Context: an optimization exercise on an open-source flow, tuned for small area. The choices shown serve that exercise and are no tape-out recipe. In this exercise RTL edits were held to simulation tests only and were not proved equivalent to the original. The series may have gaps, and a smaller design here may also do less where the tests do not look. No activity file was given, so power comes from the tool's default toggle rates.

run_1/route_heat.png
Scale bar: 50 um. 21 x 21 tiles, from white (low) to dark blue (high), scaled to the fullest tile. Values are wire area over tile area, all layers added.
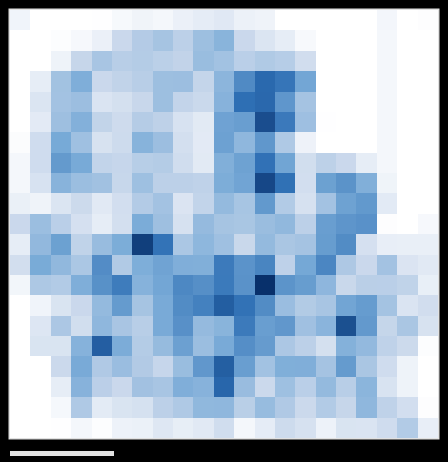
run_1/class_map.png
Fill, decap, tap and diode cells in gray.
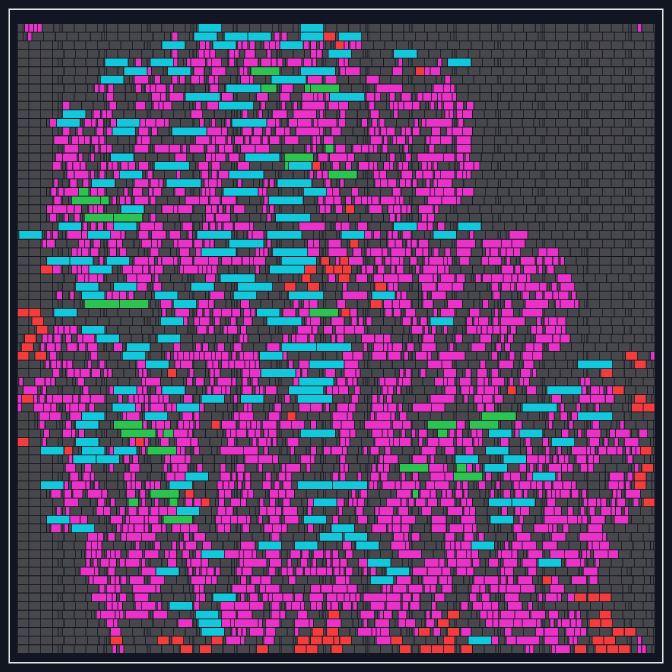
run_1/sizing.png
Scale bar: 50 um.
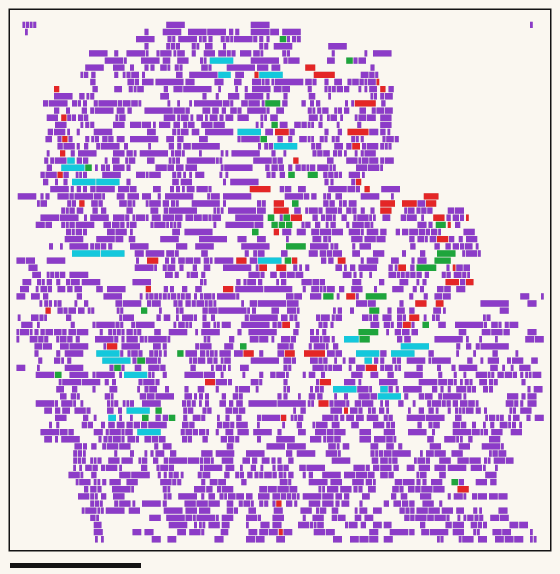
run_1/layers.png
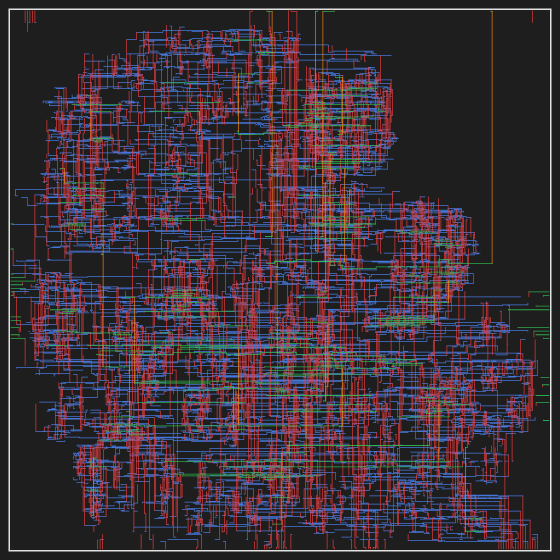
[flow/run.sh]
#!/bin/bash
# synth_recipe.tcl (not shown) runs the flow's synth.tcl, then flattens the netlist and writes it again
# the make line also repeats each setting of config.mk as NAME=value (left out here)
make -C /OpenROAD-flow-scripts/flow DESIGN_CONFIG=/design/flow/config.mk WORK_HOME=/design/flow/orfs CLKGATE_MAP_FILE= SYNTH_SCRIPT=/design/flow/synth_recipe.tcl finish
[flow/config.mk]
export PLATFORM = sky130hd
export DESIGN_NAME = pong_core
export DESIGN_NICKNAME = pong_core
export VERILOG_FILES = /design/flow/design.v
export SDC_FILE = /design/flow/constraint.sdc
export NUM_CORES = 4
export LEC_CHECK = 0
export CAP_MARGIN = 20
export CORE_MARGIN = 2
export CORE_UTILIZATION = 40
export SLEW_MARGIN = 20
[flow/constraint.sdc]
create_clock -name core_clock -period 25.0 [get_ports {clk}]
set_input_delay 5.0000 -clock core_clock [delete_from_list [all_inputs] [get_ports {clk}]]
set_output_delay 5.0000 -clock core_clock [all_outputs]
set_load 0.01 [all_outputs]
[flow/design.v]
module pong_core(
	input			clk,
	input			rst,
	input			frame_tick,
	input			game_reset,
	input			p2_up,
	input			p2_down,
	input	[9:0]	hpos,
	input	[9:0]	vpos,
	input			active,
	output reg		pixel,
	output [12:0]	ball_x,
	output [12:0]	ball_y,
	output [12:0]	p1_y,
	output [12:0]	p2_y,
	output [3:0]	direction,
	output reg		goal_p1,
	output reg		goal_p2,
	output reg		nn_up,
	output reg		nn_down,
	output			nn_test
);
	reg [11:0] bx;		 
	reg [10:0] by;		 
	reg [7:0]  pa;		 
	reg [7:0]  pb;		 
	reg [3:0]  dir;
	reg [4:0]  cnt;		 
	reg [3:0]  cd;		 
	reg [3:0]  cdp;		 
	assign ball_x = {1'b0, bx};
	assign ball_y = {2'b0, by};
	assign p1_y = {2'b0, pa, 3'b0};
	assign p2_y = {2'b0, pb, 3'b0};
	assign direction = dir;
	wire game_rst = game_reset | ((goal_p1 | goal_p2) & (cdp <= 4'd1));
	wire [7:0] pa_up = (pa <= 8'd36) ? 8'd35 : pa - 8'd2;
	wire [7:0] pa_dn = (pa >= 8'd204) ? 8'd205 : pa + 8'd2;
	wire [7:0] pb_up = (pb <= 8'd36) ? 8'd35 : pb - 8'd2;
	wire [7:0] pb_dn = (pb >= 8'd204) ? 8'd205 : pb + 8'd2;
	reg [4:0] dxm, dym;	 
	always @* begin
		case (dir)
		4'd0:  begin dxm = 5'sd0;  dym = -5'sd4; end
		4'd1:  begin dxm = 5'sd1;  dym = -5'sd3; end
		4'd2:  begin dxm = 5'sd2;  dym = -5'sd2; end
		4'd3:  begin dxm = 5'sd3;  dym = -5'sd1; end
		4'd4:  begin dxm = 5'sd4;  dym = 5'sd0;  end
		4'd5:  begin dxm = 5'sd3;  dym = 5'sd1;  end
		4'd6:  begin dxm = 5'sd2;  dym = 5'sd2;  end
		4'd7:  begin dxm = 5'sd1;  dym = 5'sd3;  end
		4'd8:  begin dxm = 5'sd0;  dym = 5'sd4;  end
		4'd9:  begin dxm = -5'sd1; dym = 5'sd3;  end
		4'd10: begin dxm = -5'sd2; dym = 5'sd2;  end
		4'd11: begin dxm = -5'sd3; dym = 5'sd1;  end
		4'd12: begin dxm = -5'sd4; dym = 5'sd0;  end
		4'd13: begin dxm = -5'sd3; dym = -5'sd1; end
		4'd14: begin dxm = -5'sd2; dym = -5'sd2; end
		default: begin dxm = -5'sd1; dym = -5'sd3; end
		endcase
	end
	wire signed [13:0] bx_s = $signed({2'b0, bx}) + $signed(dxm) * 6;
	wire signed [12:0] by_s = $signed({2'b0, by}) + $signed(dym) * 6;
	wire [11:0] bx_n = (bx_s < 20) ? 12'd20 : (bx_s > 2540) ? 12'd2540 : bx_s[11:0];
	wire [10:0] by_n = (by_s < 20) ? 11'd20 : (by_s > 1900) ? 11'd1900 : by_s[10:0];
	wire hit1 = (bx <= 12'd182);
	wire hit2 = (bx >= 12'd2394);
	wire [7:0] psel = hit1 ? pa : pb;
	wire signed [12:0] dy = $signed({2'b0, by}) - $signed({2'b0, psel, 3'b0});
	reg [2:0] clu;
	always @* begin
		if (dy < -280)      clu = 3'd7;
		else if (dy < -200) clu = 3'd0;
		else if (dy < -120) clu = 3'd1;
		else if (dy < -40)  clu = 3'd2;
		else if (dy < 44)   clu = 3'd3;
		else if (dy < 124)  clu = 3'd4;
		else if (dy < 204)  clu = 3'd5;
		else if (dy < 284)  clu = 3'd6;
		else                clu = 3'd7;
	end
	wire signed [5:0] r1 = 6'sd13 + $signed({3'b0, clu}) - $signed({2'b0, dir});
	wire signed [5:0] r2 = 6'sd19 - $signed({3'b0, clu}) - $signed({2'b0, dir});
	wire [3:0] ref1 = (r1 < 1) ? 4'd1 : (r1 > 7) ? 4'd7 : r1[3:0];
	wire [3:0] ref2 = (r2 < 9) ? 4'd9 : (r2 > 15) ? 4'd15 : r2[3:0];
	wire ok1 = (clu != 3'd7) & dir[3] & (dir != 4'd8);
	wire ok2 = (clu != 3'd7) & ~dir[3] & (dir != 4'd0);
	wire wall = ((by == 11'd20) | (by == 11'd1900)) & (cd == 4'd0);
	wire [3:0] cd_dec = (cd != 4'd0) ? cd - 4'd1 : cd;
	wire [3:0] cdp_dec = (cdp != 4'd0) ? cdp - 4'd1 : cdp;
	always @(posedge clk) begin
		if (rst) begin
			bx <= 12'd1280; by <= 11'd960; pa <= 8'd120; pb <= 8'd120;
			dir <= 4'd4; cnt <= 5'd0; cd <= 4'd0; cdp <= 4'd0;
			goal_p1 <= 1'b0; goal_p2 <= 1'b0;
		end else if (frame_tick) begin
			cnt <= (cnt == 5'd29) ? 5'd0 : cnt + 5'd1;
			if (game_rst) begin
				bx <= 12'd1280; by <= 11'd960; pa <= 8'd120; pb <= 8'd120;
				goal_p1 <= 1'b0; goal_p2 <= 1'b0;
				dir <= (cnt == 5'd0 || cnt == 5'd16) ? 4'd4 : (cnt == 5'd8 || cnt == 5'd24) ? 4'd12 : cnt[3:0];
				cd <= 4'd0; cdp <= 4'd0;
			end else begin
				bx <= bx_n; by <= by_n;
				if (nn_up) pa <= pa_up; else if (nn_down) pa <= pa_dn;
				if (p2_up) pb <= pb_up; else if (p2_down) pb <= pb_dn;
				if (wall) begin
					dir <= 4'd8 - dir;
					cd <= 4'd15;
					cdp <= cdp_dec;
					if (cdp == 4'd0) begin goal_p1 <= 1'b0; goal_p2 <= 1'b0; end
				end else if (hit1 && cdp == 4'd0) begin
					if (!ok1) goal_p1 <= 1'b1;
					cd <= cd_dec;
					dir <= ok1 ? ref1 : dir;
					cdp <= 4'd15;
				end else if (hit2 && cdp == 4'd0) begin
					if (!ok2) goal_p2 <= 1'b1;
					cd <= cd_dec;
					dir <= ok2 ? ref2 : dir;
					cdp <= 4'd15;
				end else begin
					if (cdp == 4'd0) begin goal_p1 <= 1'b0; goal_p2 <= 1'b0; end
					cd <= cd_dec;
					cdp <= cdp_dec;
				end
			end
		end
	end
	wire [9:0] bxs = bx[11:2];
	wire [9:0] bys = by[10:2];
	wire [10:0] ux = {1'b0, hpos} + 11'd5 - {1'b0, bxs};
	wire [10:0] uy = {1'b0, vpos} + 11'd5 - {1'b0, bys};
	wire ball_on = (ux <= 11'd10) & (uy <= 11'd10) & (hpos != 10'd640) & (vpos != 10'd480);
	wire in1 = (hpos >= 10'd26) & (hpos <= 10'd34);
	wire in2 = (hpos >= 10'd605) & (hpos <= 10'd613);
	wire [7:0] pq = in1 ? pa : pb;
	wire [10:0] up_ = {1'b0, vpos} + 11'd70 - {2'b0, pq, 1'b0};
	wire pad_on = (in1 | in2) & (up_ <= 11'd140) & (vpos != 10'd480);
	always @(posedge clk) begin
		if (rst) pixel <= 1'b0;
		else pixel <= active & (ball_on | pad_on);
	end
	function [7:0] rom(input [5:0] a);
		case (a)
			6'd0: rom = 8'h80;
			6'd1: rom = 8'h7f;
			6'd2: rom = 8'h61;
			6'd3: rom = 8'h22;
			6'd4: rom = 8'h63;
			6'd5: rom = 8'h07;
			6'd6: rom = 8'hb2;
			6'd7: rom = 8'h80;
			6'd8: rom = 8'h49;
			6'd9: rom = 8'h0f;
			6'd10: rom = 8'h7f;
			6'd11: rom = 8'h80;
			6'd12: rom = 8'h07;
			6'd13: rom = 8'h0a;
			6'd14: rom = 8'hb0;
			6'd15: rom = 8'h7f;
			6'd16: rom = 8'hd9;
			6'd17: rom = 8'h7f;
			6'd18: rom = 8'h34;
			6'd19: rom = 8'h7f;
			6'd20: rom = 8'h41;
			6'd21: rom = 8'h18;
			6'd22: rom = 8'h7f;
			6'd23: rom = 8'hf5;
			6'd24: rom = 8'h85;
			6'd25: rom = 8'h45;
			6'd26: rom = 8'h30;
			6'd27: rom = 8'h80;
			6'd28: rom = 8'h43;
			6'd29: rom = 8'h91;
			6'd30: rom = 8'h7f;
			6'd31: rom = 8'h7f;
			6'd32: rom = 8'h80;
			6'd33: rom = 8'h15;
			6'd34: rom = 8'hb9;
			6'd35: rom = 8'hb8;
			6'd36: rom = 8'h80;
			6'd37: rom = 8'hdf;
			6'd38: rom = 8'h7f;
			6'd39: rom = 8'h80;
			6'd40: rom = 8'h7f;
			6'd41: rom = 8'hcb;
			6'd42: rom = 8'hfe;
			6'd43: rom = 8'hbf;
			6'd44: rom = 8'h03;
			6'd45: rom = 8'h7f;
			6'd46: rom = 8'h6f;
			6'd47: rom = 8'h7f;
			6'd48: rom = 8'h71;
			6'd49: rom = 8'h80;
			6'd50: rom = 8'h80;
			6'd51: rom = 8'h7f;
			6'd52: rom = 8'h00;
			6'd53: rom = 8'hd9;
			6'd54: rom = 8'h7f;
			6'd55: rom = 8'h80;
			6'd56: rom = 8'h80;
			6'd57: rom = 8'h7f;
			6'd58: rom = 8'h80;
			6'd59: rom = 8'hb4;
			6'd60: rom = 8'hd2;
			6'd61: rom = 8'h39;
			6'd62: rom = 8'hb0;
			6'd63: rom = 8'hf9;
			default: rom = 8'h00;
		endcase
	endfunction
	reg [3:0] nc;		 
	reg [5:0] s;		 
	reg signed [17:0] S;
	reg [6:0] H;
	reg signed [16:0] A0, A2;
	reg [3:0] rx, ry, r1q, r2q;	 
	reg tst;		 
	reg dge;		 
	assign nn_test = tst;
	localparam signed [16:0] A0_INIT = -17'sd24576;	 
	localparam signed [16:0] A2_INIT = -17'sd4224;	 
	wire nrun = (nc[3] == 1'b0);	 
	wire s_init = (s == 6'd0);
	wire s_neu = (s >= 6'd1) && (s <= 6'd40);
	wire [5:0] k = s - 6'd1;
	wire [2:0] gb = 3'd7 - k / 5;	 
	wire [2:0] gj = k % 5;			 
	wire s_hld = (s == 6'd41);
	wire s_mul0 = (s >= 6'd42) && (s <= 6'd49);
	wire s_acc0 = (s == 6'd50);
	wire s_mul2 = (s >= 6'd51) && (s <= 6'd58);
	wire s_acc2 = (s == 6'd59);
	wire [2:0] mb = s_mul0 ? 3'd1 - s[2:0] : 3'd2 - s[2:0];	 
	function [4:0] dstep(input [3:0] r, input b, input [3:0] d);
		reg [4:0] t;
		begin
			t = {r, b};
			dstep = (t >= {1'b0, d}) ? {1'b1, t[3:0] - d} : {1'b0, t[3:0]};
		end
	endfunction
	wire [4:0] dx_ = dstep(rx, bx[gb], 4'd10);
	wire [4:0] dy_ = dstep(ry, (gb == 3'd0) ? 1'b0 : by[gb - 3'd1], 4'd15);
	wire pab = gb[2] ? pa[gb[1:0]] : 1'b0;
	wire pbb = gb[2] ? pb[gb[1:0]] : 1'b0;
	wire [4:0] d1_ = dstep(r1q, pab, 4'd15);
	wire [4:0] d2_ = dstep(r2q, pbb, 4'd15);
	reg qb;
	always @* begin
		case (gj)
		3'd0: qb = gb[2] ? dir[gb[1:0]] : 1'b0;
		3'd1: qb = dx_[4];
		3'd2: qb = dy_[4];
		3'd3: qb = d1_[4];
		default: qb = d2_[4];
		endcase
	end
	wire [5:0] ra = {nc[2:0], s_init ? 3'd5 : s_mul0 ? 3'd6 : s_mul2 ? 3'd7 : gj};
	wire [7:0] W = rom(ra);
	wire hb = H[mb[2:0]] & (mb != 3'd7);
	wire neg = s_neu & (gb == 3'd7);
	wire sel = s_init | (s_neu & (qb ^ neg)) | ((s_mul0 | s_mul2) & hb);
	wire zero = s_init | ((s_mul0 | s_mul2) & (mb == 3'd7));
	wire dbl = (s_neu & (gj == 3'd0) & (gb != 3'd7)) | s_mul0 | s_mul2;
	wire signed [17:0] Aop = zero ? 18'sd0 : dbl ? (S <<< 1) : S;
	wire signed [17:0] Bop = sel ? $signed({{10{W[7]}}, W} ^ {18{neg}}) : 18'sd0;
	wire signed [17:0] Snext = Aop + Bop + {17'd0, neg & sel};
	function [6:0] clampo(input [16:0] a);
		clampo = (a[16:13] == 4'b0000 || a[16:13] == 4'b1111) ? {~a[13], a[12:7]} : (a[16] ? 7'd0 : 7'd127);
	endfunction
	wire [6:0] l0 = clampo(A0);
	wire [6:0] l2 = clampo(A2);
	wire [6:0] hc = S[17] ? 7'd0 : (S[16:14] != 3'd0) ? 7'd127 : S[13:7];
	always @(posedge clk) begin
		if (rst) begin
			nc <= 4'd0; s <= 6'd60;
			nn_up <= 1'b0; nn_down <= 1'b0;
			A0 <= A0_INIT; A2 <= A2_INIT;
			tst <= 1'b0; dge <= 1'b0;
		end else begin
			if (frame_tick) begin
				s <= 6'd0;
				nc <= (nc == 4'd9) ? 4'd0 : nc + 4'd1;
				if (nc == 4'd9) begin nn_up <= dge; nn_down <= ~dge; end
			end else if (s != 6'd60) s <= s + 6'd1;
			if (nrun) begin
				S <= Snext;
				if (s_init) begin rx <= bx[11:8]; ry <= by[10:7]; r1q <= pa[7:4]; r2q <= pb[7:4]; end
				if (s_neu && gj == 3'd4) begin rx <= dx_[3:0]; ry <= dy_[3:0]; r1q <= d1_[3:0]; r2q <= d2_[3:0]; end
				if (s_hld) H <= hc;
				if (s_acc0 | s_acc2) begin A0 <= A2; A2 <= A0 + S[16:0]; end
			end else if (nc == 4'd8 && s_init) begin
				tst <= (l2 < l0);
				dge <= (l0 >= l2);
				A0 <= A0_INIT; A2 <= A2_INIT;
			end
		end
	end
endmodule
==> results.sh, run 1 <==
export IMPL_status="complete, no violations"
export IMPL_h_tree_depth=4
export IMPL_ctsLongestPathBuffers=2
export IMPL_cp_end_kind="flop"
export IMPL_timing_final_hold_violations=0
export IMPL_hold_class="reg2reg"
export IMPL_layout_common_cells="ha_1 (199), nor2_1 (196), a21oi_1 (189)"
export IMPL_drtAntennaViolNets=0
export IMPL_ys_seq_area_share_pct=21.4
export IMPL_synth_mux_area_share_pct=4.50
export IMPL_final_nets=2335
export IMPL_finalClockSkew_ps=14.3
export IMPL_cts_buffers=17
export IMPL_cellLeakagePower_nw=7.45
export IMPL_wl_met3_um=2950
export IMPL_setup_worst_path_class="reg2reg"
export IMPL_seq_share_pct=19.3
export IMPL_tightest_slew_ps=1210
export IMPL_num_vias=15200
export IMPL_start_util_pct=40.7
export IMPL_buf_share_pct=4.90
export IMPL_fp_dieW_um=206
export IMPL_final_core_util_pct=45.1
export IMPL_p_switching_mw=1.00
export IMPL_taps=525
export IMPL_pg_seq_mw=0.385
export IMPL_post_synth_xor_area_fraction_pct=6.39
export IMPL_clk_pin_slew_ps=70
export IMPL_crit_buf_inv=6
export IMPL_synthCells=2071
export IMPL_largestClassByArea="multi-input combinational cells"
export IMPL_clock_sinks=153
export IMPL_holdPathStages=2
export IMPL_yosys_area_share_simple_pct=18.9
export IMPL_fin_cells=2634
export IMPL_seq_cells=153
export IMPL_antenna_found_initial=0
export IMPL_cts_tree="done"
export IMPL_slew_viol_final=0
export IMPL_gp_congestion=0.939
export IMPL_wl_met1_um=21800
export IMPL_max_freq_ghz=0.0734
export IMPL_cpPeakStageDelay_ps=720
export IMPL_multi_input_area_share_pct=65.2
export IMPL_inverters=167
export IMPL_clock_buffers=19
export IMPL_rsz0062_at_grt="false"
export IMPL_ys_warn_count=1
export IMPL_cp_arrival_ps=13820
export IMPL_root_buffer="clkbuf_16"
export IMPL_internal_power_mw=1.06
export IMPL_slowest_stage="dfxtp_1"
export IMPL_synth_top_cell_area_share_pct=15.3
export IMPL_clk_latency_ps=450
export IMPL_cp_start_kind="flop"
export IMPL_required_ps=25200
export IMPL_combPwrFrac_pct=67.9
export IMPL_slew_headroom_pct=18.3
export IMPL_p_sw_share_pct=48.6
export IMPL_cts_hold_buf=0
export IMPL_drc=0
export IMPL_grt_pass1_vias=14300
export IMPL_grt_max_degree=71
export IMPL_rows=73
export IMPL_whs_ps=458
export IMPL_cts_resized_gates=0
export IMPL_synthAdderAreaFrac_pct=16.9
export IMPL_via_per_inst=5.76
export IMPL_grt_overflow_total=0
export IMPL_ys_ff_latch=153
export IMPL_clk_share_pct=3.38
export IMPL_period_share_pct=54.5
export IMPL_use_met3_pct=3.50
export IMPL_diodes=0
export IMPL_dp_cells=2602
export IMPL_synth_ff_type="dfxtp_1"
export IMPL_async_flop_share_pct=0
export IMPL_synth_top_cells_by_area="ha_1 (15%), dfxtp_1 (14%), edfxtp_1 (7.6%)"
export IMPL_maxCapViolCount=0
export IMPL_clock_power_mw=0.278
export IMPL_dpl_worst_slack_ps=11510
export IMPL_report_power_total_mw=2.06
export IMPL_min_period_ps=13620
export IMPL_synth_area_um2=16300
export IMPL_tns_ps=0
export IMPL_p_per_area_nw_per_um2=115
export IMPL_met2_usage_pct=34.8
export IMPL_power_leader="combinational cells"
export IMPL_grt_busiest_layer="met2"
export IMPL_wl_per_cell_um=17.6
export IMPL_hpwl_um=35600
export IMPL_io_pins=89
export IMPL_grt_pass1_wl_um=75000
export IMPL_crit_fanout=18
export IMPL_dieArea_um2=42300
export IMPL_rr_worst_depth=59
export IMPL_cpMostUsedCell="a21oi_1"
export IMPL_multi_input_area_um2=11700
export IMPL_clkPwrFrac_pct=13.5
export IMPL_use_met1_pct=30.8
export IMPL_setup_viol=0
export IMPL_seq_power_share_pct=18.7
export IMPL_routed_top_layer="met4"
export IMPL_multi_input_gates=1663
export IMPL_placed_area_um2=17400
export IMPL_peakVddDrop_uv=75.4
export IMPL_port_buffers=73
export IMPL_drive_gt1_share_pct=6.02
export IMPL_synth_edf_count=41
export IMPL_fillers=3961
export IMPL_dieHeight_um=206
export IMPL_postCtsSetupBuffers=0
export IMPL_synth_top_family_by_area="compound AO/OA/AOI/OAI gates"
export IMPL_route_met2_wl_um=20600
export IMPL_cp_depth=59
export IMPL_cpLargestDelayFamily="compound AO/OA/AOI/OAI gates"
export IMPL_regArea_um2=3470
export IMPL_pg_comb_mw=1.40
export IMPL_layout_commonest_cell="ha_1"
export IMPL_yosysTopAreaCell="ha_1"
export IMPL_synth_distinct_cells=98
export IMPL_first_pass_iters=7
export IMPL_synth_compound_area_share_pct=25.0
export IMPL_avgSynthCellArea_um2=7.85
export IMPL_drt_iter0_markers=1014
Back to the opening pictures, route_heat.png:
nearly empty tiles: 17%
emptiest ninth of the die: upper right
mean over tiles: 0.18
tiles over half the peak: 17%
wirelength, routed: 46,400 um
gr usage total: 22.1%

Back to the opening pictures, class_map.png:
| color | class | cells | share of their area |
|---|---|---|---|
| red | remaining buffers and delay cells | 94 | 5.1% |
| green | clock drivers and dummy loads | 32 | 3.5% |
| cyan | sequential cells | 153 | 20% |
| magenta | remaining logic cells | 1,830 | 71% |
Post-Layout Inst Area: 18,000 um2
total core area: 39,900 um2

Back to the opening pictures, sizing.png:
| color | size | cells | share |
|---|---|---|---|
| purple | x1 and smaller | 1,982 | 94% |
| cyan | x6 and larger | 26 | 1.2% |
| red | x2 | 64 | 3.0% |
| green | x3 and x4 | 37 | 1.8% |
fin worst setup slack: 11,380 ps
P&R area growth vs syn: 10.8%
nonclk buf count: 94

Back to the opening pictures, layers.png:
| color | layer | wire length |
|---|---|---|
| orange | M4 | 1,080 um |
| blue | M1 | 21.8 mm |
| red | M2 | 20.6 mm |
| green | M3 | 2,950 um |

[run 1: sequential cells by signal, indices dropped and copies added, names as in the netlist, 5 cells and up]
name  flops
S        18
A0       17
A2       17
bx       11
by       10
pa        8
pb        8
H         7
s         6
cnt       5
[run 1: path summary, 6_finish.rpt]
path	from	to	slack, ps
min reg2reg	A2[4]	A0[4]	460
max reg2reg	s[2]	S[16]	11380
max	s[2]	S[16]	11380
min	A2[4]	A0[4]	460
[run 1: synthesized netlist by cell type (12+ instances only)]
cell type	number
a211oi_1	29
a21boi_0	13
a21o_1	34
a21oi_1	189
a31oi_1	28
and2_1	16
and3_1	19
buf_4	15
clkbuf_1	70
dfxtp_1	112
edfxtp_1	41
fa_1	13
ha_1	199
inv_1	162
mux2_2	12
mux2i_1	46
nand2_1	138
nand2b_1	32
nand3_1	61
nand4_1	15
nor2_1	199
nor2b_1	23
nor3_1	42
nor4_1	19
o211ai_1	17
o21a_1	13
o21ai_0	132
o21bai_1	38
o22ai_1	20
or2_2	13
xnor2_1	78
xor2_1	35
run_1/chip.png
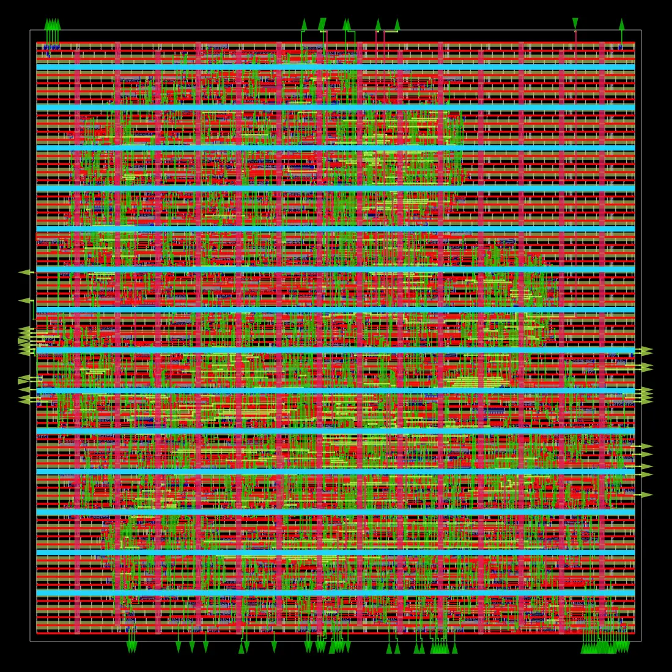

==> run 2, diff against run 1 <==
--- a/flow/config.mk
+++ b/flow/config.mk
@@ -7,2 +7,3 @@
 export LEC_CHECK = 0
+export ABC_AREA = 1
 export CAP_MARGIN = 20
run_2/chip.png
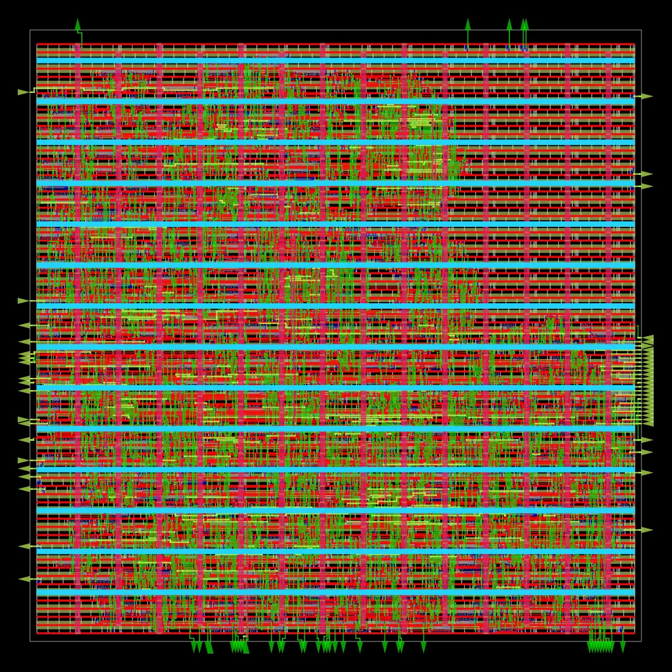
Ports: 89
Core Util, Final: 45.3%
# rows: 72
DIE AREA: 41,300 um2

run_2/class_map.png
Fill, decap, tap and diode cells in gray.
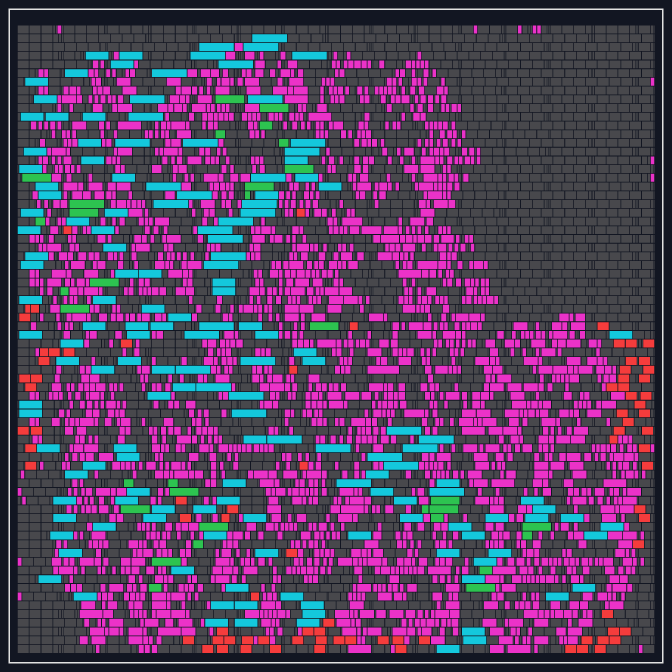
| color | class | cells | share of their area |
|---|---|---|---|
| red | remaining buffers and delay cells | 83 | 4.7% |
| cyan | sequential cells | 153 | 20% |
| green | clock drivers and dummy loads | 32 | 3.4% |
| magenta | remaining logic cells | 2,152 | 71% |
Post-Layout Inst Area: 17,600 um2
total core area: 38,900 um2
fraction of area in registers: 19.7%

==> results.sh, run 2 <==
export IMPL_status="complete, no violations"
export IMPL_drt_iter0_markers=1032
export IMPL_whs_ps=462
export IMPL_grt_pass1_wl_um=74600
export IMPL_layout_setup_ws_ps=14720
export IMPL_cts_hold_buf=0
export IMPL_inverters=396
export IMPL_clk_latency_ps=470
export IMPL_report_power_total_mw=1.78
export IMPL_tns_ps=0
export IMPL_grt_max_degree=54
export IMPL_ys_ff_latch=153
export IMPL_layout_commonest_cell="nand2_1"
export IMPL_avgSynthCellArea_um2=6.75
export IMPL_p_per_area_nw_per_um2=101
export IMPL_cpPeakStageDelay_ps=610
export IMPL_async_flop_share_pct=0
export IMPL_ys_seq_area_share_pct=21.9
export IMPL_fp_dieW_um=203
export IMPL_regArea_um2=3470
export IMPL_setup_worst_path_class="reg2reg"
export IMPL_multi_input_area_um2=10600
export IMPL_wl_per_cell_um=15.6
export IMPL_synth_top_cell_area_share_pct=15.7
export IMPL_synthCells=2352
export IMPL_dieHeight_um=203
export IMPL_power_leader="combinational cells"
export IMPL_largest_register_ffs=18
export IMPL_met2_usage_pct=35.5
export IMPL_cp_start_kind="flop"
export IMPL_timing_final_hold_violations=0
export IMPL_slew_headroom_pct=42.3
export IMPL_synth_distinct_cells=66
export IMPL_crit_buf_inv=8
export IMPL_grt_usage_pct=22.3
export IMPL_cp_end_kind="flop"
export IMPL_max_freq_ghz=0.0973
export IMPL_grt_pass1_vias=14600
export IMPL_slowest_stage="dfxtp_1"
export IMPL_dp_cells=2906
export IMPL_use_met1_pct=31.5
export IMPL_clk_pin_slew_ps=80
export IMPL_cellLeakagePower_nw=8.69
export IMPL_use_met3_pct=3.05
export IMPL_regMostFlops="S"
export IMPL_grt_overflow_total=0
export IMPL_cts_resized_gates=0
export IMPL_buffers=83
export IMPL_synth_area_um2=15900
export IMPL_r2r_start="s[0]"
export IMPL_cp_arrival_ps=10510
export IMPL_largestClassByArea="multi-input combinational cells"
export IMPL_min_period_ps=10280
export IMPL_fillers=4038
export IMPL_drtAntennaViolNets=0
export IMPL_cts_tree="done"
export IMPL_peakVddDrop_uv=66.6
export IMPL_diodes=1
export IMPL_ys_warn_count=1
export IMPL_clkPwrFrac_pct=15.0
export IMPL_synth_top_cells_by_area="ha_1 (16%), dfxtp_1 (14%), nand2_1 (11%)"
export IMPL_rsz0062_at_grt="false"
export IMPL_multi_input_gates=1756
export IMPL_maxCapViolCount=0
export IMPL_buf_share_pct=4.54
export IMPL_num_vias=15400
export IMPL_gp_congestion=0.925
export IMPL_tightest_slew_ps=863
export IMPL_crit_fanout=23
export IMPL_via_per_inst=5.25
export IMPL_layout_common_cells="nand2_1 (478), inv_1 (379), ha_1 (199)"
export IMPL_clock_sinks=153
export IMPL_internal_power_mw=0.883
run_2/layers.png
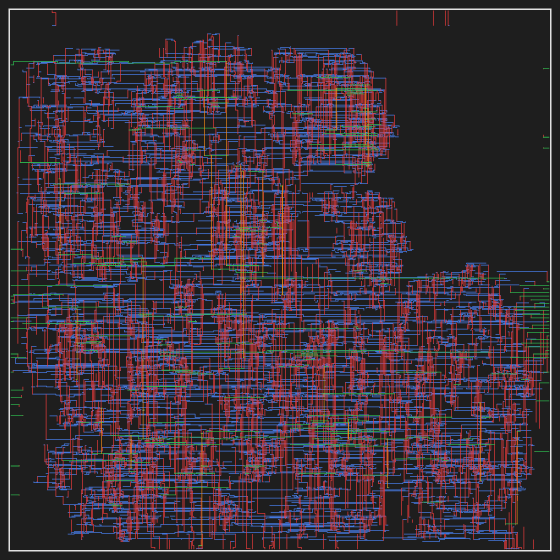
| color | layer | wire length |
|---|---|---|
| green | M3 | 2,240 um |
| orange | M4 | 707 um |
| blue | M1 | 22.5 mm |
| red | M2 | 20.3 mm |

run_2/clock_nets.png
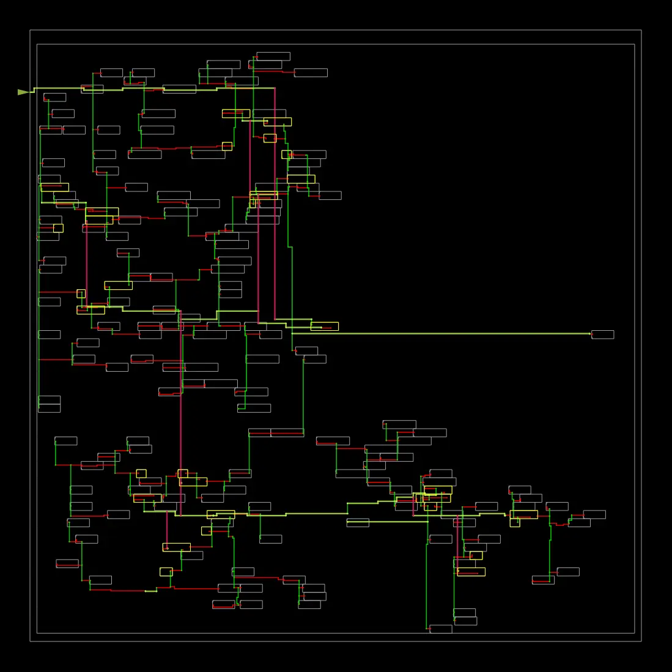
clock network power: 0.268 mW
Setup Skew: 18.2 ps
Seq cells: 153
TritonCTS Buffers: 17
clkbuf count: 17

==> run 2: cell count changes after synthesis, sizes merged, moves of 14 or more <==
cell | previous run | this run
a211oi | 31 | 6
a21o | 34 | 5
and3 | 19 | 2
clkbuf | 70 | 31
inv | 166 | 392
mux2i | 47 | 0
nand2 | 138 | 496
nand2b | 32 | 0
nand3 | 62 | 130
nor2 | 201 | 187
nor2b | 23 | 0
o21ai | 140 | 204
xnor2 | 79 | 25
xor2 | 37 | 72
==> run 2: worst paths after layout <==
path              endpoint  slack [ps]  depth (start not counted)
setup / recovery     S[17]       14720                         66
hold / removal       A0[4]         460                          2
setup reg to reg     S[17]       14720                         66
hold reg to reg      A0[4]         460                          2
==> run 2: kinds of logic (layout without fill, tap and decap cells) <==
family	Yosys count	in the layout	share of synthesized area, %
AO/OA/AOI/OAI	531	531	19.1
XOR/XNOR	97	97	5.51
adder cells (fa/ha/maj)	212	212	17.3
buffers and inverters	457	511	11.5
flip-flops	153	153	21.9
other	1	16	0.0236
AND/OR/NAND/NOR	901	901	24.7
run_2/route_heat.png
Scale bar: 50 um. 20 x 20 tiles, from white (low) to dark blue (high), scaled to the fullest tile. Values are wire area over tile area, all layers added.
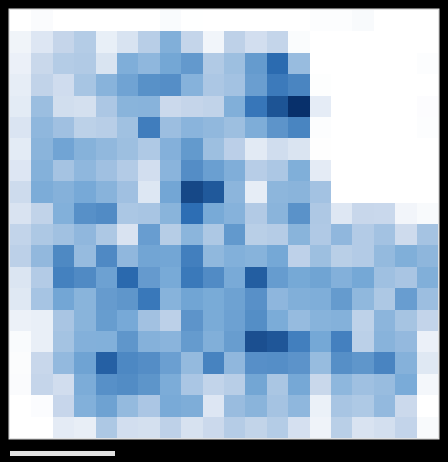

## Run 3: files that changed since run 2, shown whole
removed: flow/run.sh
==> flow/design.v <==
module pong_core(
	input			clk,
	input			rst,
	input			frame_tick,
	input			game_reset,
	input			p2_up,
	input			p2_down,
	input	[9:0]	hpos,
	input	[9:0]	vpos,
	input			active,
	output reg		pixel,
	output [12:0]	ball_x,
	output [12:0]	ball_y,
	output [12:0]	p1_y,
	output [12:0]	p2_y,
	output [3:0]	direction,
	output reg		goal_p1,
	output reg		goal_p2,
	output reg		nn_up,
	output reg		nn_down,
	output			nn_test
);
	reg [10:0] bx;		 
	reg [9:0]  by;		 
	reg [7:0]  pa;		 
	reg [7:0]  pb;		 
	reg [3:0]  dir;
	reg [4:0]  cnt;		 
	reg [3:0]  cd;		 
	reg [3:0]  cdp;		 
	assign ball_x = {1'b0, bx, 1'b0};
	assign ball_y = {2'b0, by, 1'b0};
	assign p1_y = {2'b0, pa, 3'b0};
	assign p2_y = {2'b0, pb, 3'b0};
	assign direction = dir;
	wire game_rst = game_reset | ((goal_p1 | goal_p2) & (cdp[3:1] == 3'd0));
	wire [7:0] pa_up = (pa <= 8'd36) ? 8'd35 : pa - 8'd2;
	wire [7:0] pa_dn = (pa >= 8'd204) ? 8'd205 : pa + 8'd2;
	wire [7:0] pb_up = (pb <= 8'd36) ? 8'd35 : pb - 8'd2;
	wire [7:0] pb_dn = (pb >= 8'd204) ? 8'd205 : pb + 8'd2;
	wire signed [4:0] dxh = (dir == 4'd0) ? 5'sd0 : (dir == 4'd1) ? 5'sd3 : (dir == 4'd2) ? 5'sd6 : (dir == 4'd3) ? 5'sd9 : (dir == 4'd4) ? 5'sd12 : (dir == 4'd5) ? 5'sd9 : (dir == 4'd6) ? 5'sd6 : (dir == 4'd7) ? 5'sd3 : (dir == 4'd8) ? 5'sd0 : (dir == 4'd9) ? -5'sd3 : (dir == 4'd10) ? -5'sd6 : (dir == 4'd11) ? -5'sd9 : (dir == 4'd12) ? -5'sd12 : (dir == 4'd13) ? -5'sd9 : (dir == 4'd14) ? -5'sd6 : -5'sd3;
	wire signed [4:0] dyh = (dir == 4'd0) ? -5'sd12 : (dir == 4'd1) ? -5'sd9 : (dir == 4'd2) ? -5'sd6 : (dir == 4'd3) ? -5'sd3 : (dir == 4'd4) ? 5'sd0 : (dir == 4'd5) ? 5'sd3 : (dir == 4'd6) ? 5'sd6 : (dir == 4'd7) ? 5'sd9 : (dir == 4'd8) ? 5'sd12 : (dir == 4'd9) ? 5'sd9 : (dir == 4'd10) ? 5'sd6 : (dir == 4'd11) ? 5'sd3 : (dir == 4'd12) ? 5'sd0 : (dir == 4'd13) ? -5'sd3 : (dir == 4'd14) ? -5'sd6 : -5'sd9;
	wire signed [11:0] bx_s = $signed({1'b0, bx}) + dxh;
	wire signed [10:0] by_s = $signed({1'b0, by}) + dyh;
	wire [10:0] bx_n = (bx_s < 10) ? 11'd10 : (bx_s > 1270) ? 11'd1270 : bx_s[10:0];
	wire [9:0]  by_n = (by_s < 10) ? 10'd10 : (by_s > 950) ? 10'd950 : by_s[9:0];
	wire hit1 = (bx <= 11'd91);
	wire hit2 = (bx >= 11'd1197);
	wire [7:0] psel = hit1 ? pa : pb;
	wire signed [10:0] dh = $signed({1'b0, by}) - $signed({1'b0, psel, 2'b0});	 
	reg [2:0] clu;
	always @* begin
		if (dh < -140)      clu = 3'd7;
		else if (dh < -100) clu = 3'd0;
		else if (dh < -60)  clu = 3'd1;
		else if (dh < -20)  clu = 3'd2;
		else if (dh < 22)   clu = 3'd3;
		else if (dh < 62)   clu = 3'd4;
		else if (dh < 102)  clu = 3'd5;
		else if (dh < 142)  clu = 3'd6;
		else                clu = 3'd7;
	end
	wire signed [5:0] r1 = 6'sd13 + $signed({3'b0, clu}) - $signed({2'b0, dir});
	wire signed [5:0] r2 = 6'sd19 - $signed({3'b0, clu}) - $signed({2'b0, dir});
	wire [3:0] ref1 = (r1 < 1) ? 4'd1 : (r1 > 7) ? 4'd7 : r1[3:0];
	wire [3:0] ref2 = (r2 < 9) ? 4'd9 : (r2 > 15) ? 4'd15 : r2[3:0];
	wire ok1 = (clu != 3'd7) & dir[3] & (dir != 4'd8);
	wire ok2 = (clu != 3'd7) & ~dir[3] & (dir != 4'd0);
	wire wall = ((by == 10'd10) | (by == 10'd950)) & (cd == 4'd0);
	wire [3:0] cd_dec = (cd != 4'd0) ? cd - 4'd1 : cd;
	wire [3:0] cdp_dec = (cdp != 4'd0) ? cdp - 4'd1 : cdp;
	always @(posedge clk) begin
		if (rst) begin
			bx <= 11'd640; by <= 10'd480; pa <= 8'd120; pb <= 8'd120;
			dir <= 4'd4; cnt <= 5'd0; cd <= 4'd0; cdp <= 4'd0;
			goal_p1 <= 1'b0; goal_p2 <= 1'b0;
		end else if (frame_tick) begin
			cnt <= (cnt == 5'd29) ? 5'd0 : cnt + 5'd1;
			if (game_rst) begin
				bx <= 11'd640; by <= 10'd480; pa <= 8'd120; pb <= 8'd120;
				goal_p1 <= 1'b0; goal_p2 <= 1'b0;
				dir <= (cnt == 5'd0 || cnt == 5'd16) ? 4'd4 : (cnt == 5'd8 || cnt == 5'd24) ? 4'd12 : cnt[3:0];
				cd <= 4'd0; cdp <= 4'd0;
			end else begin
				bx <= bx_n; by <= by_n;
				if (nn_up) pa <= pa_up; else if (nn_down) pa <= pa_dn;
				if (p2_up) pb <= pb_up; else if (p2_down) pb <= pb_dn;
				if (wall) begin
					dir <= 4'd8 - dir;
					cd <= 4'd15;
					cdp <= cdp_dec;
					if (cdp == 4'd0) begin goal_p1 <= 1'b0; goal_p2 <= 1'b0; end
				end else if (hit1 && cdp == 4'd0) begin
					if (!ok1) goal_p1 <= 1'b1;
					cd <= cd_dec;
					dir <= ok1 ? ref1 : dir;
					cdp <= 4'd15;
				end else if (hit2 && cdp == 4'd0) begin
					if (!ok2) goal_p2 <= 1'b1;
					cd <= cd_dec;
					dir <= ok2 ? ref2 : dir;
					cdp <= 4'd15;
				end else begin
					if (cdp == 4'd0) begin goal_p1 <= 1'b0; goal_p2 <= 1'b0; end
					cd <= cd_dec;
					cdp <= cdp_dec;
				end
			end
		end
	end
	wire [9:0] bxs = bx[10:1];
	wire [9:0] bys = {1'b0, by[9:1]};
	wire [10:0] ux = {1'b0, hpos} + 11'd5 - {1'b0, bxs};
	wire [10:0] uy = {1'b0, vpos} + 11'd5 - {1'b0, bys};
	wire ball_on = (ux <= 11'd10) & (uy <= 11'd10) & (hpos != 10'd640) & (vpos != 10'd480);
	wire in1 = (hpos >= 10'd26) & (hpos <= 10'd34);
	wire in2 = (hpos >= 10'd605) & (hpos <= 10'd613);
	wire [7:0] pq = in1 ? pa : pb;
	wire [10:0] up_ = {1'b0, vpos} + 11'd70 - {2'b0, pq, 1'b0};
	wire pad_on = (in1 | in2) & (up_ <= 11'd140) & (vpos != 10'd480);
	always @(posedge clk) begin
		if (rst) pixel <= 1'b0;
		else pixel <= active & (ball_on | pad_on);
	end
	function [7:0] rom(input [5:0] a);
		case (a)
			6'd0: rom = 8'h80;
			6'd1: rom = 8'h7f;
			6'd2: rom = 8'h61;
			6'd3: rom = 8'h22;
			6'd4: rom = 8'h63;
			6'd5: rom = 8'h07;
			6'd6: rom = 8'hb2;
			6'd7: rom = 8'h80;
			6'd8: rom = 8'h49;
			6'd9: rom = 8'h0f;
			6'd10: rom = 8'h7f;
			6'd11: rom = 8'h80;
			6'd12: rom = 8'h07;
			6'd13: rom = 8'h0a;
			6'd14: rom = 8'hb0;
			6'd15: rom = 8'h7f;
			6'd16: rom = 8'hd9;
			6'd17: rom = 8'h7f;
			6'd18: rom = 8'h34;
			6'd19: rom = 8'h7f;
			6'd20: rom = 8'h41;
			6'd21: rom = 8'h18;
			6'd22: rom = 8'h7f;
			6'd23: rom = 8'hf5;
			6'd24: rom = 8'h85;
			6'd25: rom = 8'h45;
			6'd26: rom = 8'h30;
			6'd27: rom = 8'h80;
			6'd28: rom = 8'h43;
			6'd29: rom = 8'h91;
			6'd30: rom = 8'h7f;
			6'd31: rom = 8'h7f;
			6'd32: rom = 8'h80;
			6'd33: rom = 8'h15;
			6'd34: rom = 8'hb9;
			6'd35: rom = 8'hb8;
			6'd36: rom = 8'h80;
			6'd37: rom = 8'hdf;
			6'd38: rom = 8'h7f;
			6'd39: rom = 8'h80;
			6'd40: rom = 8'h7f;
			6'd41: rom = 8'hcb;
			6'd42: rom = 8'hfe;
			6'd43: rom = 8'hbf;
			6'd44: rom = 8'h03;
			6'd45: rom = 8'h7f;
			6'd46: rom = 8'h6f;
			6'd47: rom = 8'h7f;
			6'd48: rom = 8'h71;
			6'd49: rom = 8'h80;
			6'd50: rom = 8'h80;
			6'd51: rom = 8'h7f;
			6'd52: rom = 8'h00;
			6'd53: rom = 8'hd9;
			6'd54: rom = 8'h7f;
			6'd55: rom = 8'h80;
			6'd56: rom = 8'h80;
			6'd57: rom = 8'h7f;
			6'd58: rom = 8'h80;
			6'd59: rom = 8'hb4;
			6'd60: rom = 8'hd2;
			6'd61: rom = 8'h39;
			6'd62: rom = 8'hb0;
			6'd63: rom = 8'hf9;
			default: rom = 8'h00;
		endcase
	endfunction
	wire [4:0] cm = (cnt >= 5'd20) ? cnt - 5'd20 : (cnt >= 5'd10) ? cnt - 5'd10 : cnt;
	wire [3:0] nc = cm[3:0];
	reg [5:0] s;		 
	reg signed [17:0] S;	 
	reg [6:0] H;		 
	reg [3:0] R0, R1, R2, R3, R4;	 
	reg [16:0] P, Q;	 
	reg ph;				 
	reg tst;			 
	assign nn_test = tst;
	wire nrun = ~nc[3];			 
	wire s_init = (s == 6'd0);
	wire s_neu = (s >= 6'd1) && (s <= 6'd40);
	wire [5:0] k = s - 6'd1;
	wire [2:0] gb = 3'd7 - k / 5;	 
	wire [2:0] gj = k % 5;			 
	wire s_z0 = (s == 6'd41);		 
	wire s_m0 = (s >= 6'd42) && (s <= 6'd48);
	wire s_a0 = (s == 6'd49);
	wire s_z2 = (s == 6'd50);
	wire s_m2 = (s >= 6'd51) && (s <= 6'd57);
	wire s_a2 = (s == 6'd58);
	wire osel = (s_z0 | s_m0) ? ph ^ ~s[0] : ph ^ s[0];
	reg [3:0] rin;
	reg dbit;
	always @* begin
		case (gj)
		3'd0: begin rin = dir;        dbit = 1'b0; end
		3'd1: begin rin = bx[10:7];   dbit = (gb == 3'd0) ? 1'b0 : bx[gb - 3'd1]; end
		3'd2: begin rin = by[9:6];    dbit = (gb[2:1] == 2'd0) ? 1'b0 : by[gb - 3'd2]; end
		3'd3: begin rin = pa[7:4];    dbit = gb[2] ? pa[gb[1:0]] : 1'b0; end
		default: begin rin = pb[7:4]; dbit = gb[2] ? pb[gb[1:0]] : 1'b0; end
		endcase
		if (gb != 3'd7) rin = R0;
	end
	wire [4:0] t = {rin, dbit};
	wire [4:0] dv = (gj == 3'd0) ? 5'd16 : (gj == 3'd1) ? 5'd10 : 5'd15;
	wire qb = (t >= dv);
	wire [4:0] tr = qb ? t - dv : t;
	wire [5:0] ra = {nc[2:0], s_init ? 3'd5 : (s_m0 | s_m2) ? {2'b11, osel} : gj};
	wire [7:0] W = (s_z0 | s_z2) ? (osel ? 8'd31 : 8'h80) : rom(ra);
	wire hb = s_m0 ? H[6] : H[1];
	wire neg = s_neu & (gb == 3'd7);
	wire sel = s_init | (s_neu & (qb ^ neg)) | ((s_z0 | s_z2) & (nc == 4'd0)) | ((s_m0 | s_m2) & hb);
	wire zero = s_init | s_z0 | s_z2;
	wire dbl = (s_neu & (gj == 3'd0) & (gb != 3'd7)) | s_m0 | s_m2;
	wire signed [17:0] Aop = zero ? 18'sd0 : dbl ? (S <<< 1) : S;
	wire acc = nrun & (s_a0 | s_a2);		 
	wire clr = nc == 4'd0;				 
	wire ld = nrun & (s_z2 | (s == 6'd59));	 
	wire signed [17:0] Bop = (sel ? $signed({{10{W[7]}}, W} ^ {18{neg}}) : 18'sd0)
		| ((acc & ~clr) ? $signed({P[16], P}) : 18'sd0);
	wire signed [17:0] Snext = Aop + Bop + {17'd0, neg & sel};
	function [6:0] clampv(input [16:0] a);
		clampv = a[16] ? 7'd0 : (a[15:14] != 2'd0) ? 7'd127 : a[13:7];
	endfunction
	wire [6:0] lp = clampv(P);
	wire [6:0] lq = clampv(Q);
	wire pq_lt = (lp < lq);
	wire qp_lt = (lq < lp);
	wire l0_lt_l2 = ph ? qp_lt : pq_lt;
	wire l2_lt_l0 = ph ? pq_lt : qp_lt;
	wire [6:0] hc = S[17] ? 7'd0 : (S[16:14] != 3'd0) ? 7'd127 : S[13:7];
	always @(posedge clk) begin
		S <= Snext;
		R0 <= R1; R1 <= R2; R2 <= R3; R3 <= R4; R4 <= tr[3:0];
		H <= s_z0 ? hc : {H[5:0], H[6]};
		if (rst) begin
			s <= 6'd63;
			nn_up <= 1'b0; nn_down <= 1'b0;
			P <= -17'sd16384; Q <= 17'sd3968; ph <= 1'b0;
			tst <= 1'b0;
		end else begin
			ph <= ~ph;
			P <= ld ? S[16:0] : Q;
			Q <= P;
			if (frame_tick) begin
				s <= 6'd0;
				if (nc == 4'd9) begin nn_up <= ~l0_lt_l2; nn_down <= l0_lt_l2; end
			end else if (s != 6'd63) s <= s + 6'd1;
			if (nc == 4'd8 && s_init) tst <= l2_lt_l0;
		end
	end
endmodule
==> flow/flow/run.sh <==
#!/bin/bash
# The standard layout (standard.sh), with one change to synthesis:
# arithmetic is left to ABC as plain logic (no extracted half/full-adder cells,
# no Kogge-Stone carry map) and ABC maps for area (flow/area.abc).
# Registers, their names and cell types are those of the standard synthesis.
set -euo pipefail
WORK=$(pwd)
FLOWDIR=$WORK/flow

# synthesis script: the standard flow's own, with ABC's script swapped for flow/area.abc
{
  printf 'proc abc {args} {\n'
  printf '  set i [lsearch -exact $args -script]\n'
  printf '  if {$i >= 0} { lset args [expr {$i + 1}] {%s} }\n' "$FLOWDIR/area.abc"
  printf '  yosys abc {*}$args\n'
  printf '}\n'
  cat "$WORK/synth_recipe.tcl"
} > "$WORK/area_synth.tcl"

# standard.sh with that script and without the adder maps
sed -e "s#SYNTH_SCRIPT=[^ ]*synth_recipe.tcl#SYNTH_SCRIPT=$WORK/area_synth.tcl#" \
    -e "s#CLKGATE_MAP_FILE= #CLKGATE_MAP_FILE= ADDER_MAP_FILE= SYNTH_OPERATIONS_ARGS=-noshare #" \
    "$WORK/standard.sh" > "$WORK/area_standard.sh"
grep -q "area_synth.tcl" "$WORK/area_standard.sh"
grep -q "ADDER_MAP_FILE= " "$WORK/area_standard.sh"

bash "$WORK/area_standard.sh" > "$WORK/flow_make.log" 2>&1
==> flow/flow/area.abc <==
strash
dch -f
amap
strash
dc2
dch -f
amap
strash
dch -f
amap
topo
stime -c
==> flow/standard.sh <==
#!/bin/bash
# synth_recipe.tcl (not shown) runs the flow's synth.tcl, then flattens the netlist and writes it again
# the make line also repeats each setting of config.mk as NAME=value (left out here)
make -C /OpenROAD-flow-scripts/flow DESIGN_CONFIG=/design/flow/config.mk WORK_HOME=/design/flow/orfs CLKGATE_MAP_FILE= SYNTH_SCRIPT=/design/flow/synth_recipe.tcl "${@:-finish}"
==> flow/config.mk <==
export PLATFORM = sky130hd
export DESIGN_NAME = pong_core
export DESIGN_NICKNAME = pong_core
export VERILOG_FILES = /design/flow/design.v
export SDC_FILE = /design/flow/constraint.sdc
export NUM_CORES = 4
export LEC_CHECK = 0
export ABC_AREA = 1
export CAP_MARGIN = 20
export CORE_MARGIN = 2
export CORE_UTILIZATION = 40
export CTS_BUF_LIST = sky130_fd_sc_hd__clkbuf_8
export SLEW_MARGIN = 20
run_3/route_heat.png
Scale bar: 50 um. 33 x 33 tiles, from white (low) to dark blue (high), scaled to the fullest tile. Values are wire area over tile area, all layers added.
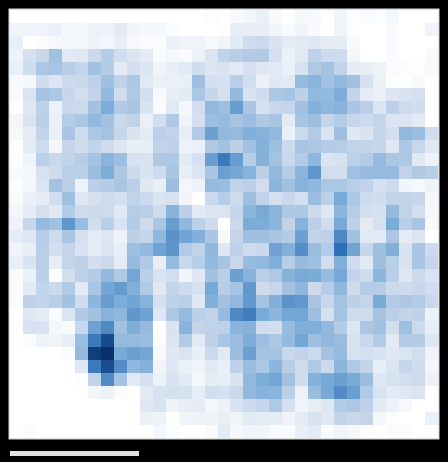
tiles over half the peak: 5.4%
mean over tiles: 0.20
nearly empty tiles: 12%
Via Count: 12,200
gr usage total: 24.8%
wirelength, routed: 35,000 um
DR WL/cell: 16.6 um

run_3/sizing.png
Scale bar: 50 um.
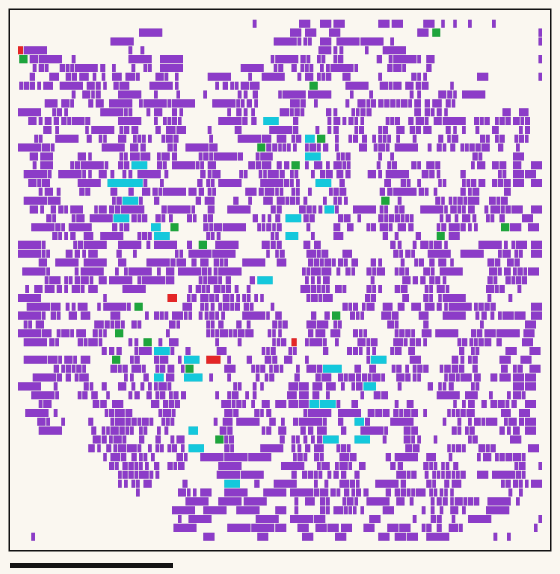
| color | size | cells | share |
|---|---|---|---|
| red | x2 | 4 | 0.23% |
| purple | x1 and smaller | 1,726 | 97% |
| green | x3 and x4 | 18 | 1.0% |
| cyan | x6 and larger | 29 | 1.6% |
P&R area growth vs syn: 15.4%
fin worst setup slack: 11,620 ps

==> results.sh, run 3 <==
export IMPL_cts_resized_gates=0
export IMPL_synth_top_cells_by_area="dfxtp_1 (28%), nor2_1 (14%), o21ai_0 (9.1%)"
export IMPL_drtAntennaViolNets=0
export IMPL_cts_tree="done"
export IMPL_yosysTopAreaCell="dfxtp_1"
export IMPL_io_pins=89
export IMPL_maxCapViolCount=0
export IMPL_clk_pin_slew_ps=110
export IMPL_cp_arrival_ps=13810
export IMPL_hpwl_um=26900
export IMPL_p_switching_mw=0.487
export IMPL_internal_power_mw=0.565
export IMPL_fp_dieW_um=166
export IMPL_setup_viol=0
export IMPL_cpMostUsedCell="nor2_1"
export IMPL_peakVddDrop_uv=51.6
export IMPL_finalClockSkew_ps=19.0
export IMPL_cts_buffers=17
export IMPL_start_util_pct=40.6
export IMPL_gp_congestion=0.924
export IMPL_status="complete, no violations"
export IMPL_pg_comb_mw=0.531
export IMPL_slew_headroom_pct=29.4
export IMPL_diodes=0
export IMPL_async_flop_share_pct=0
export IMPL_rsz0062_at_grt="false"
export IMPL_dieHeight_um=166
export IMPL_power_leader="combinational cells"
export IMPL_synth_edf_count=0
export IMPL_antenna_found_initial=1
export IMPL_largest_register_ffs=18
export IMPL_postCtsSetupBuffers=0
export IMPL_tightest_slew_ps=1030
export IMPL_synthCells=1657
export IMPL_required_ps=25430
export IMPL_cpLargestDelayFamily="compound AO/OA/AOI/OAI gates"
export IMPL_min_period_ps=13380
export IMPL_cellLeakagePower_nw=4.29
export IMPL_ys_seq_area_share_pct=27.8
export IMPL_dp_cells=2080
export IMPL_synth_area_um2=10500
export IMPL_max_freq_ghz=0.0747
export IMPL_regMostFlops="S"
export IMPL_grt_max_degree=49
export IMPL_via_per_inst=5.77
export IMPL_report_power_total_mw=1.05
export IMPL_crit_start="s[0]"
export IMPL_p_sw_share_pct=46.3
export IMPL_period_share_pct=53.5
export IMPL_grt_pass1_wl_um=56300
export IMPL_dieArea_um2=27600
export IMPL_grt_overflow_total=0
export IMPL_fin_area_um2=12100
export IMPL_timing_final_hold_violations=0
export IMPL_hold_start="R1[0]"
export IMPL_final_core_util_pct=46.8
export IMPL_drc=0
export IMPL_rows=59
export IMPL_ys_warn_count=1
export IMPL_seq_power_share_pct=30.8
export IMPL_ys_ff_latch=146
export IMPL_synth_most_common_cell="nor2_1"
export IMPL_final_nets=1792
export IMPL_cpPeakStageDelay_ps=520
export IMPL_hold_class="reg2reg"
export IMPL_whs_ps=333
export IMPL_layout_common_cells="nor2_1 (388), clkinv_1 (196), o21ai_0 (191)"
export IMPL_tns_ps=0
export IMPL_layout_commonest_cell="nor2_1"
export IMPL_crit_buf_inv=11
export IMPL_port_buffers=73
export IMPL_r2r_start="s[0]"
export IMPL_grt_pass1_vias=11100
export IMPL_placed_area_um2=11700
export IMPL_h_tree_depth=4
export IMPL_synth_top_cell_area_share_pct=27.8
export IMPL_clkPwrFrac_pct=18.7
export IMPL_avgSynthCellArea_um2=6.34
export IMPL_core_um2=25900
export IMPL_setup_worst_path_class="reg2reg"
export IMPL_fin_cells=2112
export IMPL_cp_start_kind="flop"
export IMPL_dpl_worst_slack_ps=11620
export IMPL_drt_iter0_markers=899
export IMPL_first_pass_iters=6
export IMPL_synth_distinct_cells=49
export IMPL_synth_ff_type="dfxtp_1"
export IMPL_crit_fanout=10
export IMPL_slew_viol_final=0
export IMPL_ctsLongestPathBuffers=2
export IMPL_slowest_stage="o21ai_0"
export IMPL_root_buffer="clkbuf_8"
export IMPL_pg_seq_mw=0.325
export IMPL_reg_top3="S (18), P (17), Q (17)"
export IMPL_drive_gt1_share_pct=2.87
export IMPL_p_per_area_nw_per_um2=86.8
export IMPL_cp_end_kind="flop"
export IMPL_synth_common_cells="nor2_1 (388), clkinv_1 (196), o21ai_0 (192)"
export IMPL_cts_hold_buf=0
export IMPL_combPwrFrac_pct=50.4
run_3/clock_nets.png
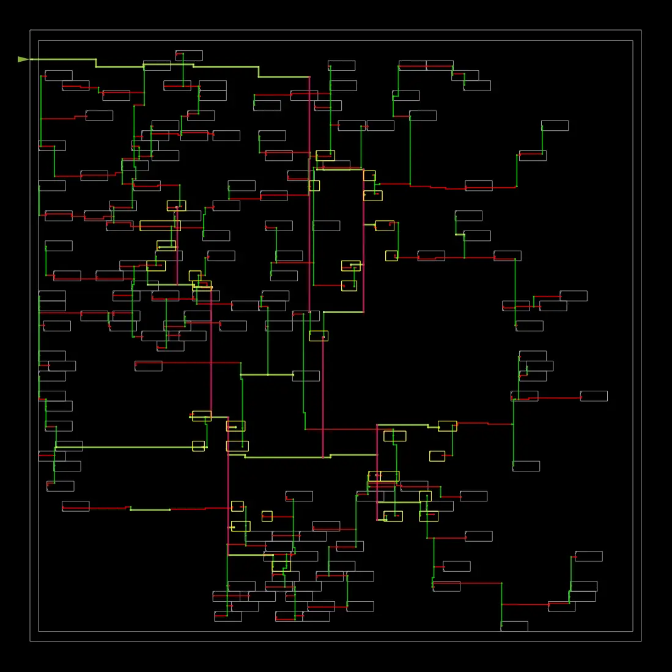
Clk Latency, worst-skew pair: 490 ps
clock network power: 0.197 mW
CTS sink cnt: 146

run_3/layers.png
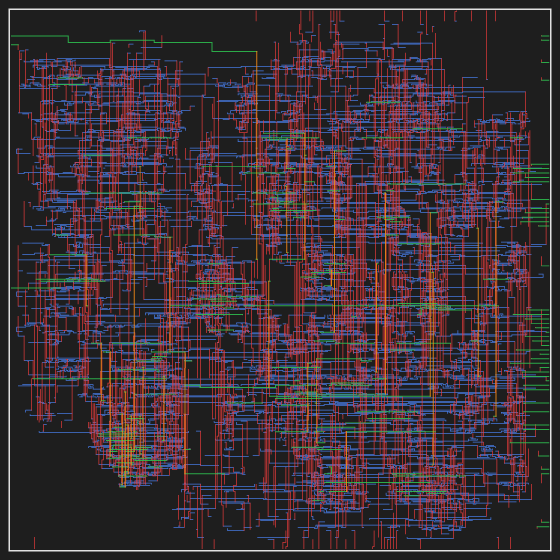
| color | layer | wire length |
|---|---|---|
| blue | M1 | 15,400 um |
| orange | M4 | 985 um |
| green | M3 | 1,770 um |
| red | M2 | 16,800 um |

-- run 3: path summary, 6_finish.rpt --
path            to  slack [ps]  cells past startpoint
max          S[17]       11620                     75
min          R0[0]         330                      0
max reg2reg  S[17]       11620                     75
min reg2reg  R0[0]         330                      0
-- run 3: layout make-up --
cell class	instances	area [um2]
Clock buffer	17	234
Clock inverter	14	161
Fill cell	2707	13800
Inverter	196	736
Multi-Input combinational cell	1314	6800
Sequential cell	146	2920
Tap cell	335	419
Timing Repair Buffer	90	851
-- run 3: logic make-up (layout without fill, tap and decap cells) --
| logic type | after synthesis | in the layout | share of synthesized area, % |
|---|---|---|---|
| other | 1 | 15 | 0.0357 |
| AOI/OAI and AO/OA | 625 | 625 | 37.7 |
| buffers and inverters | 211 | 317 | 8.07 |
| and+or+nand+nor | 674 | 674 | 26.4 |
| DFF | 146 | 146 | 27.8 |
-- run 3: per-layer routing --
metal  up-vias  wire [um]  track usage, %
li1       6179          -               -
met4         0        984            10.1
met3        75       1770            3.77
met2       365      16800            43.4
met5         -          0               0
met1      5570      15400            30.6
run_3/chip.png
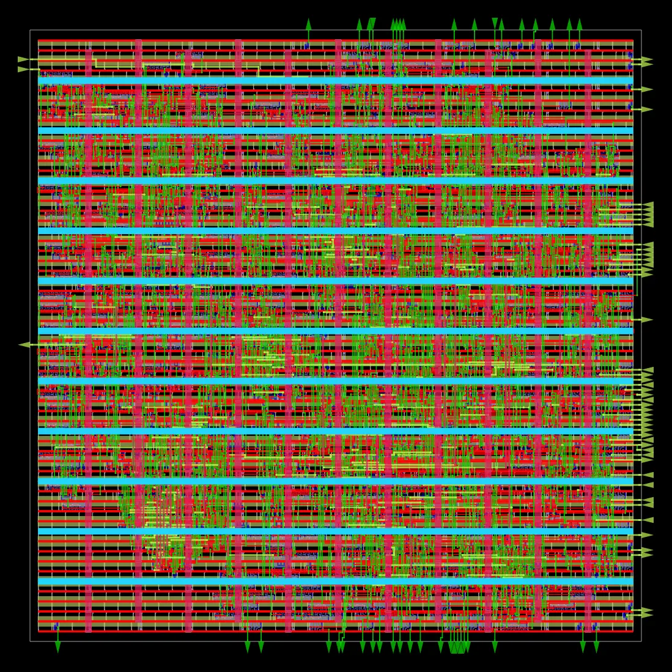

==> run 4, diff against run 3 <==
==> flow/flow/run.sh (replaced) <==
#!/bin/bash
# The standard layout (standard.sh) with these changes:
#  - synthesis leaves arithmetic to ABC as plain logic (no extracted
#    half/full-adder cells, no Kogge-Stone carry map) and ABC maps for
#    area (flow/area.abc); registers, their names and cell types are those
#    of the standard synthesis;
#  - the port buffers are the smallest buffer (buf_1) instead of
#    clkdlybuf4s50_1; every port still gets its own buffer;
#  - clock tree synthesis uses clkbuf_8 and no dummy loads.
set -euo pipefail
WORK=$(pwd)
FLOWDIR=$WORK/flow

# synthesis script: the standard flow's own, with ABC's script swapped for flow/area.abc
{
  printf 'proc abc {args} {\n'
  printf '  set i [lsearch -exact $args -script]\n'
  printf '  if {$i >= 0} { lset args [expr {$i + 1}] {%s} }\n' "$FLOWDIR/area.abc"
  printf '  yosys abc {*}$args\n'
  printf '}\n'
  cat "$WORK/synth_recipe.tcl"
} > "$WORK/area_synth.tcl"

EXTRA="ADDER_MAP_FILE= SYNTH_OPERATIONS_ARGS=-noshare"
EXTRA="$EXTRA 'BUFFER_PORTS_ARGS=-buffer_cell sky130_fd_sc_hd__buf_1'"
EXTRA="$EXTRA 'CTS_ARGS=-sink_clustering_enable -repair_clock_nets -dont_use_dummy_load -buf_list sky130_fd_sc_hd__clkbuf_8 -sink_clustering_size 24'"

sed -e "s#SYNTH_SCRIPT=[^ ]*synth_recipe.tcl#SYNTH_SCRIPT=$WORK/area_synth.tcl#" \
    -e "s#CLKGATE_MAP_FILE= #CLKGATE_MAP_FILE= $EXTRA #" \
    "$WORK/standard.sh" > "$WORK/area_standard.sh"
grep -q "area_synth.tcl" "$WORK/area_standard.sh"
grep -q "dont_use_dummy_load" "$WORK/area_standard.sh"

bash "$WORK/area_standard.sh" > "$WORK/flow_make.log" 2>&1
--- a/flow/config.mk
+++ b/flow/config.mk
@@ -7,3 +7,2 @@
 export LEC_CHECK = 0
-export ABC_AREA = 1
 export CAP_MARGIN = 20
@@ -11,3 +10,2 @@
 export CORE_UTILIZATION = 40
-export CTS_BUF_LIST = sky130_fd_sc_hd__clkbuf_8
 export SLEW_MARGIN = 20
run_4/chip.png
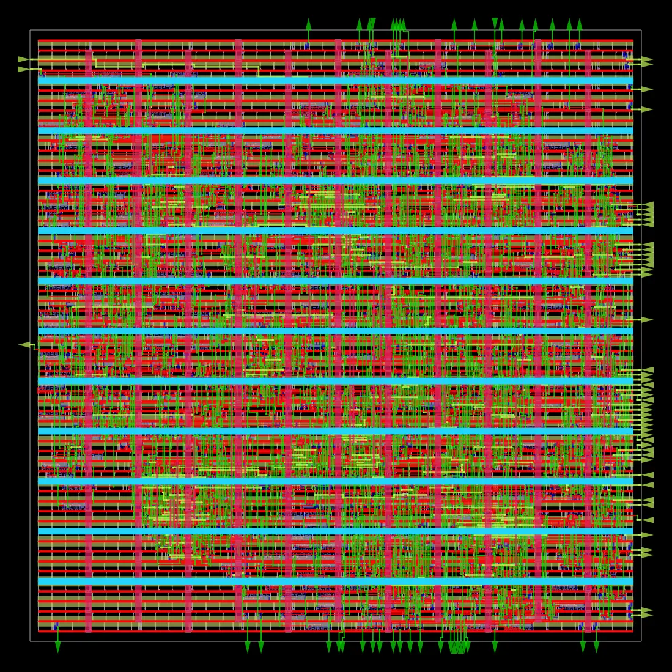
Final Non-Filler Cells: 2,093
wirelength, routed: 34,900 um
Core Util, Final: 44.3%
Die X: 166 um

run_4/clock_nets.png
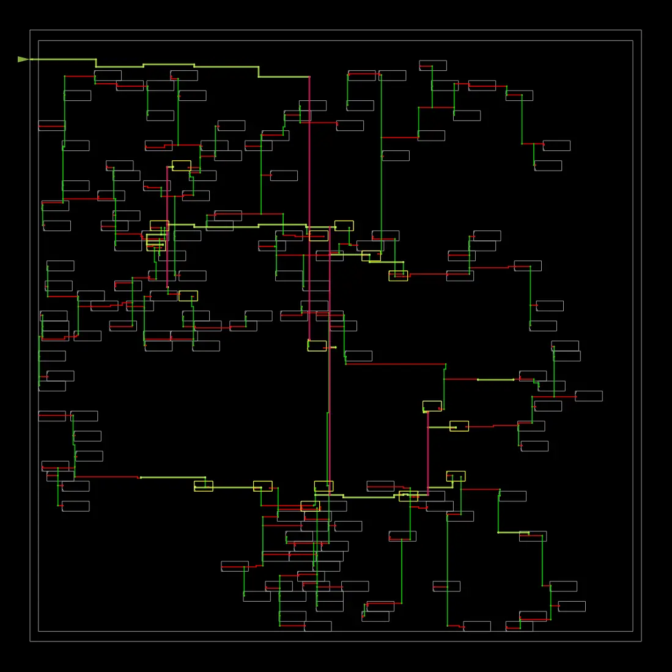
Setup Skew: 47.5 ps
clock network power: 0.142 mW

run_4/route_heat.png
Scale bar: 50 um. 33 x 33 tiles, from white (low) to dark blue (high), scaled to the fullest tile. Values are wire area over tile area, all layers added.
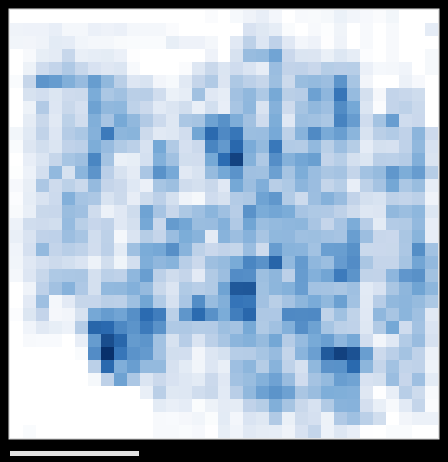
tiles over half the peak: 13%
fullest tile: 0.76
mean over tiles: 0.20

run_4/sizing.png
Scale bar: 50 um.
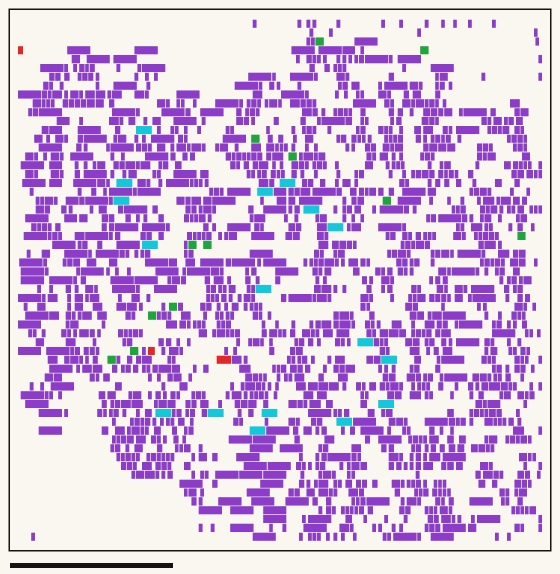
| color | size | cells | share |
|---|---|---|---|
| purple | x1 and smaller | 1,726 | 98% |
| red | x2 | 3 | 0.17% |
| cyan | x6 and larger | 17 | 0.97% |
| green | x3 and x4 | 12 | 0.68% |

==> results.sh, run 4 <==
export IMPL_status="complete, no violations"
export IMPL_wl_met1_um=15600
export IMPL_cts_hold_buf=0
export IMPL_cts_resized_gates=0
export IMPL_wl_per_cell_um=16.7
export IMPL_max_freq_ghz=0.0725
export IMPL_grt_overflow_total=0
export IMPL_regMostFlops="S"
export IMPL_required_ps=25420
export IMPL_p_per_area_nw_per_um2=86.3
export IMPL_grt_pass1_wl_um=56500
export IMPL_num_vias=12200
export IMPL_async_flop_share_pct=0
export IMPL_drive_gt1_share_pct=1.82
export IMPL_synth_most_common_cell="nor2_1"
export IMPL_cpLargestDelayFamily="compound AO/OA/AOI/OAI gates"
export IMPL_gp_congestion=0.951
export IMPL_wl_met3_um=1740
export IMPL_rows=59
export IMPL_ys_seq_area_share_pct=27.8
export IMPL_avgSynthCellArea_um2=6.34
export IMPL_ctsLongestPathBuffers=2
export IMPL_setup_viol=0
export IMPL_cts_buffers=17
export IMPL_synth_top_family_by_area="compound AO/OA/AOI/OAI gates"
export IMPL_peakVddDrop_uv=53.5
export IMPL_synth_area_um2=10500
export IMPL_core_um2=25900
export IMPL_layout_common_cells="nor2_1 (387), clkinv_1 (196), o21ai_0 (191)"
export IMPL_tns_ps=0
export IMPL_cp_end_kind="flop"
export IMPL_cp_arrival_ps=14220
export IMPL_post_synth_xor_area_fraction_pct=0
export IMPL_cp_start_kind="flop"
export IMPL_period_share_pct=55.2
export IMPL_grt_usage_pct=24.8
export IMPL_clk_pin_slew_ps=110
export IMPL_clk_latency_ps=480
export IMPL_first_pass_iters=5
export IMPL_hpwl_um=26700
export IMPL_via_per_inst=5.83
export IMPL_synth_common_cells="nor2_1 (388), clkinv_1 (196), o21ai_0 (192)"
export IMPL_yosysTopAreaCell="dfxtp_1"
export IMPL_synth_ff_type="dfxtp_1"
export IMPL_dieArea_um2=27600
export IMPL_met2_usage_pct=42.8
export IMPL_timing_final_hold_violations=0
export IMPL_dp_cells=2076
export IMPL_synth_top_cell_area_share_pct=27.8
export IMPL_drtAntennaViolNets=0
export IMPL_drc=0
export IMPL_synthCells=1657
export IMPL_cellLeakagePower_nw=4.00
export IMPL_min_period_ps=13800
export IMPL_postCtsSetupBuffers=0
export IMPL_syn2layout_area_growth_pct=9.19
export IMPL_largest_register_ffs=18
export IMPL_ys_warn_count=1
export IMPL_crit_buf_inv=11
export IMPL_clock_sinks=146
export IMPL_slew_viol_final=0
export IMPL_route_met2_wl_um=16500
export IMPL_start_util_pct=40.6
export IMPL_use_met1_pct=31.6
export IMPL_synth_top_cells_by_area="dfxtp_1 (28%), nor2_1 (14%), o21ai_0 (9.1%)"
export IMPL_synthAdderAreaFrac_pct=0
export IMPL_maxCapViolCount=0
export IMPL_root_buffer="clkbuf_8"
export IMPL_layout_commonest_cell="nor2_1"
export IMPL_drt_iter0_markers=1036
export IMPL_grt_max_degree=52
export IMPL_cts_tree="done"
export IMPL_port_buffers=73
export IMPL_rsz0062_at_grt="false"
export IMPL_grt_pass1_vias=11000
-- run 4: cell counts after synthesis --
No cell type changed its count.
-- run 4: final cells by class --
cell class | count | area (um2)
clock buffers | 17 | 234
fillers | 2772 | 14400
inverters | 196 | 736
multi-input cells | 1314 | 6800
flip-flops and latches | 146 | 2920
well taps | 335 | 419
repair buffers | 85 | 365
-- run 4: path summary, 6_finish.rpt --
| check | to | slack [ps] | cells after the start |
|---|---|---|---|
| max | S[17] | 11200 | 75 |
| min | R2[0] | 310 | 0 |
| max reg2reg | S[17] | 11200 | 75 |
| min reg2reg | R2[0] | 310 | 0 |
-- run 4: power breakdown --
part	total (mW)	internal, mW	switching, mW
registers	0.324	0.285	0.0395
logic	0.524	0.188	0.336
clock network	0.142	0.0599	0.0821
-- run 4: metrics by stage --
step	hold slack (ps)	util, %	worst slack, ps	power (mW)	instance area, um2
CTS	314	44.3	11630	0.986	11500
finish	311	44.3	11200	0.990	11500
global route	314	44.3	9800	1.08	11500
detailed placement	314	43.4	11720	0.841	11200
global placement	312	43.4	12440	0.838	11200
floorplan	310	-	13800	0.717	10600
==> run 5, diff against run 4 <==
--- a/flow/flow/run.sh
+++ b/flow/flow/run.sh
@@ -25,3 +25,3 @@
 EXTRA="$EXTRA 'BUFFER_PORTS_ARGS=-buffer_cell sky130_fd_sc_hd__buf_1'"
-EXTRA="$EXTRA 'CTS_ARGS=-sink_clustering_enable -repair_clock_nets -dont_use_dummy_load -buf_list sky130_fd_sc_hd__clkbuf_8 -sink_clustering_size 24'"
+EXTRA="$EXTRA 'CTS_ARGS=-sink_clustering_enable -repair_clock_nets -dont_use_dummy_load -buf_list sky130_fd_sc_hd__clkbuf_8'"
 
run_5/layers.png
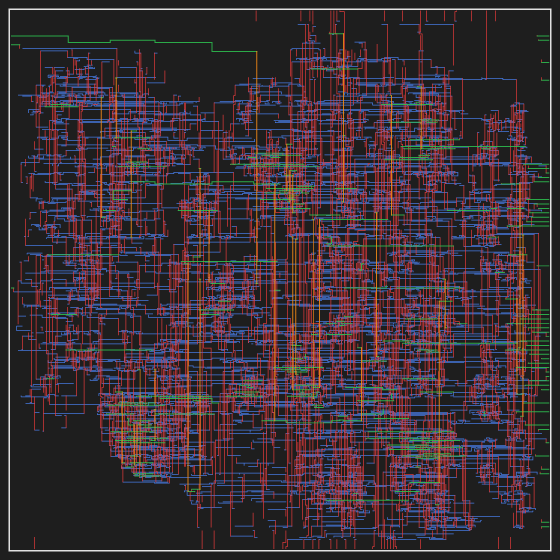
| color | layer | wire length |
|---|---|---|
| orange | M4 | 1,120 um |
| red | M2 | 16,500 um |
| blue | M1 | 15,600 um |
| green | M3 | 1,740 um |

==> results.sh, run 5 <==
export IMPL_antenna_found_initial=0
export IMPL_port_buffers=73
export IMPL_cp_end_kind="flop"
export IMPL_first_pass_iters=5
export IMPL_avgSynthCellArea_um2=6.34
export IMPL_rsz0062_at_grt="false"
export IMPL_dieHeight_um=166
export IMPL_layout_setup_ws_ps=11200
export IMPL_ys_ff_latch=146
export IMPL_yosysTopAreaCell="dfxtp_1"
export IMPL_layout_common_cells="nor2_1 (387), clkinv_1 (196), o21ai_0 (191)"
export IMPL_timing_final_hold_violations=0
export IMPL_dp_cells=2076
export IMPL_synth_ff_type="dfxtp_1"
export IMPL_cts_resized_gates=0
export IMPL_diodes=0
export IMPL_async_flop_share_pct=0
export IMPL_clock_sinks=146
export IMPL_h_tree_depth=4
export IMPL_slew_headroom_pct=31.6
export IMPL_cts_hold_buf=0
export IMPL_setup_worst_path_class="reg2reg"
export IMPL_synth_top_family_by_area="compound AO/OA/AOI/OAI gates"
export IMPL_ctsLongestPathBuffers=2
export IMPL_synth_most_common_cell="nor2_1"
export IMPL_core_um2=25900
export IMPL_maxCapViolCount=0
export IMPL_report_power_total_mw=0.990
export IMPL_final_core_util_pct=44.3
export IMPL_slew_viol_final=0
export IMPL_syn2layout_area_growth_pct=9.19
export IMPL_clk_latency_ps=480
export IMPL_fin_cells=2093
export IMPL_cp_start_kind="flop"
export IMPL_tns_ps=0
export IMPL_p_per_area_nw_per_um2=86.3
export IMPL_final_nets=1787
export IMPL_drive_gt1_share_pct=1.82
export IMPL_fp_dieW_um=166
export IMPL_dieArea_um2=27600
export IMPL_drt_iter0_markers=1036
export IMPL_hold_class="reg2reg"
export IMPL_crit_fanout=10
export IMPL_fin_area_um2=11500
export IMPL_placed_area_um2=11200
export IMPL_grt_pass1_wl_um=56500
export IMPL_min_period_ps=13800
export IMPL_routed_wl_um=34900
export IMPL_grt_usage_pct=24.8
export IMPL_regMostFlops="S"
export IMPL_synthCells=1657
export IMPL_rows=59
export IMPL_postCtsSetupBuffers=0
export IMPL_hpwl_um=26700
export IMPL_largest_register_ffs=18
export IMPL_root_buffer="clkbuf_8"
export IMPL_drtAntennaViolNets=0
export IMPL_grt_overflow_total=0
export IMPL_cpPeakStageDelay_ps=500
export IMPL_tightest_slew_ps=1020
export IMPL_synth_area_um2=10500
export IMPL_synth_common_cells="nor2_1 (388), clkinv_1 (196), o21ai_0 (192)"
export IMPL_gp_congestion=0.951
export IMPL_synthAdderAreaFrac_pct=0
export IMPL_synth_distinct_cells=49
export IMPL_status="complete, no violations"
export IMPL_multi_input_area_um2=6800
export IMPL_yosys_area_share_simple_pct=26.4
export IMPL_cp_arrival_ps=14220
export IMPL_grt_max_degree=52
export IMPL_finalClockSkew_ps=47.5
export IMPL_fillers=2772
export IMPL_drc=0
export IMPL_via_per_inst=5.83
export IMPL_start_util_pct=40.6
export IMPL_reg_top3="S (18), P (17), Q (17)"
export IMPL_synth_edf_count=0
export IMPL_cellLeakagePower_nw=4.00
export IMPL_peakVddDrop_uv=53.5
export IMPL_crit_buf_inv=11
export IMPL_dpl_worst_slack_ps=11720
export IMPL_clk_pin_slew_ps=110
export IMPL_ys_warn_count=1
export IMPL_cpMostUsedCell="nor2_1"
export IMPL_num_vias=12200
export IMPL_post_synth_xor_area_fraction_pct=0
export IMPL_cpLargestDelayFamily="compound AO/OA/AOI/OAI gates"
export IMPL_slowest_stage="o21ai_0"
export IMPL_cts_tree="done"
export IMPL_cts_buffers=17
export IMPL_layout_commonest_cell="nor2_1"
export IMPL_wl_per_cell_um=16.7
export IMPL_synth_top_cell_area_share_pct=27.8
export IMPL_synth_top_cells_by_area="dfxtp_1 (28%), nor2_1 (14%), o21ai_0 (9.1%)"
export IMPL_period_share_pct=55.2
export IMPL_synth_mux_area_share_pct=0
export IMPL_grt_pass1_vias=11000
export IMPL_whs_ps=311
export IMPL_ys_seq_area_share_pct=27.8
export IMPL_synth_compound_area_share_pct=37.7
export IMPL_required_ps=25420
export IMPL_max_freq_ghz=0.0725
export IMPL_io_pins=89
export IMPL_setup_viol=0
export IMPL_regArea_um2=2920
run_5/class_map.png
Fill, decap, tap and diode cells in gray.
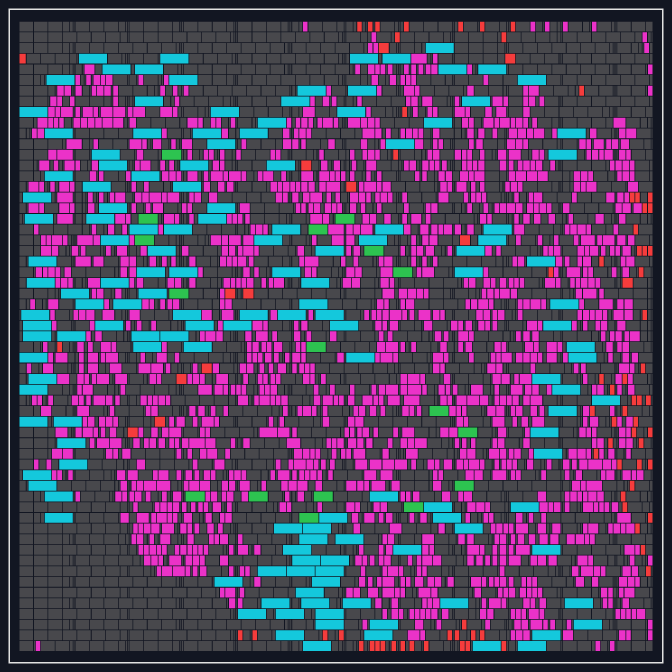
| color | class | cells | share of their area |
|---|---|---|---|
| cyan | sequential cells | 146 | 26% |
| green | clock-net drivers | 17 | 2.1% |
| red | remaining buffers and delay cells | 85 | 3.3% |
| magenta | remaining logic cells | 1,510 | 68% |

==> run 5: cell counts in the layout (fill, tap and decap cells not counted) <==
No cell type changed its count.
==> run 5: layout make-up <==
class	instances	share of cell area, %
Sequential cell	146	25.5
Timing Repair Buffer	85	3.18
Clock buffer	17	2.04
Tap cell	335	3.65
Multi-Input combinational cell	1314	59.2
Inverter	196	6.41
==> run 5: kinds of logic (layout without fill, tap and decap cells) <==
kind of cell | after synthesis | after routing
compound gates | 625 | 625
flops | 146 | 146
other cells | 1 | 15
buf+inv | 211 | 298
simple gates | 674 | 674
==> run 5: power breakdown <==
group          switching [mW]  internal [mW]  total (mW)
Combinational           0.336          0.188       0.524
Sequential             0.0395          0.285       0.324
Clock                  0.0821         0.0599       0.142
==> run 5: metal layers <==
layer	up-vias	share of wire, %	GRT usage [%]
met5	-	0	0
met4	0	3.2	8.58
met3	71	5.0	3.43
met2	402	47	42.8
met1	5579	45	31.6
li1	6151	-	-
==> run 5: path summary, 6_finish.rpt <==
path / startpoint / end / slack, ps / cells after the start
setup reg to reg: s[0] / S[17] / 11200 / 75
hold / removal: R3[0] / R2[0] / 310 / 0
setup / recovery: s[0] / S[17] / 11200 / 75
hold reg to reg: R3[0] / R2[0] / 310 / 0
==> run 6, diff against run 5 <==
--- a/flow/flow/run.sh
+++ b/flow/flow/run.sh
@@ -23,3 +23,3 @@
 
-EXTRA="ADDER_MAP_FILE= SYNTH_OPERATIONS_ARGS=-noshare"
+EXTRA="ADDER_MAP_FILE= SYNTH_OPERATIONS_ARGS=-noshare REMOVE_ABC_BUFFERS=1 'MIN_BUF_CELL_AND_PORTS=sky130_fd_sc_hd__buf_1 A X'"
 EXTRA="$EXTRA 'BUFFER_PORTS_ARGS=-buffer_cell sky130_fd_sc_hd__buf_1'"
run_6/clock_nets.png
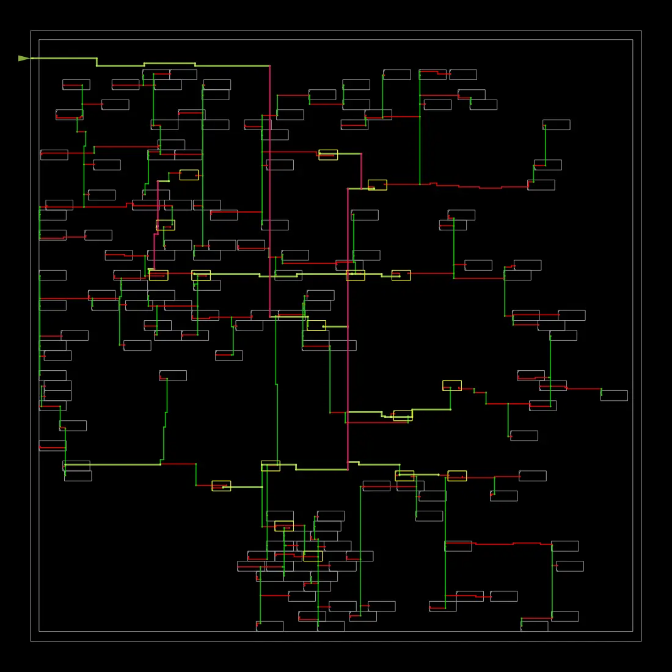
Clk Latency, worst-skew pair: 480 ps
Seq cells: 146
clock network power: 0.143 mW
Setup Skew: 48.5 ps

run_6/route_heat.png
Scale bar: 50 um. 33 x 33 tiles, from white (low) to dark blue (high), scaled to the fullest tile. Values are wire area over tile area, all layers added.
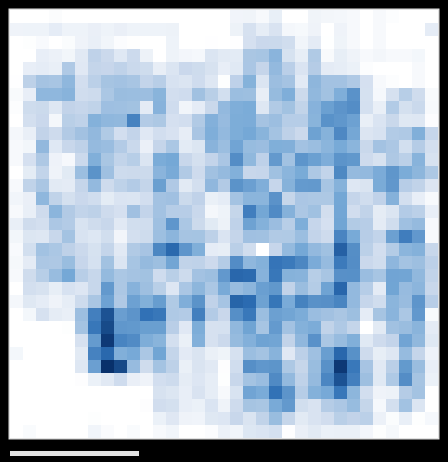
fullest tile: 0.77
mean over tiles: 0.21
nearly empty tiles: 14%
tiles over half the peak: 13%
DR WL/cell: 16.6 um
wirelength, routed: 34,800 um
Via Count: 12,200

==> results.sh, run 6 <==
export IMPL_routed_top_layer="met4"
export IMPL_cellLeakagePower_nw=4.01
export IMPL_whs_ps=316
export IMPL_seq_power_share_pct=32.7
export IMPL_route_met2_wl_um=16200
export IMPL_cts_resized_gates=0
export IMPL_grt_busiest_layer="met2"
export IMPL_start_util_pct=40.5
export IMPL_synth_area_um2=10500
export IMPL_min_period_ps=13670
export IMPL_wl_met3_um=2010
export IMPL_drt_iter0_markers=916
export IMPL_tns_ps=0
export IMPL_rr_worst_depth=75
export IMPL_slew_viol_final=0
export IMPL_worstReg2RegEnd="S[17]"
export IMPL_pg_comb_mw=0.525
export IMPL_layout_commonest_cell="nor2_1"
export IMPL_p_switching_mw=0.458
export IMPL_slowest_stage="o21ai_0"
export IMPL_internal_power_mw=0.533
export IMPL_root_buffer="clkbuf_8"
export IMPL_grt_pass1_vias=11000
export IMPL_cts_tree="done"
export IMPL_power_leader="combinational cells"
export IMPL_cpPeakStageDelay_ps=510
export IMPL_grt_max_degree=71
export IMPL_timing_final_hold_violations=0
export IMPL_drive_gt1_share_pct=1.88
export IMPL_synthCells=1657
export IMPL_holdPathStages=0
export IMPL_synth_ff_type="dfxtp_1"
export IMPL_synth_distinct_cells=49
export IMPL_ys_seq_area_share_pct=28.0
export IMPL_slew_headroom_pct=32.8
export IMPL_ys_warn_count=1
export IMPL_r2r_slack_ps=11330
export IMPL_synth_top_cells_by_area="dfxtp_1 (28%), nor2_1 (14%), o21ai_0 (9.2%)"
export IMPL_first_pass_iters=5
export IMPL_gp_congestion=0.936
export IMPL_status="complete, no violations"
export IMPL_setup_viol=0
export IMPL_max_freq_ghz=0.0731
export IMPL_p_per_area_nw_per_um2=86.3
export IMPL_met2_usage_pct=41.5
export IMPL_synth_most_common_cell="nor2_1"
export IMPL_clk_pin_slew_ps=90
export IMPL_crit_end="S[17]"
export IMPL_hold_start="R3[2]"
export IMPL_ys_ff_latch=146
export IMPL_wl_met1_um=15300
export IMPL_grt_overflow_total=0
export IMPL_grt_usage_pct=24.8
export IMPL_synth_common_cells="nor2_1 (388), clkinv_1 (196), o21ai_0 (192)"
export IMPL_h_tree_depth=4
export IMPL_cts_buffers=17
export IMPL_required_ps=25400
export IMPL_ctsLongestPathBuffers=2
export IMPL_hpwl_um=26700
export IMPL_drc=0
export IMPL_cp_start_kind="flop"
export IMPL_crit_fanout=10
export IMPL_min_to="R2[2]"
export IMPL_use_met3_pct=4.42
export IMPL_maxCapViolCount=0
export IMPL_synth_edf_count=0
export IMPL_crit_start="s[0]"
export IMPL_grt_pass1_wl_um=56300
export IMPL_synth_top_cell_area_share_pct=28.0
export IMPL_clkPwrFrac_pct=14.4
export IMPL_via_per_inst=5.82
export IMPL_cts_hold_buf=0
export IMPL_rsz0062_at_grt="false"
export IMPL_avgSynthCellArea_um2=6.31
export IMPL_tightest_slew_ps=1000
export IMPL_reg_top3="S (18), P (17), Q (17)"
export IMPL_io_pins=89
export IMPL_combPwrFrac_pct=52.9
export IMPL_pg_seq_mw=0.324
export IMPL_clock_sinks=146
export IMPL_cp_arrival_ps=14080
export IMPL_setup_worst_path_class="reg2reg"
export IMPL_fillers=2826
export IMPL_antenna_found_initial=1
export IMPL_cpMostUsedCell="nor2_1"
export IMPL_regMostFlops="S"
export IMPL_yosysTopAreaCell="dfxtp_1"
export IMPL_layout_common_cells="nor2_1 (388), clkinv_1 (196), o21ai_0 (190)"
export IMPL_peakVddDrop_uv=60.5
export IMPL_core_um2=25800
export IMPL_final_nets=1789
export IMPL_r2r_start="s[0]"
export IMPL_largest_register_ffs=18
export IMPL_hold_class="reg2reg"
export IMPL_drtAntennaViolNets=0
export IMPL_use_met1_pct=31.6
export IMPL_postCtsSetupBuffers=0
export IMPL_p_sw_share_pct=46.2
export IMPL_period_share_pct=54.7
export IMPL_async_flop_share_pct=0
export IMPL_syn2layout_area_growth_pct=9.94
export IMPL_port_buffers=73
export IMPL_cp_end_kind="flop"
run_6/class_map.png
Fill, decap, tap and diode cells in gray.
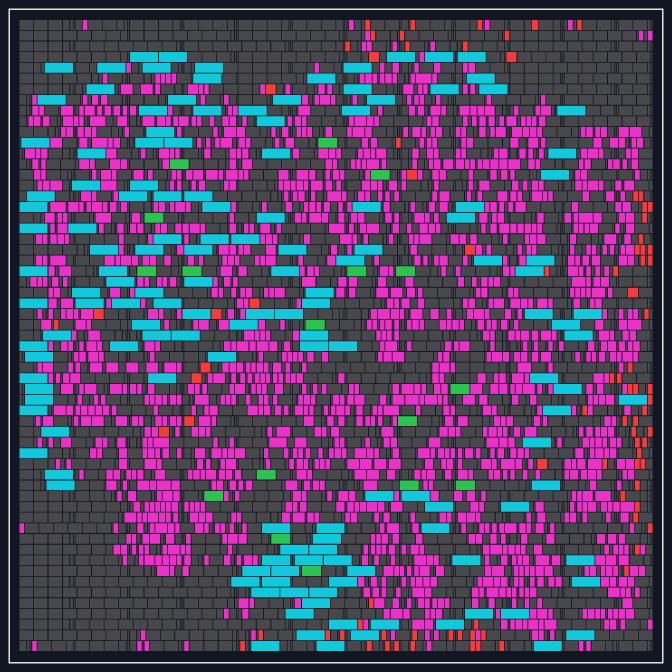
| color | class | cells | share of their area |
|---|---|---|---|
| red | remaining buffers and delay cells | 87 | 3.4% |
| green | clock-net drivers | 17 | 2.1% |
| magenta | remaining logic cells | 1,510 | 68% |
| cyan | sequential cells | 146 | 26% |

run_6/chip.png
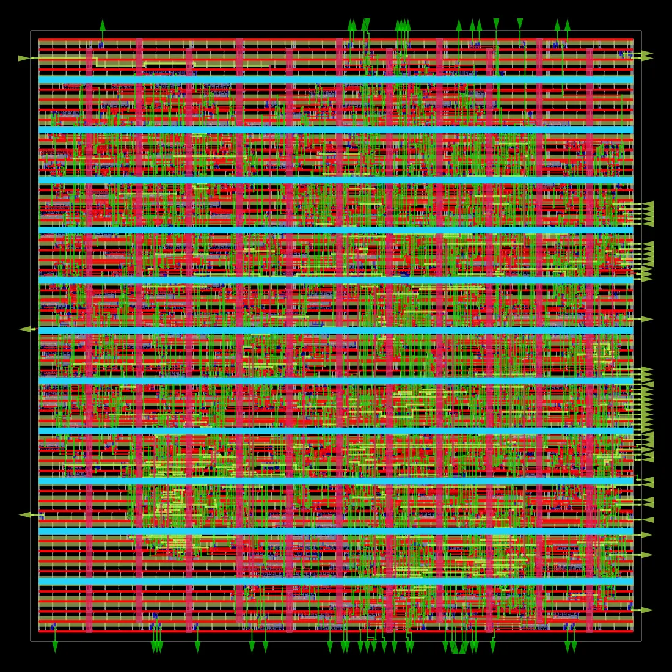
Die X: 166 um
# rows: 59
DIE AREA: 27,400 um2
Core Util, Final: 44.5%
Post-Layout Inst Area: 11,500 um2

[run 6: logic make-up (layout without fill, tap and decap cells)]
logic type / after synthesis / in the layout / synth area share [%]
other: 1 / 16 / 0.0359
and+or+nand+nor: 674 / 674 / 26.5
DFF: 146 / 146 / 28.0
AOI/OAI and AO/OA: 625 / 625 / 37.9
buffers and inverters: 211 / 300 / 7.58
[run 6: area by class of cell]
class | count | area [um2] | area share, %
multi-input combinational | 1314 | 6800 | 59.1
sequential | 146 | 2920 | 25.4
inverter | 196 | 736 | 6.40
tap | 335 | 419 | 3.65
timing repair buffer | 87 | 380 | 3.31
clock buffer | 17 | 234 | 2.04
antenna | 1 | 2.50 | 0.0218
[run 6: stage by stage]
stage	utilization [%]	std cells	instance area (um2)	worst slack [ps]	total power, mW
2_1_floorplan	-	1656	10400	13800	0.715
3_3_place_gp	43.5	2077	11200	12420	0.840
3_5_place_dp	43.5	2078	11300	11470	0.844
4_1_cts	44.5	2095	11500	11430	0.989
5_1_grt	44.5	2095	11500	9490	1.08
6_report	44.5	2096	11500	11330	0.991
[run 6: critical path, delay by kind of cell, from the launching register on]
kind	cells	cell delay (ps)
compound gates	29	6230
flops	1	450
simple gates	35	4440
buf+inv	11	2530
run_6/layers.png
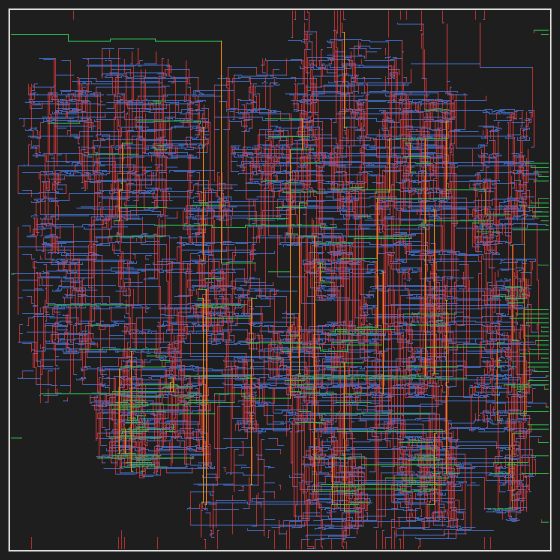

==> run 7, diff against run 6 <==
--- a/flow/design.v
+++ b/flow/design.v
@@ -44,4 +44,4 @@
 	wire signed [10:0] by_s = $signed({1'b0, by}) + dyh;
-	wire [10:0] bx_n = (bx_s < 10) ? 11'd10 : (bx_s > 1270) ? 11'd1270 : bx_s[10:0];
-	wire [9:0]  by_n = (by_s < 10) ? 10'd10 : (by_s > 950) ? 10'd950 : by_s[9:0];
+	wire [10:0] bx_n = dxh[4] ? ((bx_s < 10) ? 11'd10 : bx_s[10:0]) : ((bx_s > 1270) ? 11'd1270 : bx_s[10:0]);
+	wire [9:0]  by_n = dyh[4] ? ((by_s < 10) ? 10'd10 : by_s[9:0]) : ((by_s > 950) ? 10'd950 : by_s[9:0]);
 	wire hit1 = (bx <= 11'd91);
@@ -49,13 +49,13 @@
 	wire [7:0] psel = hit1 ? pa : pb;
-	wire signed [10:0] dh = $signed({1'b0, by}) - $signed({1'b0, psel, 2'b0});	 
+	wire signed [11:0] e = $signed({2'b0, by}) + 12'sd140 - $signed({2'b0, psel, 2'b0});	 
 	reg [2:0] clu;
 	always @* begin
-		if (dh < -140)      clu = 3'd7;
-		else if (dh < -100) clu = 3'd0;
-		else if (dh < -60)  clu = 3'd1;
-		else if (dh < -20)  clu = 3'd2;
-		else if (dh < 22)   clu = 3'd3;
-		else if (dh < 62)   clu = 3'd4;
-		else if (dh < 102)  clu = 3'd5;
-		else if (dh < 142)  clu = 3'd6;
+		if (e < 0)          clu = 3'd7;
+		else if (e < 40)    clu = 3'd0;
+		else if (e < 80)    clu = 3'd1;
+		else if (e < 120)   clu = 3'd2;
+		else if (e < 162)   clu = 3'd3;
+		else if (e < 202)   clu = 3'd4;
+		else if (e < 242)   clu = 3'd5;
+		else if (e < 282)   clu = 3'd6;
 		else                clu = 3'd7;
--- a/flow/flow/run.sh
+++ b/flow/flow/run.sh
@@ -23,5 +23,5 @@
 
-EXTRA="ADDER_MAP_FILE= SYNTH_OPERATIONS_ARGS=-noshare REMOVE_ABC_BUFFERS=1 'MIN_BUF_CELL_AND_PORTS=sky130_fd_sc_hd__buf_1 A X'"
+EXTRA="ADDER_MAP_FILE= SYNTH_OPERATIONS_ARGS=-noshare"
 EXTRA="$EXTRA 'BUFFER_PORTS_ARGS=-buffer_cell sky130_fd_sc_hd__buf_1'"
-EXTRA="$EXTRA 'CTS_ARGS=-sink_clustering_enable -repair_clock_nets -dont_use_dummy_load -buf_list sky130_fd_sc_hd__clkbuf_8'"
+EXTRA="$EXTRA 'CTS_ARGS=-sink_clustering_enable -repair_clock_nets -dont_use_dummy_load -buf_list sky130_fd_sc_hd__clkbuf_16 -sink_buffer_max_cap_derate 0.5'"
 
run_7/layers.png
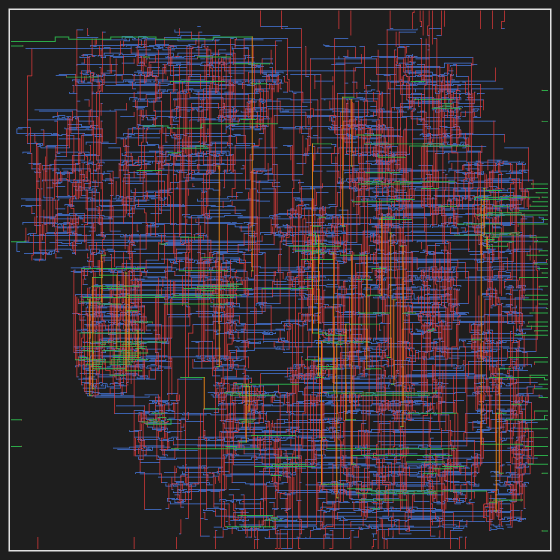
| color | layer | wire length |
|---|---|---|
| green | M3 | 1,860 um |
| red | M2 | 15,900 um |
| orange | M4 | 1,040 um |
| blue | M1 | 15,900 um |
gr usage total: 25.3%
wirelength, routed: 34,700 um
DR WL/cell: 16.7 um

run_7/sizing.png
Scale bar: 50 um.
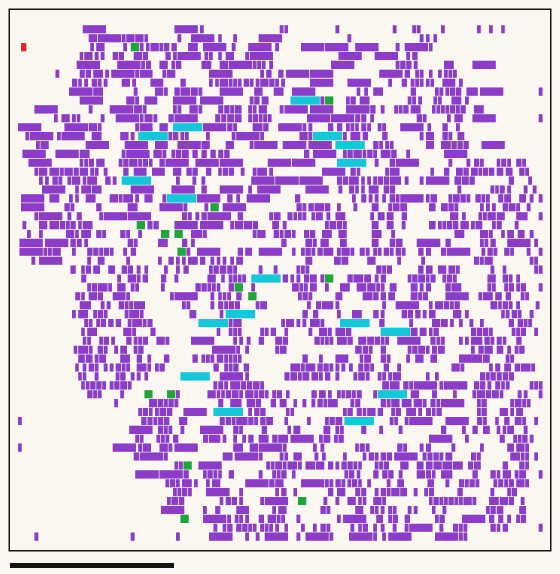
| color | size | cells | share |
|---|---|---|---|
| purple | x1 and smaller | 1,712 | 98% |
| cyan | x6 and larger | 17 | 0.97% |
| red | x2 | 1 | 0.057% |
| green | x3 and x4 | 15 | 0.86% |
P&R area growth vs syn: 11.2%
Post-Layout Inst Area: 11,500 um2
nonclk buf count: 88
fin worst setup slack: 12,580 ps

==> results.sh, run 7 <==
export IMPL_status="complete, no violations"
export IMPL_cp_start_kind="flop"
export IMPL_core_um2=25300
export IMPL_cpMostUsedCell="nor2_1"
export IMPL_start_util_pct=40.9
export IMPL_drive_gt1_share_pct=1.89
export IMPL_met2_usage_pct=42.6
export IMPL_yosys_area_share_simple_pct=26.1
export IMPL_cp_arrival_ps=12740
export IMPL_first_pass_iters=8
export IMPL_grt_max_degree=61
export IMPL_setup_viol=0
export IMPL_slew_headroom_pct=24.6
export IMPL_ys_warn_count=1
export IMPL_regMostFlops="S"
export IMPL_root_buffer="clkbuf_16"
export IMPL_dp_cells=2058
export IMPL_gp_congestion=0.932
export IMPL_final_core_util_pct=45.5
export IMPL_regArea_um2=2920
export IMPL_internal_power_mw=0.621
export IMPL_placed_area_um2=11100
export IMPL_tightest_slew_ps=1120
export IMPL_p_per_area_nw_per_um2=96.8
export IMPL_p_switching_mw=0.496
export IMPL_crit_fanout=11
export IMPL_reg_top3="S (18), P (17), Q (17)"
export IMPL_cts_resized_gates=0
export IMPL_drtAntennaViolNets=0
export IMPL_cts_buffers=17
export IMPL_cts_tree="done"
export IMPL_layout_common_cells="nor2_1 (382), o21ai_0 (185), clkinv_1 (182)"
export IMPL_setup_worst_path_class="reg2reg"
export IMPL_clk_pin_slew_ps=70
export IMPL_maxCapViolCount=0
export IMPL_synth_most_common_cell="nor2_1"
export IMPL_fillers=2684
export IMPL_drc=0
export IMPL_layout_commonest_cell="nor2_1"
export IMPL_route_met2_wl_um=15900
export IMPL_cts_hold_buf=0
export IMPL_dpl_worst_slack_ps=12710
export IMPL_clkPwrFrac_pct=18.8
export IMPL_synth_distinct_cells=49
export IMPL_ys_ff_latch=146
export IMPL_ctsLongestPathBuffers=2
export IMPL_p_sw_share_pct=44.4
export IMPL_synth_area_um2=10400
export IMPL_largest_register_ffs=18
export IMPL_holdPathStages=0
export IMPL_antenna_found_initial=0
export IMPL_min_period_ps=12420
export IMPL_required_ps=25320
export IMPL_final_nets=1774
export IMPL_rr_worst_depth=80
export IMPL_synth_edf_count=0
export IMPL_slowest_stage="o21ai_0"
export IMPL_cp_end_kind="flop"
export IMPL_grt_pass1_vias=10700
export IMPL_multi_input_area_um2=6700
export IMPL_seq_power_share_pct=29.0
export IMPL_num_vias=12000
export IMPL_async_flop_share_pct=0
export IMPL_report_power_total_mw=1.12
export IMPL_via_per_inst=5.78
export IMPL_synth_top_family_by_area="compound AO/OA/AOI/OAI gates"
export IMPL_clock_sinks=146
export IMPL_ys_seq_area_share_pct=28.2
export IMPL_yosysTopAreaCell="dfxtp_1"
export IMPL_io_pins=89
export IMPL_period_share_pct=49.7
export IMPL_diodes=0
export IMPL_hpwl_um=26100
export IMPL_cpPeakStageDelay_ps=590
export IMPL_postCtsSetupBuffers=0
export IMPL_grt_busiest_layer="met2"
export IMPL_synth_mux_area_share_pct=0
export IMPL_synth_top_cell_area_share_pct=28.2
export IMPL_timing_final_hold_violations=0
export IMPL_slew_viol_final=0
export IMPL_tns_ps=0
export IMPL_combPwrFrac_pct=52.2
export IMPL_rsz0062_at_grt="false"
export IMPL_max_freq_ghz=0.0805
export IMPL_synth_top_cells_by_area="dfxtp_1 (28%), nor2_1 (14%), o21ai_0 (9.1%)"
export IMPL_synth_ff_type="dfxtp_1"
export IMPL_routed_top_layer="met4"
export IMPL_synthAdderAreaFrac_pct=0
export IMPL_synth_common_cells="nor2_1 (382), o21ai_0 (188), clkinv_1 (182)"
export IMPL_grt_pass1_wl_um=54500
export IMPL_grt_overflow_total=0
export IMPL_rows=58
export IMPL_wl_met1_um=15900
export IMPL_port_buffers=73
export IMPL_peakVddDrop_uv=59.4
export IMPL_wl_met3_um=1860
export IMPL_h_tree_depth=4
export IMPL_post_synth_xor_area_fraction_pct=0
export IMPL_use_met1_pct=32.8
export IMPL_avgSynthCellArea_um2=6.32
export IMPL_synthCells=1641
export IMPL_whs_ps=305
export IMPL_synth_compound_area_share_pct=38.0
export IMPL_drt_iter0_markers=890
export IMPL_hold_class="reg2reg"
export IMPL_cellLeakagePower_nw=4.09
export IMPL_use_met3_pct=3.54
run_7/clock_nets.png
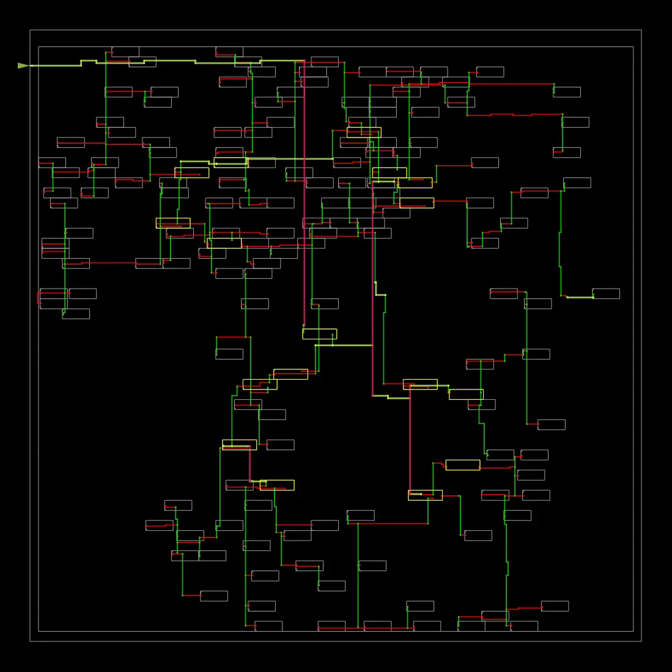
Setup Skew: 27.2 ps
clock network power: 0.210 mW
Clk Latency, worst-skew pair: 430 ps

run_7/chip.png
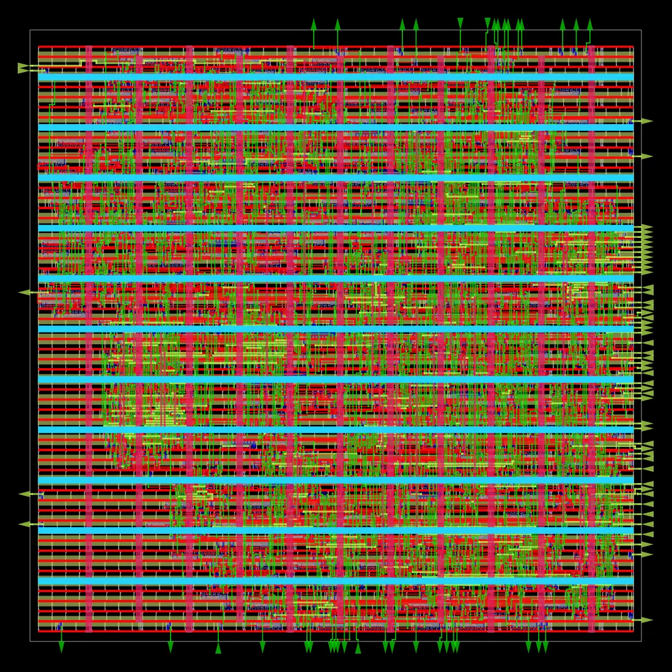
DIE AREA: 27,200 um2
Die X: 165 um
Final Non-Filler Cells: 2,075
Chip Height: 165 um

-- run 7: critical path, delay by kind of cell, from the launching register on --
family	cells	cell delay, ps
AOI/OAI and AO/OA	23	4400
and+or+nand+nor	46	5180
DFF	1	440
buffers and inverters	11	2270
-- run 7: final cells by class --
class                   instances  share of cell area (%)
well taps                     330                    3.58
flip-flops and latches        146                    25.3
clock buffers                  17                    3.69
inverters                     182                    5.92
repair buffers                 88                    3.36
multi-input cells            1312                    58.1
-- run 7: path summary, 6_finish.rpt --
check | endpoint | start | slack (ps)
setup reg to reg | S[17] | s[0] | 12580
hold / removal | R1[3] | R2[3] | 310
setup / recovery | S[17] | s[0] | 12580
hold reg to reg | R1[3] | R2[3] | 310
-- run 7: power groups by stage --
stage | clock network (mW) | registers (mW) | logic [mW]
5_1_grt | 0.223 | 0.329 | 0.660
3_3_place_gp | 0 | 0.328 | 0.568
2_1_floorplan | 0 | 0.316 | 0.448
3_5_place_dp | 0 | 0.328 | 0.573
6_report | 0.210 | 0.324 | 0.583
4_1_cts | 0.214 | 0.324 | 0.577
run_7/route_heat.png
Scale bar: 50 um. 33 x 33 tiles, from white (low) to dark blue (high), scaled to the fullest tile. Values are wire area over tile area, all layers added.
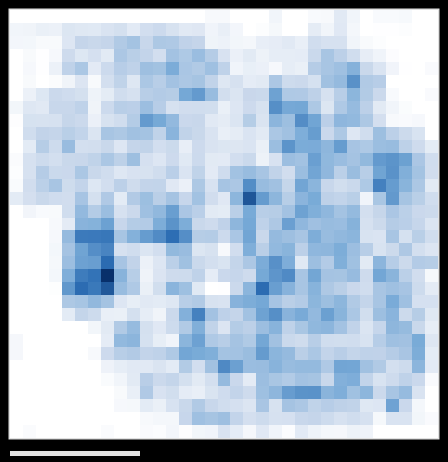

==> run 8, diff against run 7 <==
--- a/flow/flow/run.sh
+++ b/flow/flow/run.sh
@@ -4,3 +4,3 @@
 #    half/full-adder cells, no Kogge-Stone carry map) and ABC maps for
-#    area (flow/area.abc); registers, their names and cell types are those
+#    area (flow/area.abc: &deepsyn then amap); registers, their names and cell types are those
 #    of the standard synthesis;
@@ -25,3 +25,3 @@
 EXTRA="$EXTRA 'BUFFER_PORTS_ARGS=-buffer_cell sky130_fd_sc_hd__buf_1'"
-EXTRA="$EXTRA 'CTS_ARGS=-sink_clustering_enable -repair_clock_nets -dont_use_dummy_load -buf_list sky130_fd_sc_hd__clkbuf_16 -sink_buffer_max_cap_derate 0.5'"
+EXTRA="$EXTRA 'CTS_ARGS=-sink_clustering_enable -repair_clock_nets -dont_use_dummy_load -buf_list sky130_fd_sc_hd__clkbuf_8'"
 
==> flow/flow/area.abc (replaced) <==
strash
&get -n
&deepsyn -T 180
&put
dch -f
amap
topo
stime -c
run_8/route_heat.png
Scale bar: 50 um. 32 x 32 tiles, from white (low) to dark blue (high), scaled to the fullest tile. Values are wire area over tile area, all layers added.
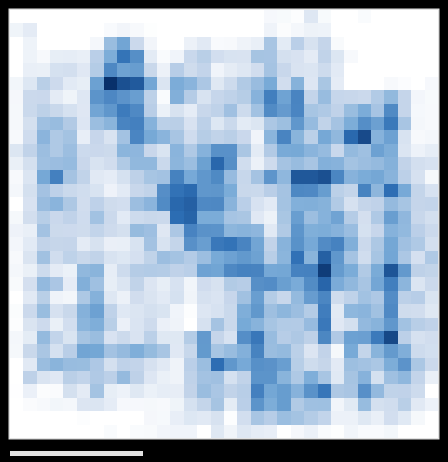
nearly empty tiles: 12%
mean over tiles: 0.22
tiles over half the peak: 16%
fullest tile: 0.78
gr usage total: 26.7%
wirelength, routed: 35,000 um
DR WL/cell: 17.8 um
Via Count: 11,500

run_8/class_map.png
Fill, decap, tap and diode cells in gray.
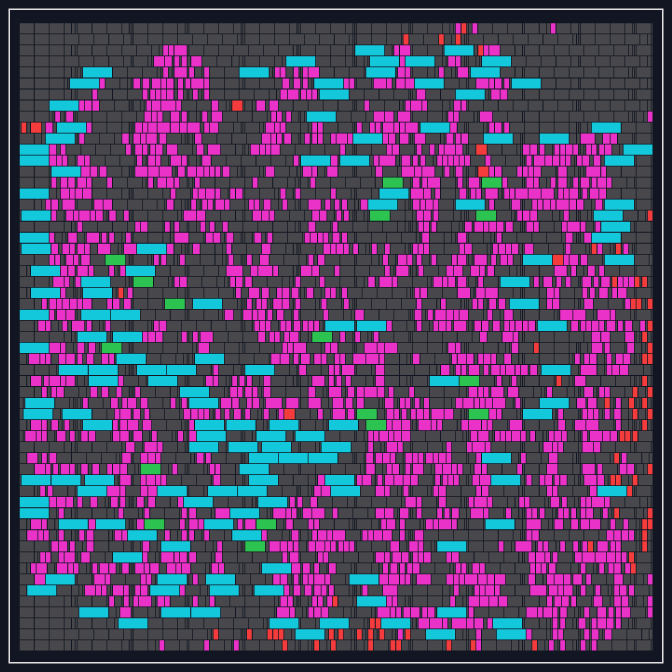
| color | class | cells | share of their area |
|---|---|---|---|
| red | remaining buffers and delay cells | 79 | 3.1% |
| green | clock-net drivers | 17 | 2.3% |
| magenta | remaining logic cells | 1,395 | 66% |
| cyan | sequential cells | 146 | 28% |

==> results.sh, run 8 <==
export IMPL_largest_register_ffs=18
export IMPL_cts_buffers=17
export IMPL_grt_pass1_vias=10500
export IMPL_tns_ps=0
export IMPL_crit_buf_inv=5
export IMPL_cp_start_kind="flop"
export IMPL_drive_gt1_share_pct=1.41
export IMPL_slew_headroom_pct=35.9
export IMPL_pg_comb_mw=0.503
export IMPL_cts_resized_gates=0
export IMPL_synth_ff_type="dfxtp_1"
export IMPL_gp_congestion=0.982
export IMPL_drc=0
export IMPL_io_pins=89
export IMPL_regMostFlops="S"
export IMPL_ys_warn_count=1
export IMPL_grt_max_degree=30
export IMPL_cpMostUsedCell="nand2_1"
export IMPL_layout_common_cells="nor2_1 (337), clkinv_1 (221), o21ai_0 (160)"
export IMPL_ys_ff_latch=146
export IMPL_route_met2_wl_um=16700
export IMPL_hpwl_um=27200
export IMPL_hold_start="R2[0]"
export IMPL_via_per_inst=5.88
export IMPL_synth_top_cells_by_area="dfxtp_1 (30%), nor2_1 (13%), clkinv_1 (8.4%)"
export IMPL_root_buffer="clkbuf_8"
export IMPL_max_freq_ghz=0.0836
export IMPL_ys_seq_area_share_pct=29.7
export IMPL_layout_commonest_cell="nor2_1"
export IMPL_crit_end="S[17]"
export IMPL_wl_met1_um=14900
export IMPL_ctsLongestPathBuffers=2
export IMPL_clkPwrFrac_pct=15.0
export IMPL_rsz0062_at_grt="false"
export IMPL_cts_hold_buf=0
export IMPL_met2_usage_pct=46.2
export IMPL_dp_cells=1944
export IMPL_holdPathStages=0
export IMPL_grt_pass1_wl_um=55700
export IMPL_min_period_ps=11960
export IMPL_grt_busiest_layer="met2"
export IMPL_cpLargestDelayFamily="compound AO/OA/AOI/OAI gates"
export IMPL_core_um2=24200
export IMPL_tightest_slew_ps=956
export IMPL_r2r_start="s[1]"
export IMPL_power_leader="combinational cells"
export IMPL_p_per_area_nw_per_um2=89.8
export IMPL_cellLeakagePower_nw=3.71
export IMPL_slowest_stage="o311ai_0"
export IMPL_internal_power_mw=0.522
export IMPL_fillers=2627
export IMPL_postCtsSetupBuffers=0
export IMPL_rows=57
export IMPL_clk_latency_ps=480
export IMPL_hold_class="reg2reg"
export IMPL_drtAntennaViolNets=0
export IMPL_avgSynthCellArea_um2=6.39
export IMPL_fin_cells=1961
export IMPL_h_tree_depth=4
export IMPL_clk_pin_slew_ps=100
export IMPL_slew_viol_final=0
export IMPL_whs_ps=326
export IMPL_crit_fanout=13
export IMPL_maxCapViolCount=0
export IMPL_cp_depth=68
export IMPL_diodes=0
export IMPL_start_util_pct=40.6
export IMPL_use_met3_pct=3.62
export IMPL_synth_distinct_cells=48
export IMPL_antenna_found_initial=0
export IMPL_peakVddDrop_uv=75.4
export IMPL_grt_overflow_total=0
export IMPL_placed_area_um2=10500
export IMPL_clock_sinks=146
export IMPL_async_flop_share_pct=0
export IMPL_use_met1_pct=34.1
export IMPL_status="complete, no violations"
export IMPL_synth_edf_count=0
export IMPL_rr_worst_depth=68
export IMPL_min_to="R1[0]"
export IMPL_pg_seq_mw=0.318
export IMPL_cp_end_kind="flop"
export IMPL_synth_area_um2=9850
export IMPL_final_nets=1666
export IMPL_seq_power_share_pct=32.9
export IMPL_p_switching_mw=0.443
export IMPL_worstReg2RegEnd="S[17]"
export IMPL_period_share_pct=47.8
export IMPL_routed_top_layer="met4"
export IMPL_r2r_slack_ps=13040
export IMPL_p_sw_share_pct=45.9
export IMPL_synth_most_common_cell="nor2_1"
export IMPL_setup_worst_path_class="reg2reg"
export IMPL_port_buffers=73
export IMPL_yosysTopAreaCell="dfxtp_1"
export IMPL_cpPeakStageDelay_ps=790
export IMPL_crit_start="s[1]"
export IMPL_syn2layout_area_growth_pct=9.13
export IMPL_drt_iter0_markers=1235
export IMPL_combPwrFrac_pct=52.1
export IMPL_reg_top3="S (18), P (17), Q (17)"
export IMPL_synthCells=1542
export IMPL_cts_tree="done"
export IMPL_cp_arrival_ps=12330
export IMPL_wl_met3_um=2330
export IMPL_synth_common_cells="nor2_1 (337), clkinv_1 (221), o21ai_0 (160)"
export IMPL_required_ps=25370
export IMPL_first_pass_iters=6
export IMPL_setup_viol=0
export IMPL_timing_final_hold_violations=0
export IMPL_synth_top_cell_area_share_pct=29.7
run_8/chip.png
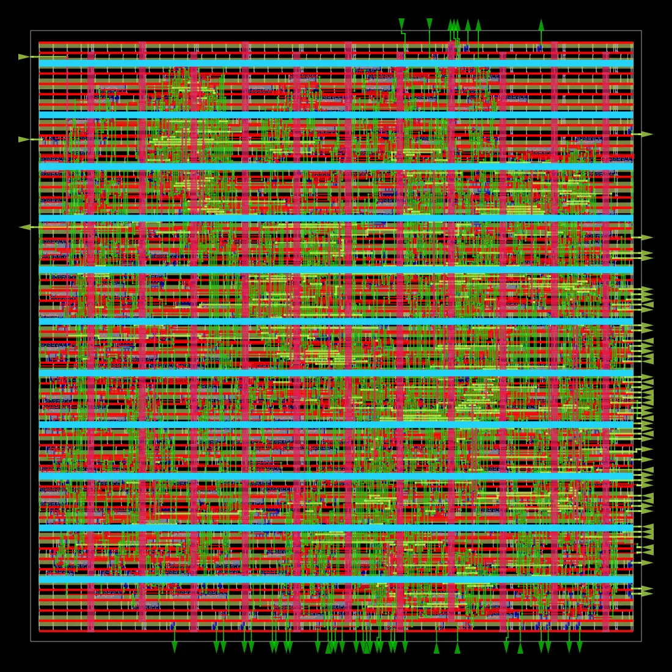
Chip Height: 161 um
Post-Layout Inst Area: 10,800 um2
Die X: 161 um
Core Util, Final: 44.3%
DIE AREA: 25,900 um2

run_8/clock_nets.png
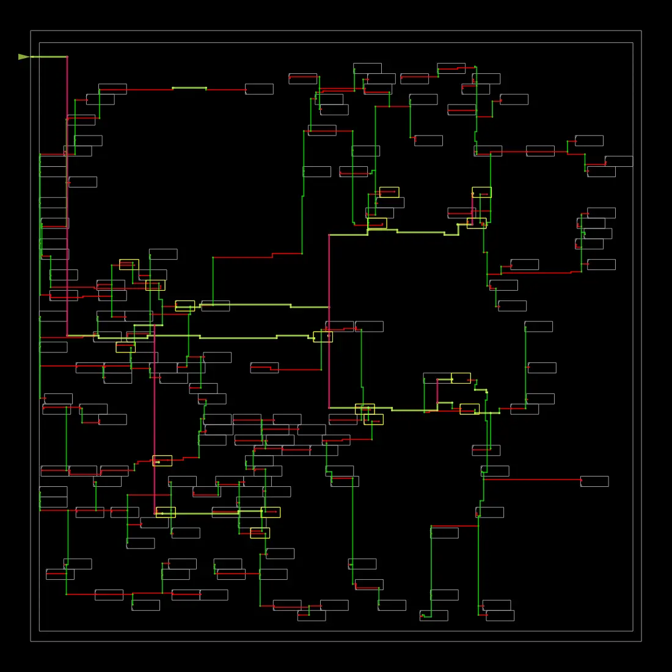
clock network power: 0.144 mW
Setup Skew: 43.9 ps

[run 8: cell count changes after synthesis, moves of 16 or more]
cell / delta
a21oi_1: -75
nor2_1: -45
a22oi_1: -18
o21ai_0: -28
clkinv_1: +39
a31oi_1: +16
o22ai_1: +21
nand3_1: +25
nand2_1: -31
[run 8: layout make-up]
| cell class | count | area, um2 | share of cell area (%) |
|---|---|---|---|
| Multi-Input combinational cell | 1174 | 6040 | 56.2 |
| Sequential cell | 146 | 2920 | 27.2 |
| Inverter | 221 | 830 | 7.72 |
| Tap cell | 324 | 405 | 3.77 |
| Timing Repair Buffer | 79 | 319 | 2.97 |
| Clock buffer | 17 | 234 | 2.18 |
[run 8: per-stage QoR]
stage / power [mW] / util, % / setup WS, ps
6_report: 0.965 / 44.3 / 13040
5_1_grt: 1.05 / 44.3 / 11290
4_1_cts: 0.963 / 44.3 / 13140
3_5_place_dp: 0.817 / 43.4 / 13110
3_3_place_gp: 0.819 / 43.4 / 13700
2_1_floorplan: 0.696 / - / 15610
[run 8: kinds of logic after synthesis]
group	count (synthesis)	share of synthesized area [%]
AOI/OAI and AO/OA	524	33.8
other	1	0.0381
DFF	146	29.7
and+or+nand+nor	635	26.9
buffers and inverters	236	9.56

## Gallery

Sizing map.
Scale bar: 50 um.
Plate I
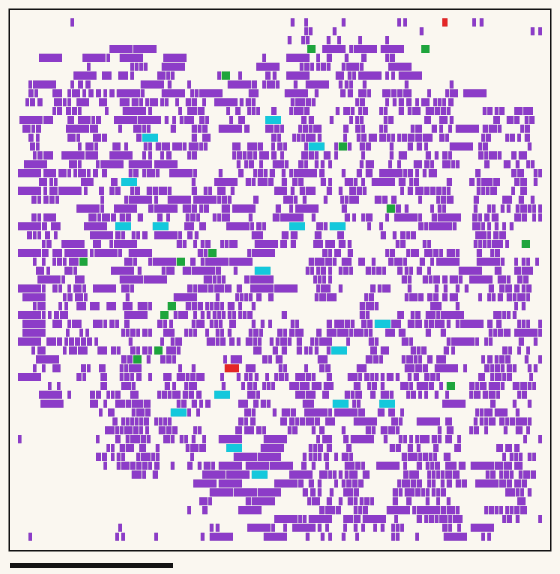
Plate II
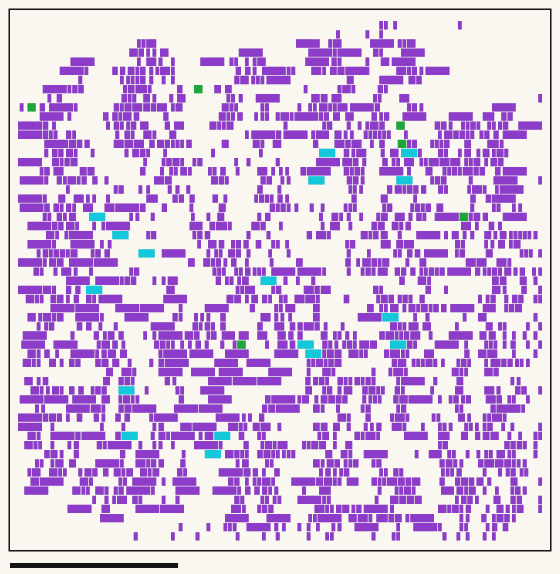
Plate III
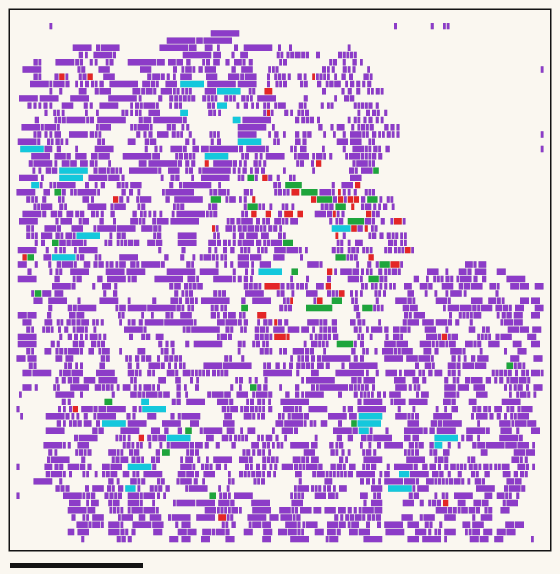
Run 8 is Plate II.
Run 6 is Plate I.
Run 2 is Plate III.
The one with the most cells is Plate III.

-- static timing again, ports no longer ideal --
Ports are ideal in the flow. The routed layouts listed here were re-timed in OpenROAD. Step 1 (the two cells are an assumption about what drives the block):
set clk [get_ports {clk}]
set_driving_cell -lib_cell sky130_fd_sc_hd__clkbuf_16 $clk
set_driving_cell -lib_cell sky130_fd_sc_hd__buf_2 [delete_from_list [all_inputs] $clk]
Step 2 moves the port delays by t, midway between the first and last clock arrival at a register: inputs arrive t later, outputs are due t later. That takes back most of the time a late clock gives input paths. Slacks: no drivers / after step 1 / after step 2; pairs: no drivers / after step 1.
run | shift t [ns] | setup WS [ns] | worst hold slack (ns) | clock arrival spread, ns
run 1 | 0.497 | 11.376 / 11.376 / 11.376 | 0.458 / 0.458 / 0.458 | 0.014 / 0.015
run 2 | 0.513 | 14.722 / 14.722 / 14.722 | 0.462 / 0.462 / 0.462 | 0.018 / 0.018
run 3 | 0.524 | 11.617 / 11.617 / 11.617 | 0.333 / 0.333 / 0.333 | 0.020 / 0.020
run 4 | 0.495 | 11.202 / 11.202 / 11.202 | 0.311 / 0.311 / 0.311 | 0.047 / 0.048
run 5 | 0.495 | 11.202 / 11.202 / 11.202 | 0.311 / 0.311 / 0.311 | 0.047 / 0.048
run 6 | 0.498 | 11.328 / 11.328 / 11.328 | 0.316 / 0.316 / 0.316 | 0.048 / 0.048
run 7 | 0.469 | 12.583 / 12.583 / 12.583 | 0.305 / 0.305 / 0.305 | 0.027 / 0.027
run 8 | 0.501 | 13.039 / 13.039 / 13.039 | 0.326 / 0.326 / 0.326 | 0.044 / 0.044
After both steps setup and hold are still met in every run listed.
